This design comes from an exercise in tuning for small area on the open sky130 flow, not from production work.
In this exercise RTL edits were held to simulation tests only and were not proved equivalent to the original.
Not every run is shown, and edits may drop behaviour that the tests do not exercise. No driver is modelled on the clock port, so clocking that relies on it looks cheaper here than on a real chip.

Figure 1. Logic cells by family (run 1).
Scale: 3 px per um.
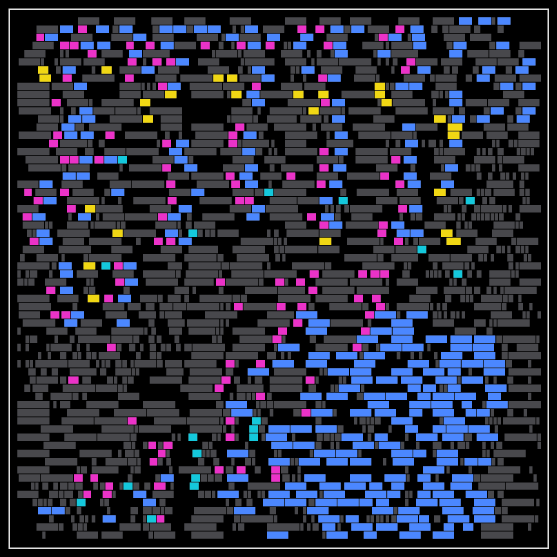
Figure 2. Routed metal per tile (run 1).
Scale: 2 px per um. The die is cut into 36 by 36 equal tiles; dark purple is low, yellow is high, scaled to the fullest tile. Values are wire area over tile area, all layers added.
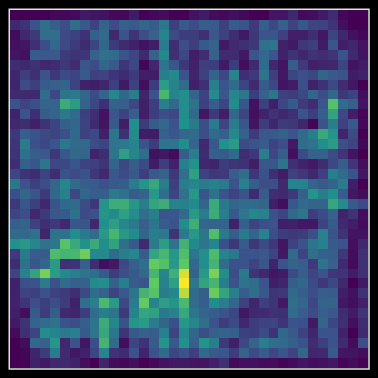
Figure 3. Clock tree branches (run 1).
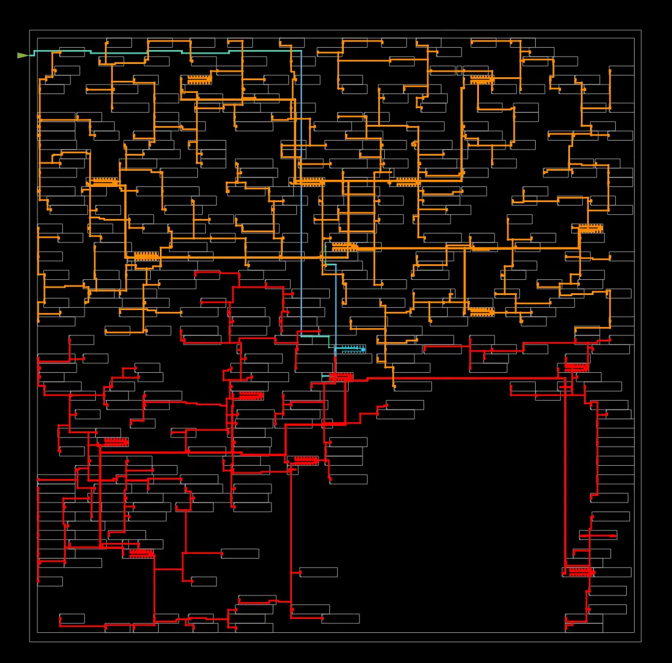
==> flow/config.mk <==
export PLATFORM = sky130hd
export DESIGN_NAME = saa1099s
export DESIGN_NICKNAME = saa1099s
export VERILOG_FILES = /design/flow/design.v
export SDC_FILE = /design/flow/constraint.sdc
export NUM_CORES = 4
export LEC_CHECK = 0
export ABC_AREA = 1
export CAP_MARGIN = 20
export CORE_MARGIN = 2
export CORE_UTILIZATION = 60
export CTS_BUF_LIST = sky130_fd_sc_hd__clkbuf_16
export CTS_CLUSTER_DIAMETER = 100
export CTS_CLUSTER_SIZE = 30
export GPL_TIMING_DRIVEN = 0
export SLEW_MARGIN = 20
==> flow/constraint.sdc <==
create_clock -name core_clock -period 20.0 [get_ports {clk_sys}]
set_input_delay 4.0000 -clock core_clock [delete_from_list [all_inputs] [get_ports {clk_sys}]]
set_output_delay 4.0000 -clock core_clock [all_outputs]
set_load 0.01 [all_outputs]
==> flow/design.v <==
`timescale 1ns / 1ps
`default_nettype none
module saa1099s
(
   input wire   clk_sys,
   input wire   ce,       
   input wire   rst_n,
   input wire   cs_n,
   input wire   a0,       
   input wire   wr_n,
   input wire   [7:0] din,
   output wire  [7:0] out_l,
   output wire  [7:0] out_r
);
reg [7:0] amplit0, amplit1, amplit2, amplit3, amplit4, amplit5;
reg [7:0] freq0, freq1, freq2, freq3, freq4, freq5;
reg [2:0] oct0, oct1, oct2, oct3, oct4, oct5;
reg [5:0] freqenable;
reg [5:0] noiseenable;
reg [1:0] noisegen0, noisegen1;
reg [7:0] envelope0, envelope1;    
reg [1:0] ctrl;
reg [4:0] addr;
reg       wr;
reg       old_wr;
wire      we  = !cs_n & old_wr & !wr_n;
wire      wd  = rst_n & we & !a0;
wire [7:0] dw = din & {8{rst_n}};
wire      rst = ~rst_n | ctrl[1];
always @(posedge clk_sys) begin
	old_wr <= wr_n;
	wr     <= rst_n & we;
	if(~rst_n)        addr <= 0;
	else if(we & a0)  addr <= din[4:0];
	if(~rst_n | (wd & (addr == 5'h00))) amplit0 <= dw;
	if(~rst_n | (wd & (addr == 5'h01))) amplit1 <= dw;
	if(~rst_n | (wd & (addr == 5'h02))) amplit2 <= dw;
	if(~rst_n | (wd & (addr == 5'h03))) amplit3 <= dw;
	if(~rst_n | (wd & (addr == 5'h04))) amplit4 <= dw;
	if(~rst_n | (wd & (addr == 5'h05))) amplit5 <= dw;
	if(~rst_n | (wd & (addr == 5'h08))) freq0 <= dw;
	if(~rst_n | (wd & (addr == 5'h09))) freq1 <= dw;
	if(~rst_n | (wd & (addr == 5'h0A))) freq2 <= dw;
	if(~rst_n | (wd & (addr == 5'h0B))) freq3 <= dw;
	if(~rst_n | (wd & (addr == 5'h0C))) freq4 <= dw;
	if(~rst_n | (wd & (addr == 5'h0D))) freq5 <= dw;
	if(~rst_n | (wd & (addr == 5'h10))) {oct1, oct0} <= {dw[6:4], dw[2:0]};
	if(~rst_n | (wd & (addr == 5'h11))) {oct3, oct2} <= {dw[6:4], dw[2:0]};
	if(~rst_n | (wd & (addr == 5'h12))) {oct5, oct4} <= {dw[6:4], dw[2:0]};
	if(~rst_n | (wd & (addr == 5'h14))) freqenable  <= dw[5:0];
	if(~rst_n | (wd & (addr == 5'h15))) noiseenable <= dw[5:0];
	if(~rst_n | (wd & (addr == 5'h16))) {noisegen1, noisegen0} <= {dw[5:4], dw[1:0]};
	if(~rst_n | (wd & (addr == 5'h18))) envelope0 <= dw;
	if(~rst_n | (wd & (addr == 5'h19))) envelope1 <= dw;
	if(~rst_n | (wd & (addr == 5'h1C))) ctrl <= dw[1:0];
end
wire [2:0] tone0, tone1;
wire       noise0, noise1;
wire [3:0] envl0, envr0, envl1, envr1;
saa1099_triplet top
(
	.rst        (rst),
	.clk_sys    (clk_sys),
	.ce         (ce),
	.env        (envelope0),
	.freq0      (freq0),
	.freq1      (freq1),
	.freq2      (freq2),
	.oct0       (oct0),
	.oct1       (oct1),
	.oct2       (oct2),
	.noise_freq (noisegen0),
	.wr_addr    (wr &  a0 & (din[4:0] == 5'h18)),
	.wr_data    (wr & !a0 & (addr == 5'h18)),
	.tone       (tone0),
	.noise      (noise0),
	.env_l      (envl0),
	.env_r      (envr0)
);
saa1099_triplet bottom
(
	.rst        (rst),
	.clk_sys    (clk_sys),
	.ce         (ce),
	.env        (envelope1),
	.freq0      (freq3),
	.freq1      (freq4),
	.freq2      (freq5),
	.oct0       (oct3),
	.oct1       (oct4),
	.oct2       (oct5),
	.noise_freq (noisegen1),
	.wr_addr    (wr &  a0 & (din[4:0] == 5'h19)),
	.wr_data    (wr & !a0 & (addr == 5'h19)),
	.tone       (tone1),
	.noise      (noise1),
	.env_l      (envl1),
	.env_r      (envr1)
);
wire [5:0] tone  = {tone1, tone0};
wire [5:0] noise = {{3{noise1}}, {3{noise0}}};
wire [5:0] fe    = freqenable;
wire [5:0] ne    = noiseenable;
wire [5:0] on_a  = (fe & ~ne & tone) | (ne & ~fe & noise) | (fe & ne & tone & ~noise);
wire [5:0] half_a = fe & ne & tone & noise;
wire       een0  = envelope0[7];
wire       een1  = envelope1[7];
wire [5:0] on    = on_a   & ~{een1, 2'b00, een0, 2'b00};
wire [5:0] half  = half_a & ~{een1, 2'b00, een0, 2'b00};
wire       sh2_0 = een0 & ~on_a[2] & ~half_a[2];
wire       sh1_0 = een0 & half_a[2];
wire       sh2_1 = een1 & ~on_a[5] & ~half_a[5];
wire       sh1_1 = een1 & half_a[5];
wire [4:0] epl2  = ({5{sh2_0}} & {envl0, 1'b0}) | ({5{sh1_0}} & {1'b0, envl0});
wire [4:0] epr2  = ({5{sh2_0}} & {envr0, 1'b0}) | ({5{sh1_0}} & {1'b0, envr0});
wire [4:0] epl5  = ({5{sh2_1}} & {envl1, 1'b0}) | ({5{sh1_1}} & {1'b0, envl1});
wire [4:0] epr5  = ({5{sh2_1}} & {envr1, 1'b0}) | ({5{sh1_1}} & {1'b0, envr1});
wire [7:0] ol, orr;
saa1099_mix mix_l(.v0(amplit0[3:0]), .v1(amplit1[3:0]), .v2(amplit2[3:0]), .v3(amplit3[3:0]), .v4(amplit4[3:0]), .v5(amplit5[3:0]),
                  .on(on), .half(half), .ep2(epl2), .ep5(epl5), .o(ol));
saa1099_mix mix_r(.v0(amplit0[7:4]), .v1(amplit1[7:4]), .v2(amplit2[7:4]), .v3(amplit3[7:4]), .v4(amplit4[7:4]), .v5(amplit5[7:4]),
                  .on(on), .half(half), .ep2(epr2), .ep5(epr5), .o(orr));
reg       ced;
reg [7:0] out_l_r, out_r_r;
always @(posedge clk_sys) begin
	ced <= ce;
	if(ced) begin
		out_l_r <= ol  & {8{ctrl[0]}};
		out_r_r <= orr & {8{ctrl[0]}};
	end
end
assign out_l = out_l_r;
assign out_r = out_r_r;
endmodule
module saa1099_triplet
(
	input  wire       rst,
	input  wire       clk_sys,
	input  wire       ce,
	input  wire [7:0] env,
	input  wire [7:0] freq0, freq1, freq2,
	input  wire [2:0] oct0, oct1, oct2,
	input  wire [1:0] noise_freq,
	input  wire       wr_addr,
	input  wire       wr_data,
	output wire [2:0] tone,
	output wire       noise,
	output wire [3:0] env_l,
	output wire [3:0] env_r
);
wire pulse_noise, pulse_envelope;
saa1099_tone  freq_gen0(.rst(rst), .clk_sys(clk_sys), .ce(ce), .oct(oct0), .freq(freq0), .out(tone[0]), .pulse(pulse_noise));
saa1099_tone  freq_gen1(.rst(rst), .clk_sys(clk_sys), .ce(ce), .oct(oct1), .freq(freq1), .out(tone[1]), .pulse(pulse_envelope));
saa1099_tone  freq_gen2(.rst(rst), .clk_sys(clk_sys), .ce(ce), .oct(oct2), .freq(freq2), .out(tone[2]), .pulse());
saa1099_noise noise_gen(.rst(rst), .clk_sys(clk_sys), .ce(ce), .pulse_noise(pulse_noise), .noise_freq(noise_freq), .out(noise));
saa1099_env   env_gen  (.rst(rst), .clk_sys(clk_sys), .envreg(env), .wr_addr(wr_addr), .wr_data(wr_data),
                        .pulse_envelope(pulse_envelope), .env_l(env_l), .env_r(env_r));
endmodule
module saa1099_tone
(
	input  wire       rst,
	input  wire       clk_sys,
	input  wire       ce,
	input  wire [2:0] oct,
	input  wire [7:0] freq,
	output reg        out,
	output reg        pulse
);
reg [8:0] nh;
reg [7:0] nl;
reg [2:0] octl;
reg [17:0] c;
reg [16:0] s;
integer i;
always @* begin
	c[0] = ce;
	for(i = 0; i < 17; i = i + 1) begin
		s[i]   = (i < 8 ? nl[i] : nh[i-8]) ^ c[i];
		c[i+1] = c[i] & (i < 8 ? nl[i] : nh[i-8]);
	end
end
wire       fire  = c[8] & ~nh[0] & &nh[8:1];      
wire       load  = rst | fire;
wire [2:0] octn  = load ? oct : octl;
wire [7:0] nmask = ~(8'hFF >> octn);
always @(posedge clk_sys) begin
	octl  <= octn;
	nl    <= (s[7:0] & {8{~rst}}) | nmask;
	nh    <= (s[16:8] | {9{rst}}) & ({9{~load}} | {1'b0, freq});
	pulse <= ~rst & fire;
	out   <= ~rst & (out ^ fire);
end
endmodule
module saa1099_noise
(
	input  wire       rst,
	input  wire       clk_sys,
	input  wire       ce,
	input  wire       pulse_noise,
	input  wire [1:0] noise_freq,
	output wire       out
);
reg  [16:0] lfsr;
wire [16:0] new_lfsr = {(lfsr[0] ^ lfsr[2] ^ !lfsr), lfsr[16:1]};
reg  [10:0] ncount;
wire        ext   = (noise_freq == 2'd3);
reg  [11:0] c;
reg  [10:0] s;
integer i;
always @* begin
	c[0] = ce & ~ext;
	for(i = 0; i < 11; i = i + 1) begin
		s[i]   = ncount[i] ^ c[i];
		c[i+1] = c[i] & ncount[i];
	end
end
wire [2:0]  nm    = ~{ext, noise_freq[1], noise_freq != 2'd0};
wire        ld    = rst | c[11];
wire        step  = ext ? pulse_noise : c[11];
always @(posedge clk_sys) begin
	ncount[7:0]  <= s[7:0] & {8{~rst}};
	ncount[10:8] <= ld ? nm : s[10:8];
	if(rst)       lfsr <= 0;
	else if(step) lfsr <= new_lfsr;
end
assign out = lfsr[0];
endmodule
module saa1099_env
(
	input  wire       rst,
	input  wire       clk_sys,
	input  wire [7:0] envreg,
	input  wire       wr_addr,
	input  wire       wr_data,
	input  wire       pulse_envelope,
	output wire [3:0] env_l,
	output wire [3:0] env_r
);
reg [2:0] shape;
reg       stereo;
wire      resolution = envreg[4];
wire      enable     = envreg[7];
reg [3:0] counter;
reg       phase;
wire[3:0] mask = {3'b000, resolution};
reg       clock;
reg       new_data;
wire      phase_ok = ~(shape[2] & ~shape[1]) | phase;    
always @(posedge clk_sys) begin
	if(rst | ~enable) begin
		new_data <= 0;
		stereo   <= envreg[0];
		shape    <= envreg[3:1];
		clock    <= envreg[5];
		phase    <= 0;
		counter  <= 0;
	end
	else begin
		if(wr_data) new_data <= 1;
		if(clock ? wr_addr : pulse_envelope) begin
			counter <= counter + resolution + 1'd1;
			if((counter | mask) == 15) begin
				if(phase_ok) begin
					if(~shape[0]) counter <= 15;
					if(new_data | shape[0]) begin
						new_data <= 0;
						stereo   <= envreg[0];
						shape    <= envreg[3:1];
						clock    <= envreg[5];
						phase    <= 0;
						if(new_data) counter <= 0;
					end
				end else begin
					phase <= 1;
				end
			end
		end
	end
end
reg [1:0] sel;
always @* begin
	case(shape)
		3'd0:       sel = 2'd0;
		3'd1:       sel = 2'd1;
		3'd2, 3'd3: sel = phase ? 2'd0 : 2'd2;
		3'd4, 3'd5: sel = phase ? 2'd2 : 2'd3;
		default:    sel = phase ? 2'd0 : 2'd3;
	endcase
end
wire [3:0] lev = (sel == 2'd0) ? 4'd0 :
                 (sel == 2'd1) ? 4'd15 :
                 (sel == 2'd2) ? ~counter : counter;
assign env_l = lev & ~mask;
assign env_r = env_l ^ ({4{stereo}} & ~mask);
endmodule
module saa1099_mix
(
	input  wire [3:0] v0, v1, v2, v3, v4, v5,
	input  wire [5:0] on,
	input  wire [5:0] half,
	input  wire [4:0] ep2, ep5,
	output wire [7:0] o
);
wire s1 = (v2[1] & ep2[0]) ^ (v5[1] & ep5[0]);
wire s2 = (v2[1] & ep2[0]) & (v5[1] & ep5[0]);
wire s3 = (v2[1] & ep2[1]) ^ (v2[2] & ep2[0]) ^ (v5[1] & ep5[1]);
wire s4 = ((v2[1] & ep2[1]) & (v2[2] & ep2[0])) | ((v2[1] & ep2[1]) & (v5[1] & ep5[1])) | ((v2[2] & ep2[0]) & (v5[1] & ep5[1]));
wire s5 = (v5[2] & ep5[0]) ^ s2 ^ s3;
wire s6 = ((v5[2] & ep5[0]) & s2) | ((v5[2] & ep5[0]) & s3) | (s2 & s3);
wire s7 = (v2[1] & ep2[2]) ^ (v2[2] & ep2[1]) ^ (v2[3] & ep2[0]);
wire s8 = ((v2[1] & ep2[2]) & (v2[2] & ep2[1])) | ((v2[1] & ep2[2]) & (v2[3] & ep2[0])) | ((v2[2] & ep2[1]) & (v2[3] & ep2[0]));
wire s9 = (v5[1] & ep5[2]) ^ (v5[2] & ep5[1]) ^ (v5[3] & ep5[0]);
wire s10 = ((v5[1] & ep5[2]) & (v5[2] & ep5[1])) | ((v5[1] & ep5[2]) & (v5[3] & ep5[0])) | ((v5[2] & ep5[1]) & (v5[3] & ep5[0]));
wire s11 = s4 ^ s7 ^ s9;
wire s12 = (s4 & s7) | (s4 & s9) | (s7 & s9);
wire s13 = s6 ^ s11;
wire s14 = s6 & s11;
wire s15 = (half[0] & v0[0]) ^ (half[1] & v1[0]) ^ (half[3] & v3[0]);
wire s16 = ((half[0] & v0[0]) & (half[1] & v1[0])) | ((half[0] & v0[0]) & (half[3] & v3[0])) | ((half[1] & v1[0]) & (half[3] & v3[0]));
wire s17 = (half[4] & v4[0]) ^ ((v2[1] & ep2[3]) | (half[2] & v2[0])) ^ (v2[2] & ep2[2]);
wire s18 = ((half[4] & v4[0]) & ((v2[1] & ep2[3]) | (half[2] & v2[0]))) | ((half[4] & v4[0]) & (v2[2] & ep2[2])) | (((v2[1] & ep2[3]) | (half[2] & v2[0])) & (v2[2] & ep2[2]));
wire s19 = (v2[3] & ep2[1]) ^ ((v5[1] & ep5[3]) | (half[5] & v5[0])) ^ (v5[2] & ep5[2]);
wire s20 = ((v2[3] & ep2[1]) & ((v5[1] & ep5[3]) | (half[5] & v5[0]))) | ((v2[3] & ep2[1]) & (v5[2] & ep5[2])) | (((v5[1] & ep5[3]) | (half[5] & v5[0])) & (v5[2] & ep5[2]));
wire s21 = (v5[3] & ep5[1]) ^ s15 ^ s8;
wire s22 = ((v5[3] & ep5[1]) & s15) | ((v5[3] & ep5[1]) & s8) | (s15 & s8);
wire s23 = s10 ^ s17 ^ s19;
wire s24 = (s10 & s17) | (s10 & s19) | (s17 & s19);
wire s25 = s12 ^ s21 ^ s23;
wire s26 = (s12 & s21) | (s12 & s23) | (s21 & s23);
wire s27 = s14 ^ s25;
wire s28 = s14 & s25;
wire s29 = ((on[0] & v0[0]) | (half[0] & v0[1])) ^ ((on[1] & v1[0]) | (half[1] & v1[1])) ^ ((on[3] & v3[0]) | (half[3] & v3[1]));
wire s30 = (((on[0] & v0[0]) | (half[0] & v0[1])) & ((on[1] & v1[0]) | (half[1] & v1[1]))) | (((on[0] & v0[0]) | (half[0] & v0[1])) & ((on[3] & v3[0]) | (half[3] & v3[1]))) | (((on[1] & v1[0]) | (half[1] & v1[1])) & ((on[3] & v3[0]) | (half[3] & v3[1])));
wire s31 = ((on[4] & v4[0]) | (half[4] & v4[1])) ^ ((v2[1] & ep2[4]) | ((on[2] & v2[0]) | (half[2] & v2[1]))) ^ (v2[2] & ep2[3]);
wire s32 = (((on[4] & v4[0]) | (half[4] & v4[1])) & ((v2[1] & ep2[4]) | ((on[2] & v2[0]) | (half[2] & v2[1])))) | (((on[4] & v4[0]) | (half[4] & v4[1])) & (v2[2] & ep2[3])) | (((v2[1] & ep2[4]) | ((on[2] & v2[0]) | (half[2] & v2[1]))) & (v2[2] & ep2[3]));
wire s33 = (v2[3] & ep2[2]) ^ ((v5[1] & ep5[4]) | ((on[5] & v5[0]) | (half[5] & v5[1]))) ^ (v5[2] & ep5[3]);
wire s34 = ((v2[3] & ep2[2]) & ((v5[1] & ep5[4]) | ((on[5] & v5[0]) | (half[5] & v5[1])))) | ((v2[3] & ep2[2]) & (v5[2] & ep5[3])) | (((v5[1] & ep5[4]) | ((on[5] & v5[0]) | (half[5] & v5[1]))) & (v5[2] & ep5[3]));
wire s35 = (v5[3] & ep5[2]) ^ s16 ^ s29;
wire s36 = ((v5[3] & ep5[2]) & s16) | ((v5[3] & ep5[2]) & s29) | (s16 & s29);
wire s37 = s18 ^ s20 ^ s31;
wire s38 = (s18 & s20) | (s18 & s31) | (s20 & s31);
wire s39 = s33 ^ s22 ^ s35;
wire s40 = (s33 & s22) | (s33 & s35) | (s22 & s35);
wire s41 = s24 ^ s37 ^ s39;
wire s42 = (s24 & s37) | (s24 & s39) | (s37 & s39);
wire s43 = s26 ^ s28 ^ s41;
wire s44 = (s26 & s28) | (s26 & s41) | (s28 & s41);
wire s45 = ((on[0] & v0[1]) | (half[0] & v0[2])) ^ ((on[1] & v1[1]) | (half[1] & v1[2])) ^ ((on[3] & v3[1]) | (half[3] & v3[2]));
wire s46 = (((on[0] & v0[1]) | (half[0] & v0[2])) & ((on[1] & v1[1]) | (half[1] & v1[2]))) | (((on[0] & v0[1]) | (half[0] & v0[2])) & ((on[3] & v3[1]) | (half[3] & v3[2]))) | (((on[1] & v1[1]) | (half[1] & v1[2])) & ((on[3] & v3[1]) | (half[3] & v3[2])));
wire s47 = ((on[4] & v4[1]) | (half[4] & v4[2])) ^ ((v2[2] & ep2[4]) | ((on[2] & v2[1]) | (half[2] & v2[2]))) ^ (v2[3] & ep2[3]);
wire s48 = (((on[4] & v4[1]) | (half[4] & v4[2])) & ((v2[2] & ep2[4]) | ((on[2] & v2[1]) | (half[2] & v2[2])))) | (((on[4] & v4[1]) | (half[4] & v4[2])) & (v2[3] & ep2[3])) | (((v2[2] & ep2[4]) | ((on[2] & v2[1]) | (half[2] & v2[2]))) & (v2[3] & ep2[3]));
wire s49 = ((v5[2] & ep5[4]) | ((on[5] & v5[1]) | (half[5] & v5[2]))) ^ (v5[3] & ep5[3]) ^ s30;
wire s50 = (((v5[2] & ep5[4]) | ((on[5] & v5[1]) | (half[5] & v5[2]))) & (v5[3] & ep5[3])) | (((v5[2] & ep5[4]) | ((on[5] & v5[1]) | (half[5] & v5[2]))) & s30) | ((v5[3] & ep5[3]) & s30);
wire s51 = s45 ^ s32 ^ s34;
wire s52 = (s45 & s32) | (s45 & s34) | (s32 & s34);
wire s53 = s47 ^ s36 ^ s49;
wire s54 = (s47 & s36) | (s47 & s49) | (s36 & s49);
wire s55 = s38 ^ s51 ^ s40;
wire s56 = (s38 & s51) | (s38 & s40) | (s51 & s40);
wire s57 = s53 ^ s42 ^ s55;
wire s58 = (s53 & s42) | (s53 & s55) | (s42 & s55);
wire s59 = s44 ^ s57;
wire s60 = s44 & s57;
wire s61 = ((on[0] & v0[2]) | (half[0] & v0[3])) ^ ((on[1] & v1[2]) | (half[1] & v1[3])) ^ ((on[3] & v3[2]) | (half[3] & v3[3]));
wire s62 = (((on[0] & v0[2]) | (half[0] & v0[3])) & ((on[1] & v1[2]) | (half[1] & v1[3]))) | (((on[0] & v0[2]) | (half[0] & v0[3])) & ((on[3] & v3[2]) | (half[3] & v3[3]))) | (((on[1] & v1[2]) | (half[1] & v1[3])) & ((on[3] & v3[2]) | (half[3] & v3[3])));
wire s63 = ((on[4] & v4[2]) | (half[4] & v4[3])) ^ ((v2[3] & ep2[4]) | ((on[2] & v2[2]) | (half[2] & v2[3]))) ^ ((v5[3] & ep5[4]) | ((on[5] & v5[2]) | (half[5] & v5[3])));
wire s64 = (((on[4] & v4[2]) | (half[4] & v4[3])) & ((v2[3] & ep2[4]) | ((on[2] & v2[2]) | (half[2] & v2[3])))) | (((on[4] & v4[2]) | (half[4] & v4[3])) & ((v5[3] & ep5[4]) | ((on[5] & v5[2]) | (half[5] & v5[3])))) | (((v2[3] & ep2[4]) | ((on[2] & v2[2]) | (half[2] & v2[3]))) & ((v5[3] & ep5[4]) | ((on[5] & v5[2]) | (half[5] & v5[3]))));
wire s65 = s46 ^ s61 ^ s48;
wire s66 = (s46 & s61) | (s46 & s48) | (s61 & s48);
wire s67 = s50 ^ s63 ^ s52;
wire s68 = (s50 & s63) | (s50 & s52) | (s63 & s52);
wire s69 = s65 ^ s54 ^ s67;
wire s70 = (s65 & s54) | (s65 & s67) | (s54 & s67);
wire s71 = s56 ^ s69 ^ s58;
wire s72 = (s56 & s69) | (s56 & s58) | (s69 & s58);
wire s73 = s60 ^ s71;
wire s74 = s60 & s71;
wire s75 = (on[0] & v0[3]) ^ (on[1] & v1[3]) ^ (on[3] & v3[3]);
wire s76 = ((on[0] & v0[3]) & (on[1] & v1[3])) | ((on[0] & v0[3]) & (on[3] & v3[3])) | ((on[1] & v1[3]) & (on[3] & v3[3]));
wire s77 = (on[4] & v4[3]) ^ (on[2] & v2[3]) ^ (on[5] & v5[3]);
wire s78 = ((on[4] & v4[3]) & (on[2] & v2[3])) | ((on[4] & v4[3]) & (on[5] & v5[3])) | ((on[2] & v2[3]) & (on[5] & v5[3]));
wire s79 = s62 ^ s75 ^ s64;
wire s80 = (s62 & s75) | (s62 & s64) | (s75 & s64);
wire s81 = s77 ^ s66 ^ s79;
wire s82 = (s77 & s66) | (s77 & s79) | (s66 & s79);
wire s83 = s68 ^ s81 ^ s70;
wire s84 = (s68 & s81) | (s68 & s70) | (s81 & s70);
wire s85 = s83 ^ s72 ^ s74;
wire s86 = (s83 & s72) | (s83 & s74) | (s72 & s74);
wire s87 = s76 ^ s78 ^ s80;
wire s88 = (s76 & s78) | (s76 & s80) | (s78 & s80);
wire s89 = s82 ^ s87 ^ s84;
wire s90 = (s82 & s87) | (s82 & s84) | (s87 & s84);
wire s91 = s89 ^ s86;
wire s92 = s89 & s86;
wire s93 = s88 ^ s90 ^ s92;
wire s94 = (s88 & s90) | (s88 & s92) | (s90 & s92);
wire p95 = 1'b1 ^ ~s1;
wire p96 = 1'b1 & ~s1;
wire p97 = p96 ^ ~s5;
wire p98 = p96 & ~s5;
wire p99 = 1'b1 ^ ~s1 ^ ~s13;
wire p100 = (1'b1 & ~s1) | (1'b1 & ~s13) | (~s1 & ~s13);
wire p101 = p98 ^ p99;
wire p102 = p98 & p99;
wire p103 = ~s5 ^ p100 ^ ~s27;
wire p104 = (~s5 & p100) | (~s5 & ~s27) | (p100 & ~s27);
wire p105 = p102 ^ p103;
wire p106 = p102 & p103;
wire p107 = ~s13 ^ p104 ^ ~s43;
wire p108 = (~s13 & p104) | (~s13 & ~s43) | (p104 & ~s43);
wire p109 = p106 ^ p107;
wire p110 = p106 & p107;
wire p111 = s1 ^ ~s27 ^ ~s59;
wire p112 = (s1 & ~s27) | (s1 & ~s59) | (~s27 & ~s59);
wire p113 = p108 ^ p111 ^ p110;
wire p114 = (p108 & p111) | (p108 & p110) | (p111 & p110);
wire p115 = s1 ^ s5 ^ ~s43;
wire p116 = (s1 & s5) | (s1 & ~s43) | (s5 & ~s43);
wire p117 = ~s73 ^ p112 ^ p115;
wire p118 = (~s73 & p112) | (~s73 & p115) | (p112 & p115);
wire p119 = p117 ^ p114;
wire p120 = p117 & p114;
wire p121 = s5 ^ s13 ^ ~s59;
wire p122 = (s5 & s13) | (s5 & ~s59) | (s13 & ~s59);
wire p123 = p116 ^ p121 ^ p118;
wire p124 = (p116 & p121) | (p116 & p118) | (p121 & p118);
wire p125 = ~s85 ^ p120 ^ p123;
wire p126 = (~s85 & p120) | (~s85 & p123) | (p120 & p123);
wire p127 = s13 ^ s27 ^ ~s73;
wire p128 = (s13 & s27) | (s13 & ~s73) | (s27 & ~s73);
wire p129 = p122 ^ p127 ^ ~s91;
wire p130 = (p122 & p127) | (p122 & ~s91) | (p127 & ~s91);
wire p131 = p124 ^ p129 ^ p126;
wire p132 = (p124 & p129) | (p124 & p126) | (p129 & p126);
wire p133 = s27 ^ s43 ^ p128;
wire p134 = (s27 & s43) | (s27 & p128) | (s43 & p128);
wire p135 = ~s85 ^ p133 ^ p130;
wire p136 = (~s85 & p133) | (~s85 & p130) | (p133 & p130);
wire p137 = ~s93 ^ p135 ^ p132;
wire p138 = (~s93 & p135) | (~s93 & p132) | (p135 & p132);
wire p139 = s43 ^ s59 ^ ~s91;
wire p140 = (s43 & s59) | (s43 & ~s91) | (s59 & ~s91);
wire p141 = p134 ^ ~s94 ^ p139;
wire p142 = (p134 & ~s94) | (p134 & p139) | (~s94 & p139);
wire p143 = p136 ^ p141 ^ p138;
wire p144 = (p136 & p141) | (p136 & p138) | (p141 & p138);
wire p145 = 1'b1 ^ s59 ^ s73;
wire p146 = (1'b1 & s59) | (1'b1 & s73) | (s59 & s73);
wire p147 = p145 ^ p140 ^ ~s93;
wire p148 = (p145 & p140) | (p145 & ~s93) | (p140 & ~s93);
wire p149 = p142 ^ p147 ^ p144;
wire p150 = (p142 & p147) | (p142 & p144) | (p147 & p144);
wire p151 = 1'b1 ^ s73 ^ p146;
wire p152 = (1'b1 & s73) | (1'b1 & p146) | (s73 & p146);
wire p153 = s85 ^ p151 ^ ~s94;
wire p154 = (s85 & p151) | (s85 & ~s94) | (p151 & ~s94);
wire p155 = p148 ^ p153 ^ p150;
wire p156 = (p148 & p153) | (p148 & p150) | (p153 & p150);
wire p157 = s85 ^ s91 ^ p152;
wire p158 = (s85 & s91) | (s85 & p152) | (s91 & p152);
wire p159 = p157 ^ p154 ^ p156;
wire p160 = (p157 & p154) | (p157 & p156) | (p154 & p156);
wire p161 = 1'b1 ^ s91 ^ s93;
wire p162 = (1'b1 & s91) | (1'b1 & s93) | (s91 & s93);
wire p163 = p158 ^ p161 ^ p160;
wire p164 = (p158 & p161) | (p158 & p160) | (p161 & p160);
wire p165 = 1'b1 ^ s94 ^ s93;
wire p166 = (1'b1 & s94) | (1'b1 & s93) | (s94 & s93);
wire p167 = p162 ^ p165 ^ p164;
wire p168 = (p162 & p165) | (p162 & p164) | (p165 & p164);
wire p169 = 1'b1 ^ s94 ^ p166;
wire p170 = (1'b1 & s94) | (1'b1 & p166) | (s94 & p166);
wire p171 = p169 ^ p168;
wire p172 = p169 & p168;
wire p173 = p170 ^ p172;
wire p174 = p170 & p172;
assign o = {p171, p167, p163, p159, p155, p149, p143, p137};
endmodule
==> flow/flow/run.sh <==
#!/bin/bash
# Layout flow: the standard flow, with two changes to synthesis:
#  1. the final ABC mapping uses an area-oriented script (flow/area.abc);
#  2. after synthesis, flow/polarity.py removes inverters around full
#     adders (a full adder is self-dual) from the netlist.
# Registers are those of the standard synthesis (same RTL, same passes up
# to and including flip-flop mapping). Each step logs to its own file here.
set -euo pipefail
F=$(pwd)
R=$F/orfs/results/$FLOW_PLATFORM/saa1099s/base

# synthesis script: the standard flow's, with abc's -script argument pointed at area.abc
{
  echo "proc abc {args} { set i [lsearch \$args -script]; if {\$i >= 0} { lset args [expr {\$i + 1}] $F/flow/area.abc }; yosys abc {*}\$args }"
  cat $F/synth_recipe.tcl
} > $F/own_synth.tcl
# and the port buffers are the smallest buffer cell
sed -e "s#SYNTH_SCRIPT=[^ ]*#SYNTH_SCRIPT=$F/own_synth.tcl#" \
    -e "s#\"\${@:-finish}\"#BUFFER_PORTS_ARGS='-buffer_cell sky130_fd_sc_hd__buf_1' \"\${@:-finish}\"#" \
    $F/standard.sh > $F/own_standard.sh

bash $F/own_standard.sh synth > $F/log_synth.txt 2>&1
cp $R/1_2_yosys.v $F/synth_before_polarity.v
python3 $F/flow/polarity.py $F/synth_before_polarity.v $R/1_2_yosys.v > $F/log_polarity.txt 2>&1
rm -f $R/1_synth.odb $R/1_synth.sdc
bash $F/own_standard.sh > $F/log_layout.txt 2>&1
test -f $FLOW_OUT/final.def
==> flow/flow/area.abc <==
&get -n
&st
&dch
&nf -a
&put
topo
dnsize -c
==> flow/flow/polarity.py <==
#!/usr/bin/env python3
"""Remove inverters around full adders in a Yosys-written flat netlist.

A full adder is self-dual: FA(~a, ~b, ~c) = ~FA(a, b, c) on both outputs.
Synthesis (extract_fa after a generic ABC pass) leaves many full adders whose
inputs come through inverters. This pass flips such adders when that lowers
the inverter count, then removes double inversions and merges inverters that
share an input. Flip-flops are not touched.

usage: polarity.py in.v out.v
"""
import re, sys, collections

INV = "sky130_fd_sc_hd__inv_1"

def parse(path):
    txt = open(path).read()
    m = re.search(r'module\s+(\S+)\s*\((.*?)\);', txt, re.S)
    head_end = m.end()
    body = txt[head_end:txt.rindex('endmodule')]
    decls = []
    cells = []
    pos = 0
    cell_re = re.compile(r'\s*(sky130_fd_sc_hd__\w+)\s+(\S+(?:\s)?)\s*\((.*?)\);', re.S)
    stmt_re = re.compile(r'\s*(input|output|inout|wire)\b(.*?);', re.S)
    while True:
        mm = stmt_re.match(body, pos)
        if mm:
            decls.append((mm.group(1), mm.group(2).strip()))
            pos = mm.end(); continue
        mm = cell_re.match(body, pos)
        if mm:
            pins = collections.OrderedDict()
            for p, n in re.findall(r'\.(\w+)\(\s*((?:\\\S+\s)|[^)\s]*)\s*\)', mm.group(3)):
                pins[p] = n.strip()
            cells.append([mm.group(1), mm.group(2).strip(), pins])
            pos = mm.end(); continue
        if body[pos:].strip() == '':
            break
        raise SystemExit("parse error near: " + body[pos:pos+200])
    return txt[:head_end], decls, cells

OUTPINS = {'X', 'Y', 'Q', 'Q_N', 'SUM', 'COUT', 'HI', 'LO'}

class Net:
    pass

def main(src, dst):
    head, decls, cells = parse(src)
    ports_out = set()
    for kind, rest in decls:
        if kind == 'output':
            m = re.match(r'(\[\d+:\d+\])?\s*(.*)', rest)
            rng, name = m.group(1), m.group(2).strip()
            if rng:
                hi, lo = map(int, rng[1:-1].split(':'))
                for i in range(min(hi, lo), max(hi, lo) + 1):
                    ports_out.add('%s[%d]' % (name, i))
            else:
                ports_out.add(name)
    cells = {c[1]: c for c in cells}
    order = list(cells)
    newwires = []
    cnt = [0]
    def fresh():
        cnt[0] += 1
        n = '_pol%d_' % cnt[0]
        newwires.append(n)
        return n
    def inst():
        cnt[0] += 1
        return '_polc%d_' % cnt[0]

    def maps():
        drv = {}; loads = collections.defaultdict(list)
        for name in order:
            if name not in cells: continue
            typ, _, pins = cells[name]
            for p, n in pins.items():
                if p in OUTPINS: drv[n] = (name, p)
                else: loads[n].append((name, p))
        return drv, loads

    def is_inv(name):
        return name in cells and re.match(r'sky130_fd_sc_hd__(clk)?inv_\d+$', cells[name][0])

    def is_fa(name):
        return name in cells and re.match(r'sky130_fd_sc_hd__fa_\d+$', cells[name][0])

    def inv_of(net, drv, loads):
        """an existing inverter whose input is net, or None"""
        for (c, p) in loads.get(net, []):
            if is_inv(c) and p == 'A':
                return c
        return None

    def flip_cost(f, drv, loads):
        typ, _, pins = cells[f]
        delta = 0
        for p in ('A', 'B', 'CIN'):
            n = pins[p]
            d = drv.get(n)
            if d and is_inv(d[0]):
                # input comes through an inverter; it is freed if f is its only load
                ls = loads[n]
                if len(ls) == 1 and pins[p] == n and n not in ports_out:
                    delta -= 1
            else:
                if inv_of(n, drv, loads) is None:
                    delta += 1
        for p in ('SUM', 'COUT'):
            n = pins[p]
            ls = loads.get(n, [])
            nonInv = [l for l in ls if not (is_inv(l[0]) and l[1] == 'A')]
            invs = [l for l in ls if is_inv(l[0]) and l[1] == 'A']
            delta -= len(invs)
            if nonInv or n in ports_out:
                delta += 1
        return delta

    def do_flip(f, drv, loads):
        typ, _, pins = cells[f]
        for p in ('A', 'B', 'CIN'):
            n = pins[p]
            d = drv.get(n)
            if d and is_inv(d[0]):
                pins[p] = cells[d[0]][2]['A']
            else:
                e = inv_of(n, drv, loads)
                if e is None:
                    nn = fresh()
                    c = inst()
                    cells[c] = [INV, c, collections.OrderedDict([('A', n), ('Y', nn)])]
                    order.append(c)
                    pins[p] = nn
                else:
                    pins[p] = cells[e][2]['Y']
        for p in ('SUM', 'COUT'):
            n = pins[p]
            ls = loads.get(n, [])
            nn = fresh()
            pins[p] = nn
            keep = False
            for (c, q) in ls:
                if c == f: continue
                if is_inv(c) and q == 'A':
                    # this inverter's output equals nn now: move its loads to nn
                    y = cells[c][2]['Y']
                    if y in ports_out:
                        # keep a buffer-free path: re-drive the port from an inverter of nn... keep the inverter
                        cells[c][2]['A'] = nn  # now gives ~nn = original n ... wrong polarity
                        # undo: port needs ~n = nn; so connect through two inverters is wasteful;
                        # simply leave inverter chain: nn -> inv -> n -> inv -> y
                        cells[c][2]['A'] = n
                        keep = True
                        continue
                    for name in order:
                        if name not in cells: continue
                        for pp, nx in cells[name][2].items():
                            if nx == y and pp not in OUTPINS:
                                cells[name][2][pp] = nn
                    del cells[c]
                else:
                    keep = True
            if keep or n in ports_out:
                c = inst()
                cells[c] = [INV, c, collections.OrderedDict([('A', nn), ('Y', n)])]
                order.append(c)

    def cleanup():
        changed = True
        while changed:
            changed = False
            drv, loads = maps()
            # remove inverters without loads
            for name in list(order):
                if is_inv(name):
                    y = cells[name][2]['Y']
                    if not loads.get(y) and y not in ports_out:
                        del cells[name]; changed = True
            if changed: continue
            # double inversion: inv2(inv1(x)) -> x
            for name in list(order):
                if not is_inv(name): continue
                a = cells[name][2]['A']; y = cells[name][2]['Y']
                d = drv.get(a)
                if d and is_inv(d[0]) and y not in ports_out:
                    x = cells[d[0]][2]['A']
                    for (c, p) in loads.get(y, []):
                        cells[c][2][p] = x
                    del cells[name]
                    changed = True
                    break
            if changed: continue
            # merge inverters with the same input
            seen = {}
            for name in list(order):
                if not is_inv(name): continue
                a = cells[name][2]['A']; y = cells[name][2]['Y']
                if a in seen and y not in ports_out:
                    y0 = cells[seen[a]][2]['Y']
                    for (c, p) in loads.get(y, []):
                        cells[c][2][p] = y0
                    del cells[name]
                    changed = True
                    break
                seen.setdefault(a, name)

    def count_inv():
        return sum(1 for n in order if is_inv(n))

    before = count_inv()
    cleanup()
    improved = True
    passes = 0
    while improved and passes < 50:
        improved = False
        passes += 1
        drv, loads = maps()
        for f in [n for n in order if is_fa(n)]:
            if f not in cells: continue
            drv, loads = maps()
            c = flip_cost(f, drv, loads)
            if c < 0:
                n0 = count_inv()
                do_flip(f, drv, loads)
                cleanup()
                n1 = count_inv()
                if n1 < n0:
                    improved = True
    after = count_inv()
    sys.stderr.write("inverters: %d -> %d\n" % (before, after))

    out = [head]
    for kind, rest in decls:
        out.append('  %s %s ;' % (kind, rest))
    for n in newwires:
        out.append('  wire %s ;' % n)
    for name in order:
        if name not in cells: continue
        typ, nm, pins = cells[name]
        out.append('  %s %s (' % (typ, nm))
        out.append(',\n'.join('    .%s(%s)' % (p, (n + ' ') if n.startswith('\\') else n) for p, n in pins.items()))
        out.append('  );')
    out.append('endmodule')
    open(dst, 'w').write('\n'.join(out) + '\n')

if __name__ == '__main__':
    main(sys.argv[1], sys.argv[2])
==> flow/standard.sh <==
#!/bin/bash
# synth_recipe.tcl (not shown) runs the flow's synth.tcl, then flattens the netlist and writes it again
# the make line also repeats each setting of config.mk as NAME=value (left out here)
make -C /OpenROAD-flow-scripts/flow DESIGN_CONFIG=/design/flow/config.mk WORK_HOME=/design/flow/orfs CLKGATE_MAP_FILE= SYNTH_SCRIPT=/design/flow/synth_recipe.tcl "${@:-finish}"
==> impl_metrics.csv, run 1 <==
group,metric,value,unit
timing,finalHoldViolations,0,
setup_path,worstPathCellList,"nand2_1 > o21ai_0 > a22o_1 > fa_1 > fa_1 > fa_1 > fa_1 > fa_1 > ha_1 > clkinv_1 > fa_1 > fa_1 > fa_1 > maj3_1 > maj3_1 > fa_1 > fa_1 > fa_1 > fa_1 > fa_1 > clkinv_1 > fa_1 > fa_1 > nor2b_1",
timing,max-slew-margin-rel,23.50,%
floorplanning,start_util,60.47,%
placed_design,preCtsSetupSlack,10.02,ns
clock_tree,clk_pin_slew,0.11,ns
layout,ff_latch_area,0.009289,mm2
setup_path,cpMostUsedCell,"fa_1",
setup_path,crit_arrival,10.36,ns
setup_path,r2r_cells,24,
layout,most-common-layout-cells,"206 x dfxtp_1, 172 x edfxtp_1, 154 x ha_1",
route,antenna_left,0,
clock_tree,ctsHoldBuffers,0,
floorplanning,die_w,179.1,um
layout,nFillCells,2408,
setup_path,criticalPathCategory,"flip-flop to flip-flop",
timing,finalCritPeriodShare,49.97,%
clock_tree,clk_latency,0.53,ns
timing,skew,0.03246,ns
timing,clock.fmax,100.1,MHz
timing,worstMarginPinSlew,1.133,ns
timing,rsz0062_at_grt,"no",
floorplanning,die_area,0.03209,mm2
setup_path,path_depth,24,
layout,layout_commonest_cell,"dfxtp_1",
timing,finalSetupViolCount,0,
floorplanning,boundaryPins,30,
global_routing,grt_pass1_vias,10900,
setup_path,endpoint_kind,"flip-flop",
setup_path,cpMaxStageDelayCell,"o21ai_0",
synthesis,syn-mean-instance-area,12.54,um2
setup_path,max_stage_delay,0.79,ns
global_routing,grtUsageTotal,22.26,%
timing,setup_tns,0,ns
route,drt_iter0_drc,646,
synthesis,synthCells,1468,
outcome,status,"no timing/DRC/antenna violations",
clock_tree,numCtsBuffers,17,
global_routing,grt_start_max_net_pins,60,
job,cap_viol_max_count,0,
route,vias,10890,
setup_path,path_buf_inv,2,
clock_tree,cts_max_path_buffers,3,
timing,setup_ws,10.01,ns
global_routing,antenna_found_initial,0,
layout,finalInstanceArea,0.01979,mm2
route,drc,0,
clock_tree,cts_tree,"built",
clock_tree,h-tree-depth,1,
global_routing,grt_overflow,0,
clock_tree,post_cts_resized,0,
floorplanning,fp.dieH,179.1,um
placed_design,placed_area,0.01926,mm2
layout,area_growth,7.547,%
global_routing,grt_pass1_wl,55.91,mm
floorplanning,num_rows,64,
synthesis,ys_warn_count,4,
placed_design,port_buffers,29,
route,routed_wl,34.02,mm
floorplanning,fp.coreArea,0.03043,mm2
worst_hold_path,holdPathStages,0,
setup_path,path_delay_family,"adder cells",
layout,drive_above_1_share,3.381,%
synthesis,netlist_area,0.01840,mm2
setup_path,crit_path_start_kind,"flip-flop",
placed_design,gp_congestion,0.8749,
layout,multi_input_area,0.008826,mm2
placed_design,dpl.hpwl,24.96,mm
synthesis,synth_nets,1764,
clock_tree,cts_setup_buffers,0,
placed_design,dpl.cell_count,1904,
route,first_pass_iters,5,
clock_tree,cts-root-buf,"clkbuf_16",
layout,final_util,65.04,%
layout,diodes,0,
layout,finalNetCount,1823,
setup_path,worst-path-max-fanout,8,
timing,fin_crit,9.993,ns
setup_path,cp.required,20.37,ns
worst_hold_path,hold_class,"flip-flop to flip-flop",
route,via_per_inst,5.633,
timing,drv_slew,0,
route,wire_per_inst,17.59,um
timing,hold-worst-slack,0.4305,ns
Notes on Figure 1 above:
legend:
  mux cells:
    colour: yellow
    cells: 26
  xor and xnor cells:
    colour: cyan
    cells: 18
  fa/ha/maj cells:
    colour: blue
    cells: 287
    where: all over the die
  non-inverting ao/oa cells:
    colour: magenta
    cells: 119
fraction of area in multi-input gates: 44.60%
Post-Layout Cell Count: 1934

Notes on Figure 2 above:
densest ninth of the die: bottom middle
nearly empty tiles: 2.5%
tiles over half the peak: 7.6%
fullest tile: 0.64
mean over tiles: 0.17

Notes on Figure 3 above:
CTS sink cnt: 378
FFs & Latches: 378

[run 1: final timing paths]
path	startpoint	to	slack, ns
setup / recovery	top.noise_gen.lfsr[0]$_SDFFE_PN0P_	out_l_r[6]$_DFFE_PP_	10.01
hold reg to reg	envelope1[1]$_DFFE_PP_	bottom.env_gen.shape[0]$_DFFE_PP_	0.43
setup reg to reg	top.noise_gen.lfsr[0]$_SDFFE_PN0P_	out_l_r[6]$_DFFE_PP_	10.01
hold / removal	envelope1[1]$_DFFE_PP_	bottom.env_gen.shape[0]$_DFFE_PP_	0.43
[run 1: worst register-to-register path, delay by kind of cell (launching register included)]
family,cells,cell delay (ns)
compound gates,2,1.06
flops,1,0.59
simple gates,2,0.29
buf+inv,2,0.26
fa+ha+maj,18,7.62
[run 1: layout make-up]
class | count | share of cell area [%]
inverter | 102 | 1.935
clock inverter | 13 | 0.4742
timing repair buffer | 40 | 1.404
tap | 396 | 2.504
multi-input combinational | 988 | 44.60
sequential | 378 | 46.94
clock buffer | 17 | 2.150
[run 1: routing by layer]
| metal | vias to the layer above | share of wire (%) | track usage (%) |
|---|---|---|---|
| li1 | 5350 | - | - |
| met1 | 5325 | 47 | 31.84 |
| met2 | 178 | 47 | 37.26 |
| met3 | 41 | 4.0 | 2.290 |
| met4 | 0 | 1.9 | 4.435 |
| met5 | - | 0 | 0 |
[run 1: sequential cells by signal, summed over array words and instances, names as in the netlist, 9 cells and up]
signal,cells
bottom.freq_gen1.nh,9
top.noise_gen.ncount,11
bottom.noise_gen.ncount,11
bottom.freq_gen2.nh,9
top.freq_gen2.nh,9
bottom.freq_gen0.nh,9
top.freq_gen0.nh,9
top.freq_gen1.nh,9
top.noise_gen.lfsr,17
bottom.noise_gen.lfsr,17
## Run 2: what changed since run 1
--- a/flow/flow/run.sh
+++ b/flow/flow/run.sh
@@ -16,5 +16,7 @@
 } > $F/own_synth.tcl
-# and the port buffers are the smallest buffer cell
+# and the port buffers are the smallest buffer cell; clock tree synthesis
+# without dummy loads and with a smaller root buffer
+CTS="-sink_clustering_enable -repair_clock_nets -dont_use_dummy_load -sink_clustering_size 30 -sink_clustering_max_diameter 100 -buf_list sky130_fd_sc_hd__clkbuf_16 -root_buf sky130_fd_sc_hd__clkbuf_8"
 sed -e "s#SYNTH_SCRIPT=[^ ]*#SYNTH_SCRIPT=$F/own_synth.tcl#" \
-    -e "s#\"\${@:-finish}\"#BUFFER_PORTS_ARGS='-buffer_cell sky130_fd_sc_hd__buf_1' \"\${@:-finish}\"#" \
+    -e "s#\"\${@:-finish}\"#BUFFER_PORTS_ARGS='-buffer_cell sky130_fd_sc_hd__buf_1' CTS_ARGS='$CTS' \"\${@:-finish}\"#" \
     $F/standard.sh > $F/own_standard.sh
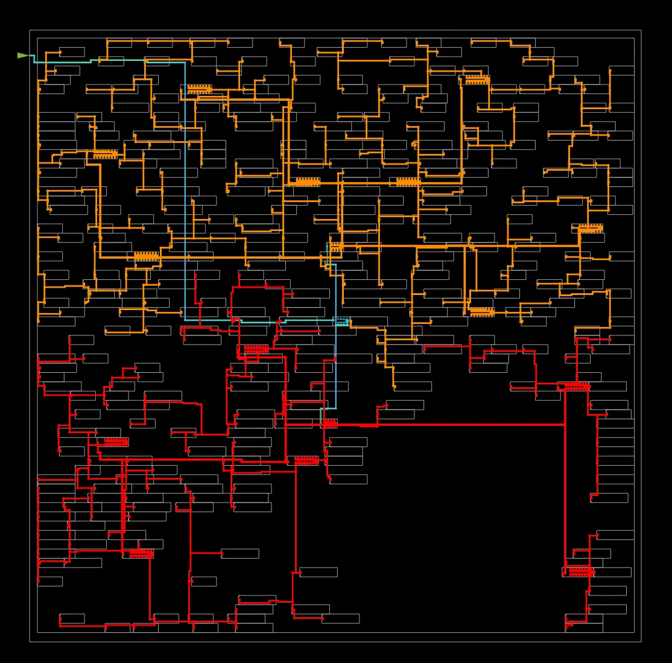
Figure 4: run 2, clock tree branches.
Root Driver: clkbuf_8
CTS Buf Count: 17
Max H-tree Level: 1

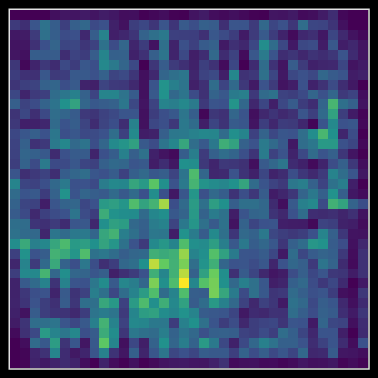
Figure 5: run 2, routed metal per tile.
Scale: 2 px per um. The die is cut into 36 by 36 equal tiles; dark purple is low, yellow is high, scaled to the fullest tile. Values are wire area over tile area, all layers added.
mean over tiles: 0.16
densest ninth of the die: bottom middle
nearly empty tiles: 2.6%
tiles over half the peak: 8.3%

==> impl_metrics.csv, run 2 <==
group,metric,value,unit
clock_tree,cts_max_path_buffers,3,
setup_path,crit_path_start_kind,"flip-flop",
layout,area_growth,6.854,%
job,cap_viol_max_count,0,
placed_design,port_buffers,29,
floorplanning,die_area,0.03209,mm2
route,wire_per_inst,17.63,um
route,via_per_inst,5.650,
layout,diodes,0,
global_routing,antenna_found_initial,0,
synthesis,synthCells,1468,
placed_design,dpl.cell_count,1904,
route,first_pass_iters,5,
synthesis,netlist_area,0.01840,mm2
global_routing,grt_overflow,0,
floorplanning,fp.dieH,179.1,um
layout,reg_top3,"bottom.noise_gen.lfsr: 17 flops, top.noise_gen.lfsr: 17 flops",
floorplanning,boundaryPins,30,
placed_design,gp_congestion,0.8749,
timing,drv_slew,0,
global_routing,grt_pass1_vias,10800,
global_routing,grtUsageTotal,22.22,%
timing,rsz0062_at_grt,"no",
clock_tree,cts_tree,"built",
layout,fin_cells,1921,
floorplanning,die_w,179.1,um
layout,final_util,64.62,%
synthesis,syn-mean-instance-area,12.54,um2
setup_path,endpoint_kind,"flip-flop",
layout,most-common-layout-cells,"206 x dfxtp_1, 172 x edfxtp_1, 154 x ha_1",
worst_hold_path,hold_class,"flip-flop to flip-flop",
clock_tree,cts_sinks,378,
outcome,status,"no timing/DRC/antenna violations",
layout,finalNetCount,1823,
timing,worstMarginPinSlew,1.122,ns
layout,ff_latch_area,0.009289,mm2
layout,multi_input_area,0.008826,mm2
timing,fin_crit,10.06,ns
route,drc,0,
clock_tree,ctsHoldBuffers,0,
timing,setup_tns,0,ns
layout,drive_above_1_share,3.082,%
clock_tree,post_cts_resized,0,
floorplanning,start_util,60.47,%
route,drt_iter0_drc,642,
setup_path,criticalPathCategory,"flip-flop to flip-flop",
timing,finalHoldViolations,0,
floorplanning,fp.coreArea,0.03043,mm2
global_routing,grt_start_max_net_pins,60,
timing,max-slew-margin-rel,24.20,%
clock_tree,cts_setup_buffers,0,
timing,hold-worst-slack,0.4304,ns
placed_design,dpl.hpwl,24.96,mm
timing,skew,0.1046,ns
route,vias,10850,
floorplanning,num_rows,64,
clock_tree,clk_pin_slew,0.11,ns
setup_path,cp.required,20.37,ns
route,antenna_left,0,
synthesis,synth_nets,1764,
global_routing,grt_pass1_wl,55.70,mm
clock_tree,clk_latency,0.61,ns
setup_path,worst-path-max-fanout,8,
synthesis,ys_warn_count,4,
timing,clock.fmax,99.36,MHz
setup_path,crit_arrival,10.43,ns
timing,finalCritPeriodShare,50.32,%
layout,nFillCells,2423,
timing,finalSetupViolCount,0,
layout,layout_commonest_cell,"dfxtp_1",
route,routed_wl,33.87,mm
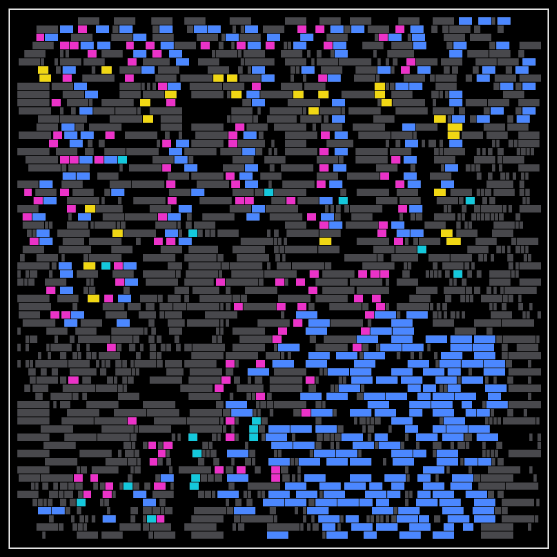
Figure 6: run 2, logic cells by family.
Scale: 3 px per um.
legend:
  mux cells:
    colour: yellow
    cells: 26
  non-inverting ao/oa cells:
    colour: magenta
    cells: 119
  fa/ha/maj cells:
    colour: blue
    cells: 287
    where: all over the die
  xor and xnor cells:
    colour: cyan
    cells: 18

run 2: area by class of cell:
type / instances / share of cell area (%)
flip-flops and latches: 378 / 47.24
multi-input cells: 988 / 44.89
well taps: 396 / 2.520
clock buffers: 17 / 1.992
inverters: 102 / 1.947
repair buffers: 40 / 1.413
run 2: path summary, 6_finish.rpt:
kind | slack, ns | to | cells after the start | startpoint
worst max-delay path | 9.94 | out_l_r[6]$_DFFE_PP_ | 24 | top.noise_gen.lfsr[0]$_SDFFE_PN0P_
worst min-delay path | 0.43 | bottom.env_gen.shape[0]$_DFFE_PP_ | 0 | envelope1[1]$_DFFE_PP_
worst max register to register | 9.94 | out_l_r[6]$_DFFE_PP_ | 24 | top.noise_gen.lfsr[0]$_SDFFE_PN0P_
worst min register to register | 0.43 | bottom.env_gen.shape[0]$_DFFE_PP_ | 0 | envelope1[1]$_DFFE_PP_
run 2: layer usage:
metal / share of wire (%) / GRT usage [%]
met1: 48 / 31.92
met2: 47 / 36.99
met3: 3.8 / 2.332
met4: 1.8 / 4.503
met5: 0 / 0
run 2: critical path, stage by stage (launching register included):
cell	delay (ns)
dfxtp_1	0.58
nand2_1	0.16
o21ai_0	0.80
a22o_1	0.27
fa_1	0.47
fa_1	0.53
fa_1	0.44
fa_1	0.41
fa_1	0.46
ha_1	0.37
clkinv_1	0.18
fa_1	0.48
fa_1	0.43
fa_1	0.45
maj3_1	0.36
maj3_1	0.38
fa_1	0.45
fa_1	0.46
fa_1	0.46
fa_1	0.46
fa_1	0.43
clkinv_1	0.08
fa_1	0.20
fa_1	0.39
nor2b_1	0.11
run 2: through the flow:
step,instance area (um2),worst slack (ns)
2_1_floorplan,18400,10.87
3_5_place_dp,19260,10.02
6_report,19660,9.936
4_1_cts,19650,9.869
3_3_place_gp,19010,6.942
5_1_grt,19660,9.446
## Run 3: what changed since run 2
==> flow/config.mk (replaced) <==
export PLATFORM = sky130hd
export DESIGN_NAME = saa1099s
export DESIGN_NICKNAME = saa1099s
export VERILOG_FILES = /design/flow/design.v
export SDC_FILE = /design/flow/constraint.sdc
export NUM_CORES = 4
export LEC_CHECK = 0
export ABC_AREA = 1
export CAP_MARGIN = 5
export CORE_MARGIN = 2
export CORE_UTILIZATION = 60
export GPL_TIMING_DRIVEN = 0
export SLEW_MARGIN = 5
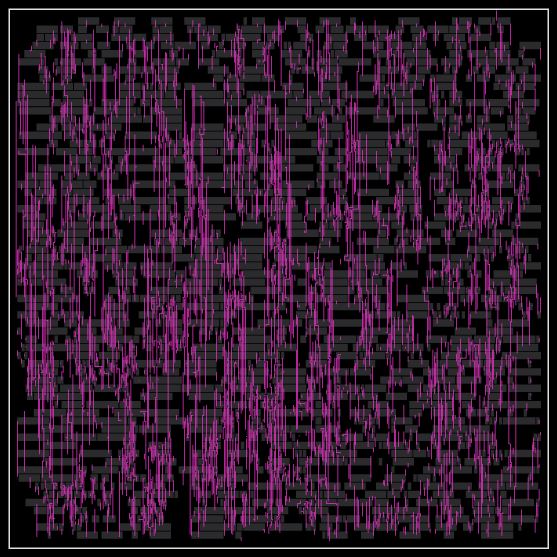
Figure 7: run 3, the metal 2 layer.
Scale: 3 px per um. Cells faint in the background.
wire length on this layer: 15800 um
share of all routed wire: 47%
nets with wire on the layer: 1471
longest straight run: 77.2 um
main direction: vertical
total routed wirelength: 33.75 mm
via count: 10870
met2 Use GR: 36.91%

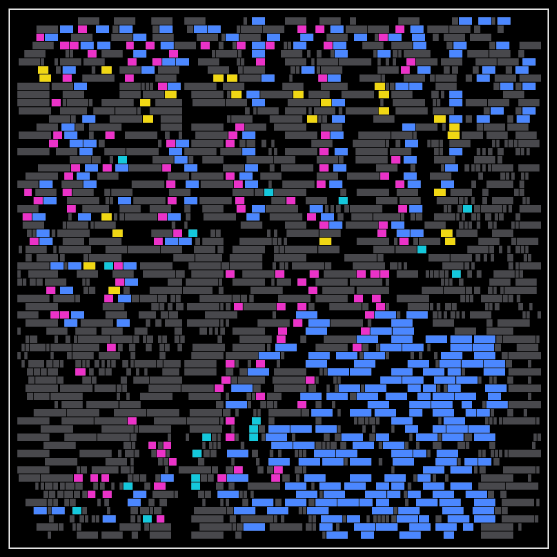
Figure 8: run 3, logic cells by family.
Scale: 3 px per um.
legend:
  mux cells:
    colour: yellow
    cells: 26
  fa/ha/maj cells:
    colour: blue
    cells: 287
    where: all over the die
  xor and xnor cells:
    colour: cyan
    cells: 18
  non-inverting ao/oa cells:
    colour: magenta
    cells: 119

==> impl_metrics.csv, run 3 <==
group,metric,value,unit
outcome,status,"no timing/DRC/antenna violations",
route,drc,0,
global_routing,grt_util_met1,31.76,%
clock_tree,h-tree-depth,1,
global_routing,grt_pass1_wl,55.59,mm
setup_path,endpoint_kind,"flip-flop",
clock_tree,cts-root-buf,"clkbuf_8",
timing,fin_crit,10.03,ns
route,antenna_left,0,
clock_tree,cts_setup_buffers,0,
synthesis,synth_nets,1764,
timing,clock.fmax,99.72,MHz
setup_path,criticalPathCategory,"flip-flop to flip-flop",
route,via_per_inst,5.654,
worst_hold_path,hold_class,"flip-flop to flip-flop",
setup_path,crit_path_start_kind,"flip-flop",
clock_tree,numCtsBuffers,17,
clock_tree,clk_pin_slew,0.11,ns
timing,finalCritPeriodShare,50.14,%
placed_design,gp_congestion,0.8749,
synthesis,syn-mean-instance-area,12.54,um2
layout,nFillCells,2396,
global_routing,use_met3,2.460,%
route,first_pass_iters,5,
setup_path,rrSetupSlack,9.97,ns
timing,worstMarginPinSlew,1.351,ns
placed_design,port_buffers,29,
floorplanning,boundaryPins,30,
job,cap_viol_max_count,0,
timing,finalSetupViolCount,0,
layout,layout_commonest_cell,"dfxtp_1",
route,drt_iter0_drc,654,
synthesis,netlist_area,0.01840,mm2
clock_tree,cts_max_path_buffers,3,
floorplanning,fp.coreArea,0.03043,mm2
layout,reg_top3,"bottom.noise_gen.lfsr: 17 flops, top.noise_gen.lfsr: 17 flops",
clock_tree,cts_tree,"built",
layout,diodes,0,
setup_path,cp.required,20.41,ns
layout,most-common-layout-cells,"206 x dfxtp_1, 172 x edfxtp_1, 154 x ha_1",
layout,drive_above_1_share,2.554,%
floorplanning,die_area,0.03209,mm2
clock_tree,clk_latency,0.60,ns
layout,finalNetCount,1825,
timing,max-slew-margin-rel,9.014,%
floorplanning,num_rows,64,
synthesis,ys_warn_count,4,
timing,drv_slew,0,
timing,finalHoldViolations,0,
global_routing,grt-busiest-layer,"met2",
timing,setup_tns,0,ns
global_routing,grt_pass1_vias,10800,
floorplanning,fp.dieH,179.1,um
setup_path,worst-path-max-fanout,8,
floorplanning,start_util,60.47,%
global_routing,grt_start_max_net_pins,42,
layout,area_growth,6.806,%
floorplanning,die_w,179.1,um
clock_tree,post_cts_resized,0,
route,wire_per_inst,17.55,um
placed_design,dpl.hpwl,25.21,mm
layout,multi_input_area,0.008782,mm2
timing,rsz0062_at_grt,"no",
global_routing,grtUsageTotal,22.16,%
timing,skew,0.09762,ns
setup_path,crit_arrival,10.43,ns
clock_tree,cts_sinks,378,
clock_tree,ctsHoldBuffers,0,
layout,ff_latch_area,0.009289,mm2
synthesis,synthCells,1468,
global_routing,antenna_found_initial,0,
global_routing,grt_overflow,0,
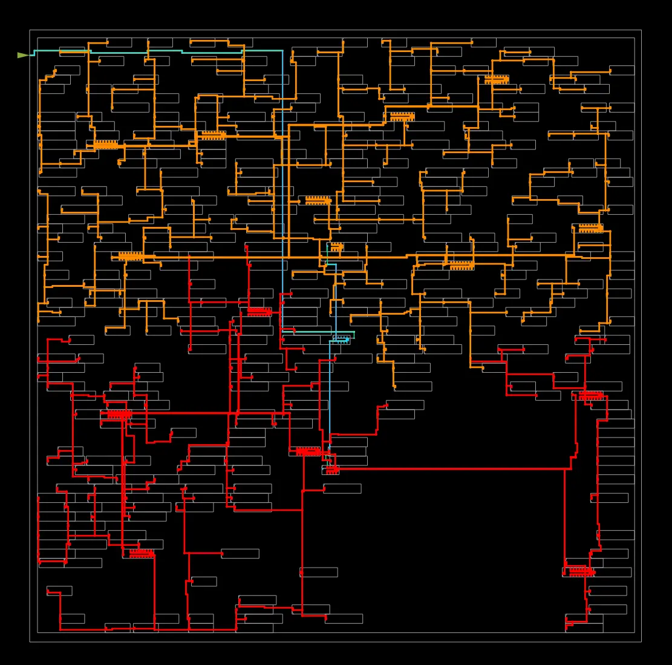
Figure 9: run 3, clock tree branches.

[run 3: per-layer routing]
layer | part of all wire (%) | wire (um)
met1 | 48 | 16200
met2 | 47 | 15820
met5 | 0 | 0
met4 | 1.5 | 507
met3 | 3.6 | 1224
[run 3: cell type report]
cell class,instances,area share (%)
sequential,378,47.26
multi-input combinational,988,44.68
tap,396,2.521
clock buffer,17,1.993
inverter,102,1.948
timing repair buffer,42,1.592
[run 3: critical path, cell delays in order, from the launching register on]
cell	delay [ns]
dfxtp_1	0.57
nand2_1	0.16
o21ai_0	0.81
a22o_1	0.27
fa_1	0.47
fa_1	0.53
fa_1	0.44
fa_1	0.41
fa_1	0.48
ha_1	0.37
clkinv_1	0.17
fa_1	0.48
fa_1	0.43
fa_1	0.45
maj3_1	0.37
maj3_1	0.38
fa_1	0.45
fa_1	0.46
fa_1	0.46
fa_1	0.46
fa_1	0.44
clkinv_1	0.08
fa_1	0.19
fa_1	0.39
nor2b_1	0.12
[run 3: path summary, 6_finish.rpt]
| path | from | end | cells past startpoint |
|---|---|---|---|
| worst max-delay path | top.noise_gen.lfsr[0]$_SDFFE_PN0P_ | out_l_r[6]$_DFFE_PP_ | 24 |
| worst max register to register | top.noise_gen.lfsr[0]$_SDFFE_PN0P_ | out_l_r[6]$_DFFE_PP_ | 24 |
| worst min register to register | envelope1[1]$_DFFE_PP_ | bottom.env_gen.shape[0]$_DFFE_PP_ | 0 |
| worst min-delay path | envelope1[1]$_DFFE_PP_ | bottom.env_gen.shape[0]$_DFFE_PP_ | 0 |
[run 3: through the flow]
step / hold WS [ns] / area [um2] / worst slack, ns / std cells / util [%]
final: 0.4251 / 19650 / 9.972 / 1923 / 64.59
after global routing: 0.4347 / 19650 / 9.513 / 1923 / 64.59
after CTS: 0.4214 / 19640 / 9.901 / 1922 / 64.55
after detailed placement: 0.4045 / 19250 / 9.994 / 1905 / 63.26
after global placement: 0.4006 / 19010 / 6.942 / 1893 / 62.46
after floorplan: 0.4003 / 18400 / 10.87 / 1468 / -
## Run 4: what changed since run 3
--- a/flow/config.mk
+++ b/flow/config.mk
@@ -8,6 +8,6 @@
 export ABC_AREA = 1
-export CAP_MARGIN = 5
+export CAP_MARGIN = 20
 export CORE_MARGIN = 2
-export CORE_UTILIZATION = 60
+export CORE_UTILIZATION = 78
 export GPL_TIMING_DRIVEN = 0
-export SLEW_MARGIN = 5
+export SLEW_MARGIN = 20
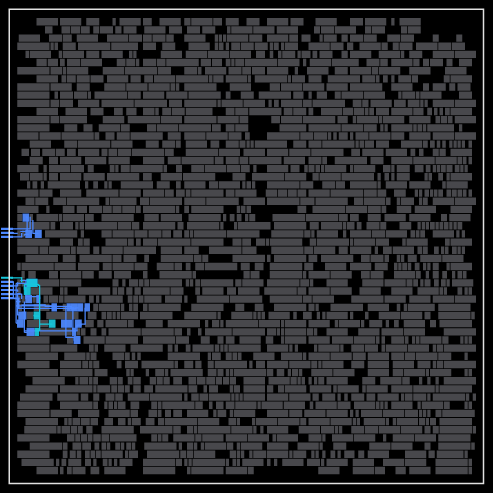
Figure 10: run 4, nets reached from selected ports.
Scale: 3 px per um.
legend:
  din:
    colour: blue
    bits: 8
    direction: input
    edge: left
    end_cells: 18
    buffers: 8
    wire: 213 um
  a0:
    colour: cyan
    bits: 1
    direction: input
    edge: left
    end_cells: 5
    buffers: 1
    wire: 34.5 um

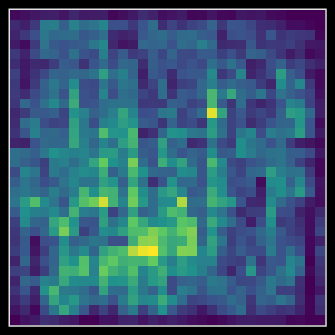
Figure 11: run 4, routed metal per tile.
Scale: 2 px per um. The die is cut into 32 by 32 equal tiles; dark purple is low, yellow is high, scaled to the fullest tile. Values are wire area over tile area, all layers added.
mean over tiles: 0.23
nearly empty tiles: 2.2%
tiles over half the peak: 16%
fullest tile: 0.72
densest ninth of the die: bottom middle

==> impl_metrics.csv, run 4 <==
group,metric,value,unit
timing,fin_crit,10.12,ns
layout,area_growth,5.922,%
floorplanning,boundaryPins,30,
global_routing,grt_overflow,0,
timing,setup_ws,9.885,ns
timing,clock.fmax,98.86,MHz
setup_path,rrSetupSlack,9.88,ns
placed_design,preCtsSetupSlack,9.989,ns
setup_path,endpoint_kind,"flip-flop",
route,first_pass_iters,5,
placed_design,dpl.hpwl,25.70,mm
floorplanning,fp.dieH,157.6,um
layout,finalNetCount,1820,
clock_tree,cts_sinks,378,
global_routing,antenna_found_initial,0,
setup_path,cp-endpoint,"out_l_r[6]$_DFFE_PP_",
route,via_per_inst,6.125,
floorplanning,die_area,0.02484,mm2
timing,worstMarginPinSlew,1.153,ns
timing,finalCritPeriodShare,50.58,%
clock_tree,numCtsBuffers,17,
floorplanning,die_w,157.6,um
layout,finalInstanceArea,0.01949,mm2
job,cap_viol_max_count,0,
layout,diodes,0,
clock_tree,post_cts_resized,0,
synthesis,synth_nets,1764,
layout,reg_top3,"bottom.noise_gen.lfsr: 17 flops, top.noise_gen.lfsr: 17 flops",
setup_path,worst-path-max-fanout,8,
timing,finalSetupViolCount,0,
worst_hold_path,hold_class,"flip-flop to flip-flop",
global_routing,grt_pass1_wl,56.74,mm
global_routing,grt_pass1_vias,11380,
synthesis,netlist_area,0.01840,mm2
route,routed_wl,35.22,mm
synthesis,synthCells,1468,
floorplanning,start_util,78.87,%
setup_path,r2r_cells,24,
setup_path,reg2reg_from,"top.noise_gen.lfsr[0]$_SDFFE_PN0P_",
timing,max-slew-margin-rel,22.12,%
timing,skew,0.1121,ns
setup_path,criticalPathCategory,"flip-flop to flip-flop",
global_routing,grtUsageTotal,29.41,%
clock_tree,cts-root-buf,"clkbuf_8",
route,wire_per_inst,19.13,um
setup_path,cp.required,20.35,ns
clock_tree,clk_latency,0.60,ns
timing,setup_tns,0,ns
clock_tree,h-tree-depth,1,
layout,most-common-layout-cells,"206 x dfxtp_1, 172 x edfxtp_1, 154 x ha_1",
route,antenna_left,0,
route,vias,11280,
placed_design,placed_area,0.01908,mm2
setup_path,crit_path_start_kind,"flip-flop",
timing,rsz0062_at_grt,"no",
layout,drive_above_1_share,2.760,%
floorplanning,fp.coreArea,0.02333,mm2
layout,final_util,83.54,%
placed_design,gp_congestion,0.9191,
clock_tree,cts_setup_buffers,0,
layout,layout_commonest_cell,"dfxtp_1",
synthesis,ys_warn_count,4,
clock_tree,ctsHoldBuffers,0,
setup_path,crit_arrival,10.47,ns
floorplanning,num_rows,56,
setup_path,worstSetupStartpoint,"top.noise_gen.lfsr[0]$_SDFFE_PN0P_",
timing,finalHoldViolations,0,
route,drt_iter0_drc,1133,
route,drc,0,
outcome,status,"no timing/DRC/antenna violations",
placed_design,port_buffers,29,
synthesis,syn-mean-instance-area,12.54,um2
clock_tree,clk_pin_slew,0.11,ns
setup_path,r2r_end,"out_l_r[6]$_DFFE_PP_",
clock_tree,cts_tree,"built",
clock_tree,cts_max_path_buffers,3,
global_routing,grt_start_max_net_pins,60,
timing,drv_slew,0,
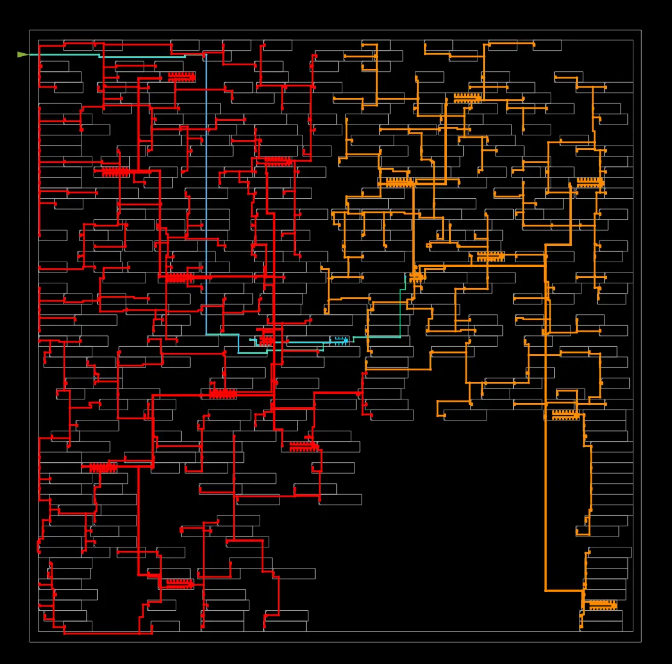
Figure 12: run 4, clock tree branches.

run 4: layer usage:
| metal | vias up | track usage [%] | share of wire (%) |
|---|---|---|---|
| li1 | 5349 | - | - |
| met1 | 5474 | 39.98 | 41 |
| met2 | 386 | 51.40 | 50 |
| met3 | 68 | 3.011 | 6.3 |
| met4 | 0 | 7.749 | 2.5 |
| met5 | - | 0 | 0 |
run 4: critical path, stage by stage, from the launching register on:
cell	delay (ns)
dfxtp_1	0.61
nand2_1	0.18
o21ai_0	0.75
a22o_1	0.26
fa_1	0.47
fa_1	0.55
fa_1	0.44
fa_1	0.41
fa_1	0.48
ha_1	0.39
clkinv_1	0.19
fa_1	0.49
fa_1	0.43
fa_1	0.43
maj3_1	0.36
maj3_1	0.38
fa_1	0.47
fa_1	0.46
fa_1	0.46
fa_1	0.46
fa_1	0.43
clkinv_1	0.07
fa_1	0.21
fa_1	0.40
nor2b_1	0.11
run 4: final cells by class:
| cell class | count | area, um2 |
|---|---|---|
| Clock buffer | 17 | 391.6 |
| Multi-Input combinational cell | 988 | 8821 |
| Sequential cell | 378 | 9289 |
| Fill cell | 1265 | 3841 |
| Inverter | 102 | 382.9 |
| Tap cell | 319 | 399.1 |
| Timing Repair Buffer | 37 | 207.7 |
run 4: worst min path at each step:
stage	start	end	slack, ns	cells after the start
2_1_floorplan	envelope1[5]$_DFFE_PP_	bottom.env_gen.clock$_DFFE_PP_	0.40	0
3_3_place_gp	envelope1[3]$_DFFE_PP_	bottom.env_gen.shape[2]$_DFFE_PP_	0.40	0
3_5_place_dp	envelope1[1]$_DFFE_PP_	bottom.env_gen.shape[0]$_DFFE_PP_	0.41	0
4_1_cts	envelope1[1]$_DFFE_PP_	bottom.env_gen.shape[0]$_DFFE_PP_	0.43	0
5_1_grt	envelope1[2]$_DFFE_PP_	bottom.env_gen.shape[1]$_DFFE_PP_	0.43	0
6_report	envelope0[1]$_DFFE_PP_	top.env_gen.shape[0]$_DFFE_PP_	0.43	0
run 4: through the flow:
step	hold WS (ns)	instances
floorplan	0.4003	1468
finish	0.4291	1841
detailed placement	0.4054	1824
global placement	0.4013	1816
CTS	0.4302	1841
global route	0.4345	1841
## Run 5: what changed since run 4
--- a/flow/flow/run.sh
+++ b/flow/flow/run.sh
@@ -18,3 +18,3 @@
 # without dummy loads and with a smaller root buffer
-CTS="-sink_clustering_enable -repair_clock_nets -dont_use_dummy_load -sink_clustering_size 30 -sink_clustering_max_diameter 100 -buf_list sky130_fd_sc_hd__clkbuf_16 -root_buf sky130_fd_sc_hd__clkbuf_8"
+CTS="-sink_clustering_enable -repair_clock_nets -dont_use_dummy_load -sink_clustering_size 36 -sink_clustering_max_diameter 80 -buf_list sky130_fd_sc_hd__clkbuf_16 -root_buf sky130_fd_sc_hd__clkbuf_8"
 sed -e "s#SYNTH_SCRIPT=[^ ]*#SYNTH_SCRIPT=$F/own_synth.tcl#" \
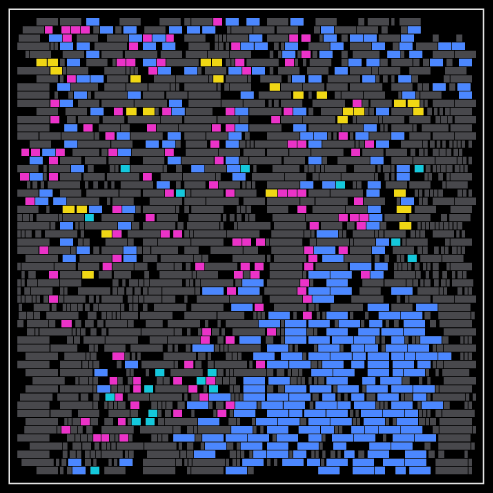
Figure 13: run 5, logic cells by family.
Scale: 3 px per um.
legend:
  mux cells:
    colour: yellow
    cells: 26
  xor and xnor cells:
    colour: cyan
    cells: 18
  non-inverting ao/oa cells:
    colour: magenta
    cells: 119
  fa/ha/maj cells:
    colour: blue
    cells: 287
    where: all over the die

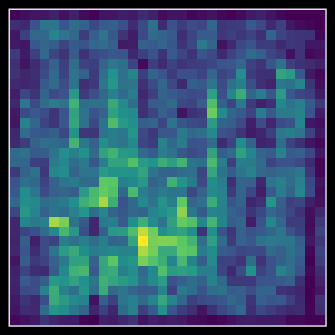
Figure 14: run 5, routed metal per tile.
Scale: 2 px per um. The die is cut into 32 by 32 equal tiles; dark purple is low, yellow is high, scaled to the fullest tile. Values are wire area over tile area, all layers added.
fullest tile: 0.75
mean over tiles: 0.23
tiles over half the peak: 13%
nearly empty tiles: 2.2%

==> impl_metrics.csv, run 5 <==
group,metric,value,unit
floorplanning,start_util,78.87,%
clock_tree,h-tree-depth,1,
route,via_per_inst,6.104,
layout,finalInstanceArea,0.01944,mm2
timing,finalSetupViolCount,0,
setup_path,worstSetupStartpoint,"top.noise_gen.lfsr[0]$_SDFFE_PN0P_",
job,cap_viol_max_count,0,
synthesis,synthCells,1468,
layout,area_growth,5.650,%
timing,fin_crit,10.12,ns
timing,worstMarginPinSlew,1.220,ns
timing,finalCritPeriodShare,50.59,%
setup_path,criticalPathCategory,"flip-flop to flip-flop",
worst_hold_path,hold_class,"flip-flop to flip-flop",
placed_design,placed_area,0.01908,mm2
clock_tree,cts_setup_buffers,0,
route,first_pass_iters,5,
synthesis,ys_warn_count,4,
clock_tree,cts-root-buf,"clkbuf_8",
floorplanning,die_area,0.02484,mm2
timing,setup_tns,0,ns
layout,layout_commonest_cell,"dfxtp_1",
timing,drv_slew,0,
synthesis,netlist_area,0.01840,mm2
layout,fin_cells,1840,
floorplanning,num_rows,56,
floorplanning,fp.coreArea,0.02333,mm2
timing,max-slew-margin-rel,17.61,%
global_routing,grt_pass1_vias,11330,
setup_path,crit_path_start_kind,"flip-flop",
layout,reg_top3,"bottom.noise_gen.lfsr: 17 flops, top.noise_gen.lfsr: 17 flops",
route,antenna_left,0,
setup_path,worst-path-max-fanout,8,
synthesis,synth_nets,1764,
clock_tree,ctsHoldBuffers,0,
global_routing,antenna_found_initial,0,
layout,drive_above_1_share,2.630,%
setup_path,r2r_cells,24,
clock_tree,cts_max_path_buffers,3,
placed_design,port_buffers,29,
clock_tree,post_cts_resized,0,
route,drt_iter0_drc,1043,
placed_design,gp_congestion,0.9191,
clock_tree,clk_latency,0.59,ns
placed_design,dpl.cell_count,1824,
clock_tree,numCtsBuffers,15,
timing,clock.fmax,98.83,MHz
global_routing,grt_pass1_wl,56.36,mm
route,vias,11230,
timing,rsz0062_at_grt,"no",
setup_path,reg2reg_from,"top.noise_gen.lfsr[0]$_SDFFE_PN0P_",
timing,finalHoldViolations,0,
clock_tree,clk_pin_slew,0.12,ns
layout,most-common-layout-cells,"206 x dfxtp_1, 172 x edfxtp_1, 154 x ha_1",
worst_hold_path,holdPathStages,0,
worst_hold_path,holdCritStartpoint,"envelope0[1]$_DFFE_PP_",
setup_path,crit_arrival,10.48,ns
global_routing,grt_overflow,0,
layout,final_util,83.32,%
layout,nFillCells,1287,
setup_path,endpoint_kind,"flip-flop",
route,routed_wl,34.74,mm
synthesis,syn-mean-instance-area,12.54,um2
floorplanning,boundaryPins,30,
route,wire_per_inst,18.88,um
placed_design,dpl.hpwl,25.70,mm
clock_tree,cts_tree,"built",
outcome,status,"no timing/DRC/antenna violations",
route,drc,0,
timing,hold-worst-slack,0.3993,ns
setup_path,rrSetupSlack,9.88,ns
timing,skew,0.1009,ns
floorplanning,fp.dieH,157.6,um
layout,finalNetCount,1819,
layout,diodes,0,
global_routing,grtUsageTotal,29.26,%
clock_tree,cts_sinks,378,
floorplanning,die_w,157.6,um
global_routing,grt_start_max_net_pins,60,
setup_path,cp.required,20.36,ns
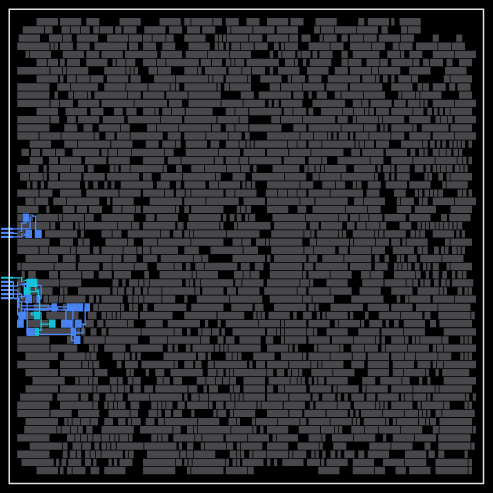
Figure 15: run 5, nets reached from selected ports.
Scale: 3 px per um.
legend:
  din:
    colour: blue
    bits: 8
    direction: input
    edge: left
    end_cells: 18
    buffers: 8
    wire: 216 um
  a0:
    colour: cyan
    bits: 1
    direction: input
    edge: left
    end_cells: 5
    buffers: 1
    wire: 42.1 um

[run 5: metal layers]
| metal | track usage [%] | wire (um) | up-vias |
|---|---|---|---|
| met5 | 0 | 0 | - |
| met4 | 7.792 | 1005 | 0 |
| met3 | 2.956 | 2265 | 76 |
| met2 | 51.30 | 17230 | 403 |
| met1 | 39.64 | 14240 | 5417 |
| li1 | - | - | 5335 |
[run 5: layout make-up]
cell class	count	area (um2)	area share (%)
tap	319	399.1	2.053
timing repair buffer	38	212.7	1.094
clock buffer	15	341.6	1.757
multi-input combinational	988	8816	45.35
inverter	102	382.9	1.969
sequential	378	9289	47.78
[run 5: critical path, stage by stage, from the launching register on]
cell,delay [ns]
dfxtp_1,0.61
nand2_1,0.17
o21ai_0,0.78
a22o_1,0.27
fa_1,0.47
fa_1,0.54
fa_1,0.44
fa_1,0.41
fa_1,0.48
ha_1,0.39
clkinv_1,0.19
fa_1,0.49
fa_1,0.43
fa_1,0.43
maj3_1,0.36
maj3_1,0.38
fa_1,0.47
fa_1,0.46
fa_1,0.46
fa_1,0.46
fa_1,0.43
clkinv_1,0.07
fa_1,0.21
fa_1,0.40
nor2b_1,0.11
[run 5: path summary, 6_finish.rpt]
kind	end
worst max register to register	out_l_r[6]$_DFFE_PP_
worst min register to register	top.env_gen.shape[0]$_DFFE_PP_
worst min-delay path	top.env_gen.shape[0]$_DFFE_PP_
worst max-delay path	out_l_r[6]$_DFFE_PP_
[run 5: per-stage QoR]
step | setup slack (ns)
after floorplan | 10.87
after CTS | 9.873
after detailed placement | 9.989
after global routing | 9.489
final | 9.881
after global placement | 7.773

## re-timing with driven ports
How much do the figures lean on ideal ports? The routed layouts below were timed once more, with nothing changed but the port constraints.
Step 1 (the two cells are an assumption about what drives the block):
set clk [get_ports {clk_sys}]
set_driving_cell -lib_cell sky130_fd_sc_hd__clkbuf_16 $clk
set_driving_cell -lib_cell sky130_fd_sc_hd__buf_2 [delete_from_list [all_inputs] $clk]
Step 2 moves the port delays by t, midway between the first and last clock arrival at a register: inputs arrive t later, outputs are due t later. That takes back most of the time a late clock gives input paths.
a / b / c = ideal / step 1 / step 2; a / b = the first two.
run | t (ns) | setup slack, ns | hold slack, ns | slew at the worst register clock pin (ns)
run 1 | 0.568 | 10.007 / 10.007 / 10.007 | 0.430 / 0.430 / 0.430 | 0.12 / 0.12
run 2 | 0.606 | 9.936 / 9.936 / 9.936 | 0.430 / 0.430 / 0.430 | 0.11 / 0.11
run 3 | 0.601 | 9.972 / 9.972 / 9.972 | 0.425 / 0.425 / 0.425 | 0.11 / 0.11
run 4 | 0.592 | 9.885 / 9.885 / 9.885 | 0.429 / 0.429 / 0.429 | 0.11 / 0.11
run 5 | 0.589 | 9.881 / 9.881 / 9.881 | 0.399 / 0.399 / 0.399 | 0.12 / 0.12
After both steps setup and hold are still met in every run listed.
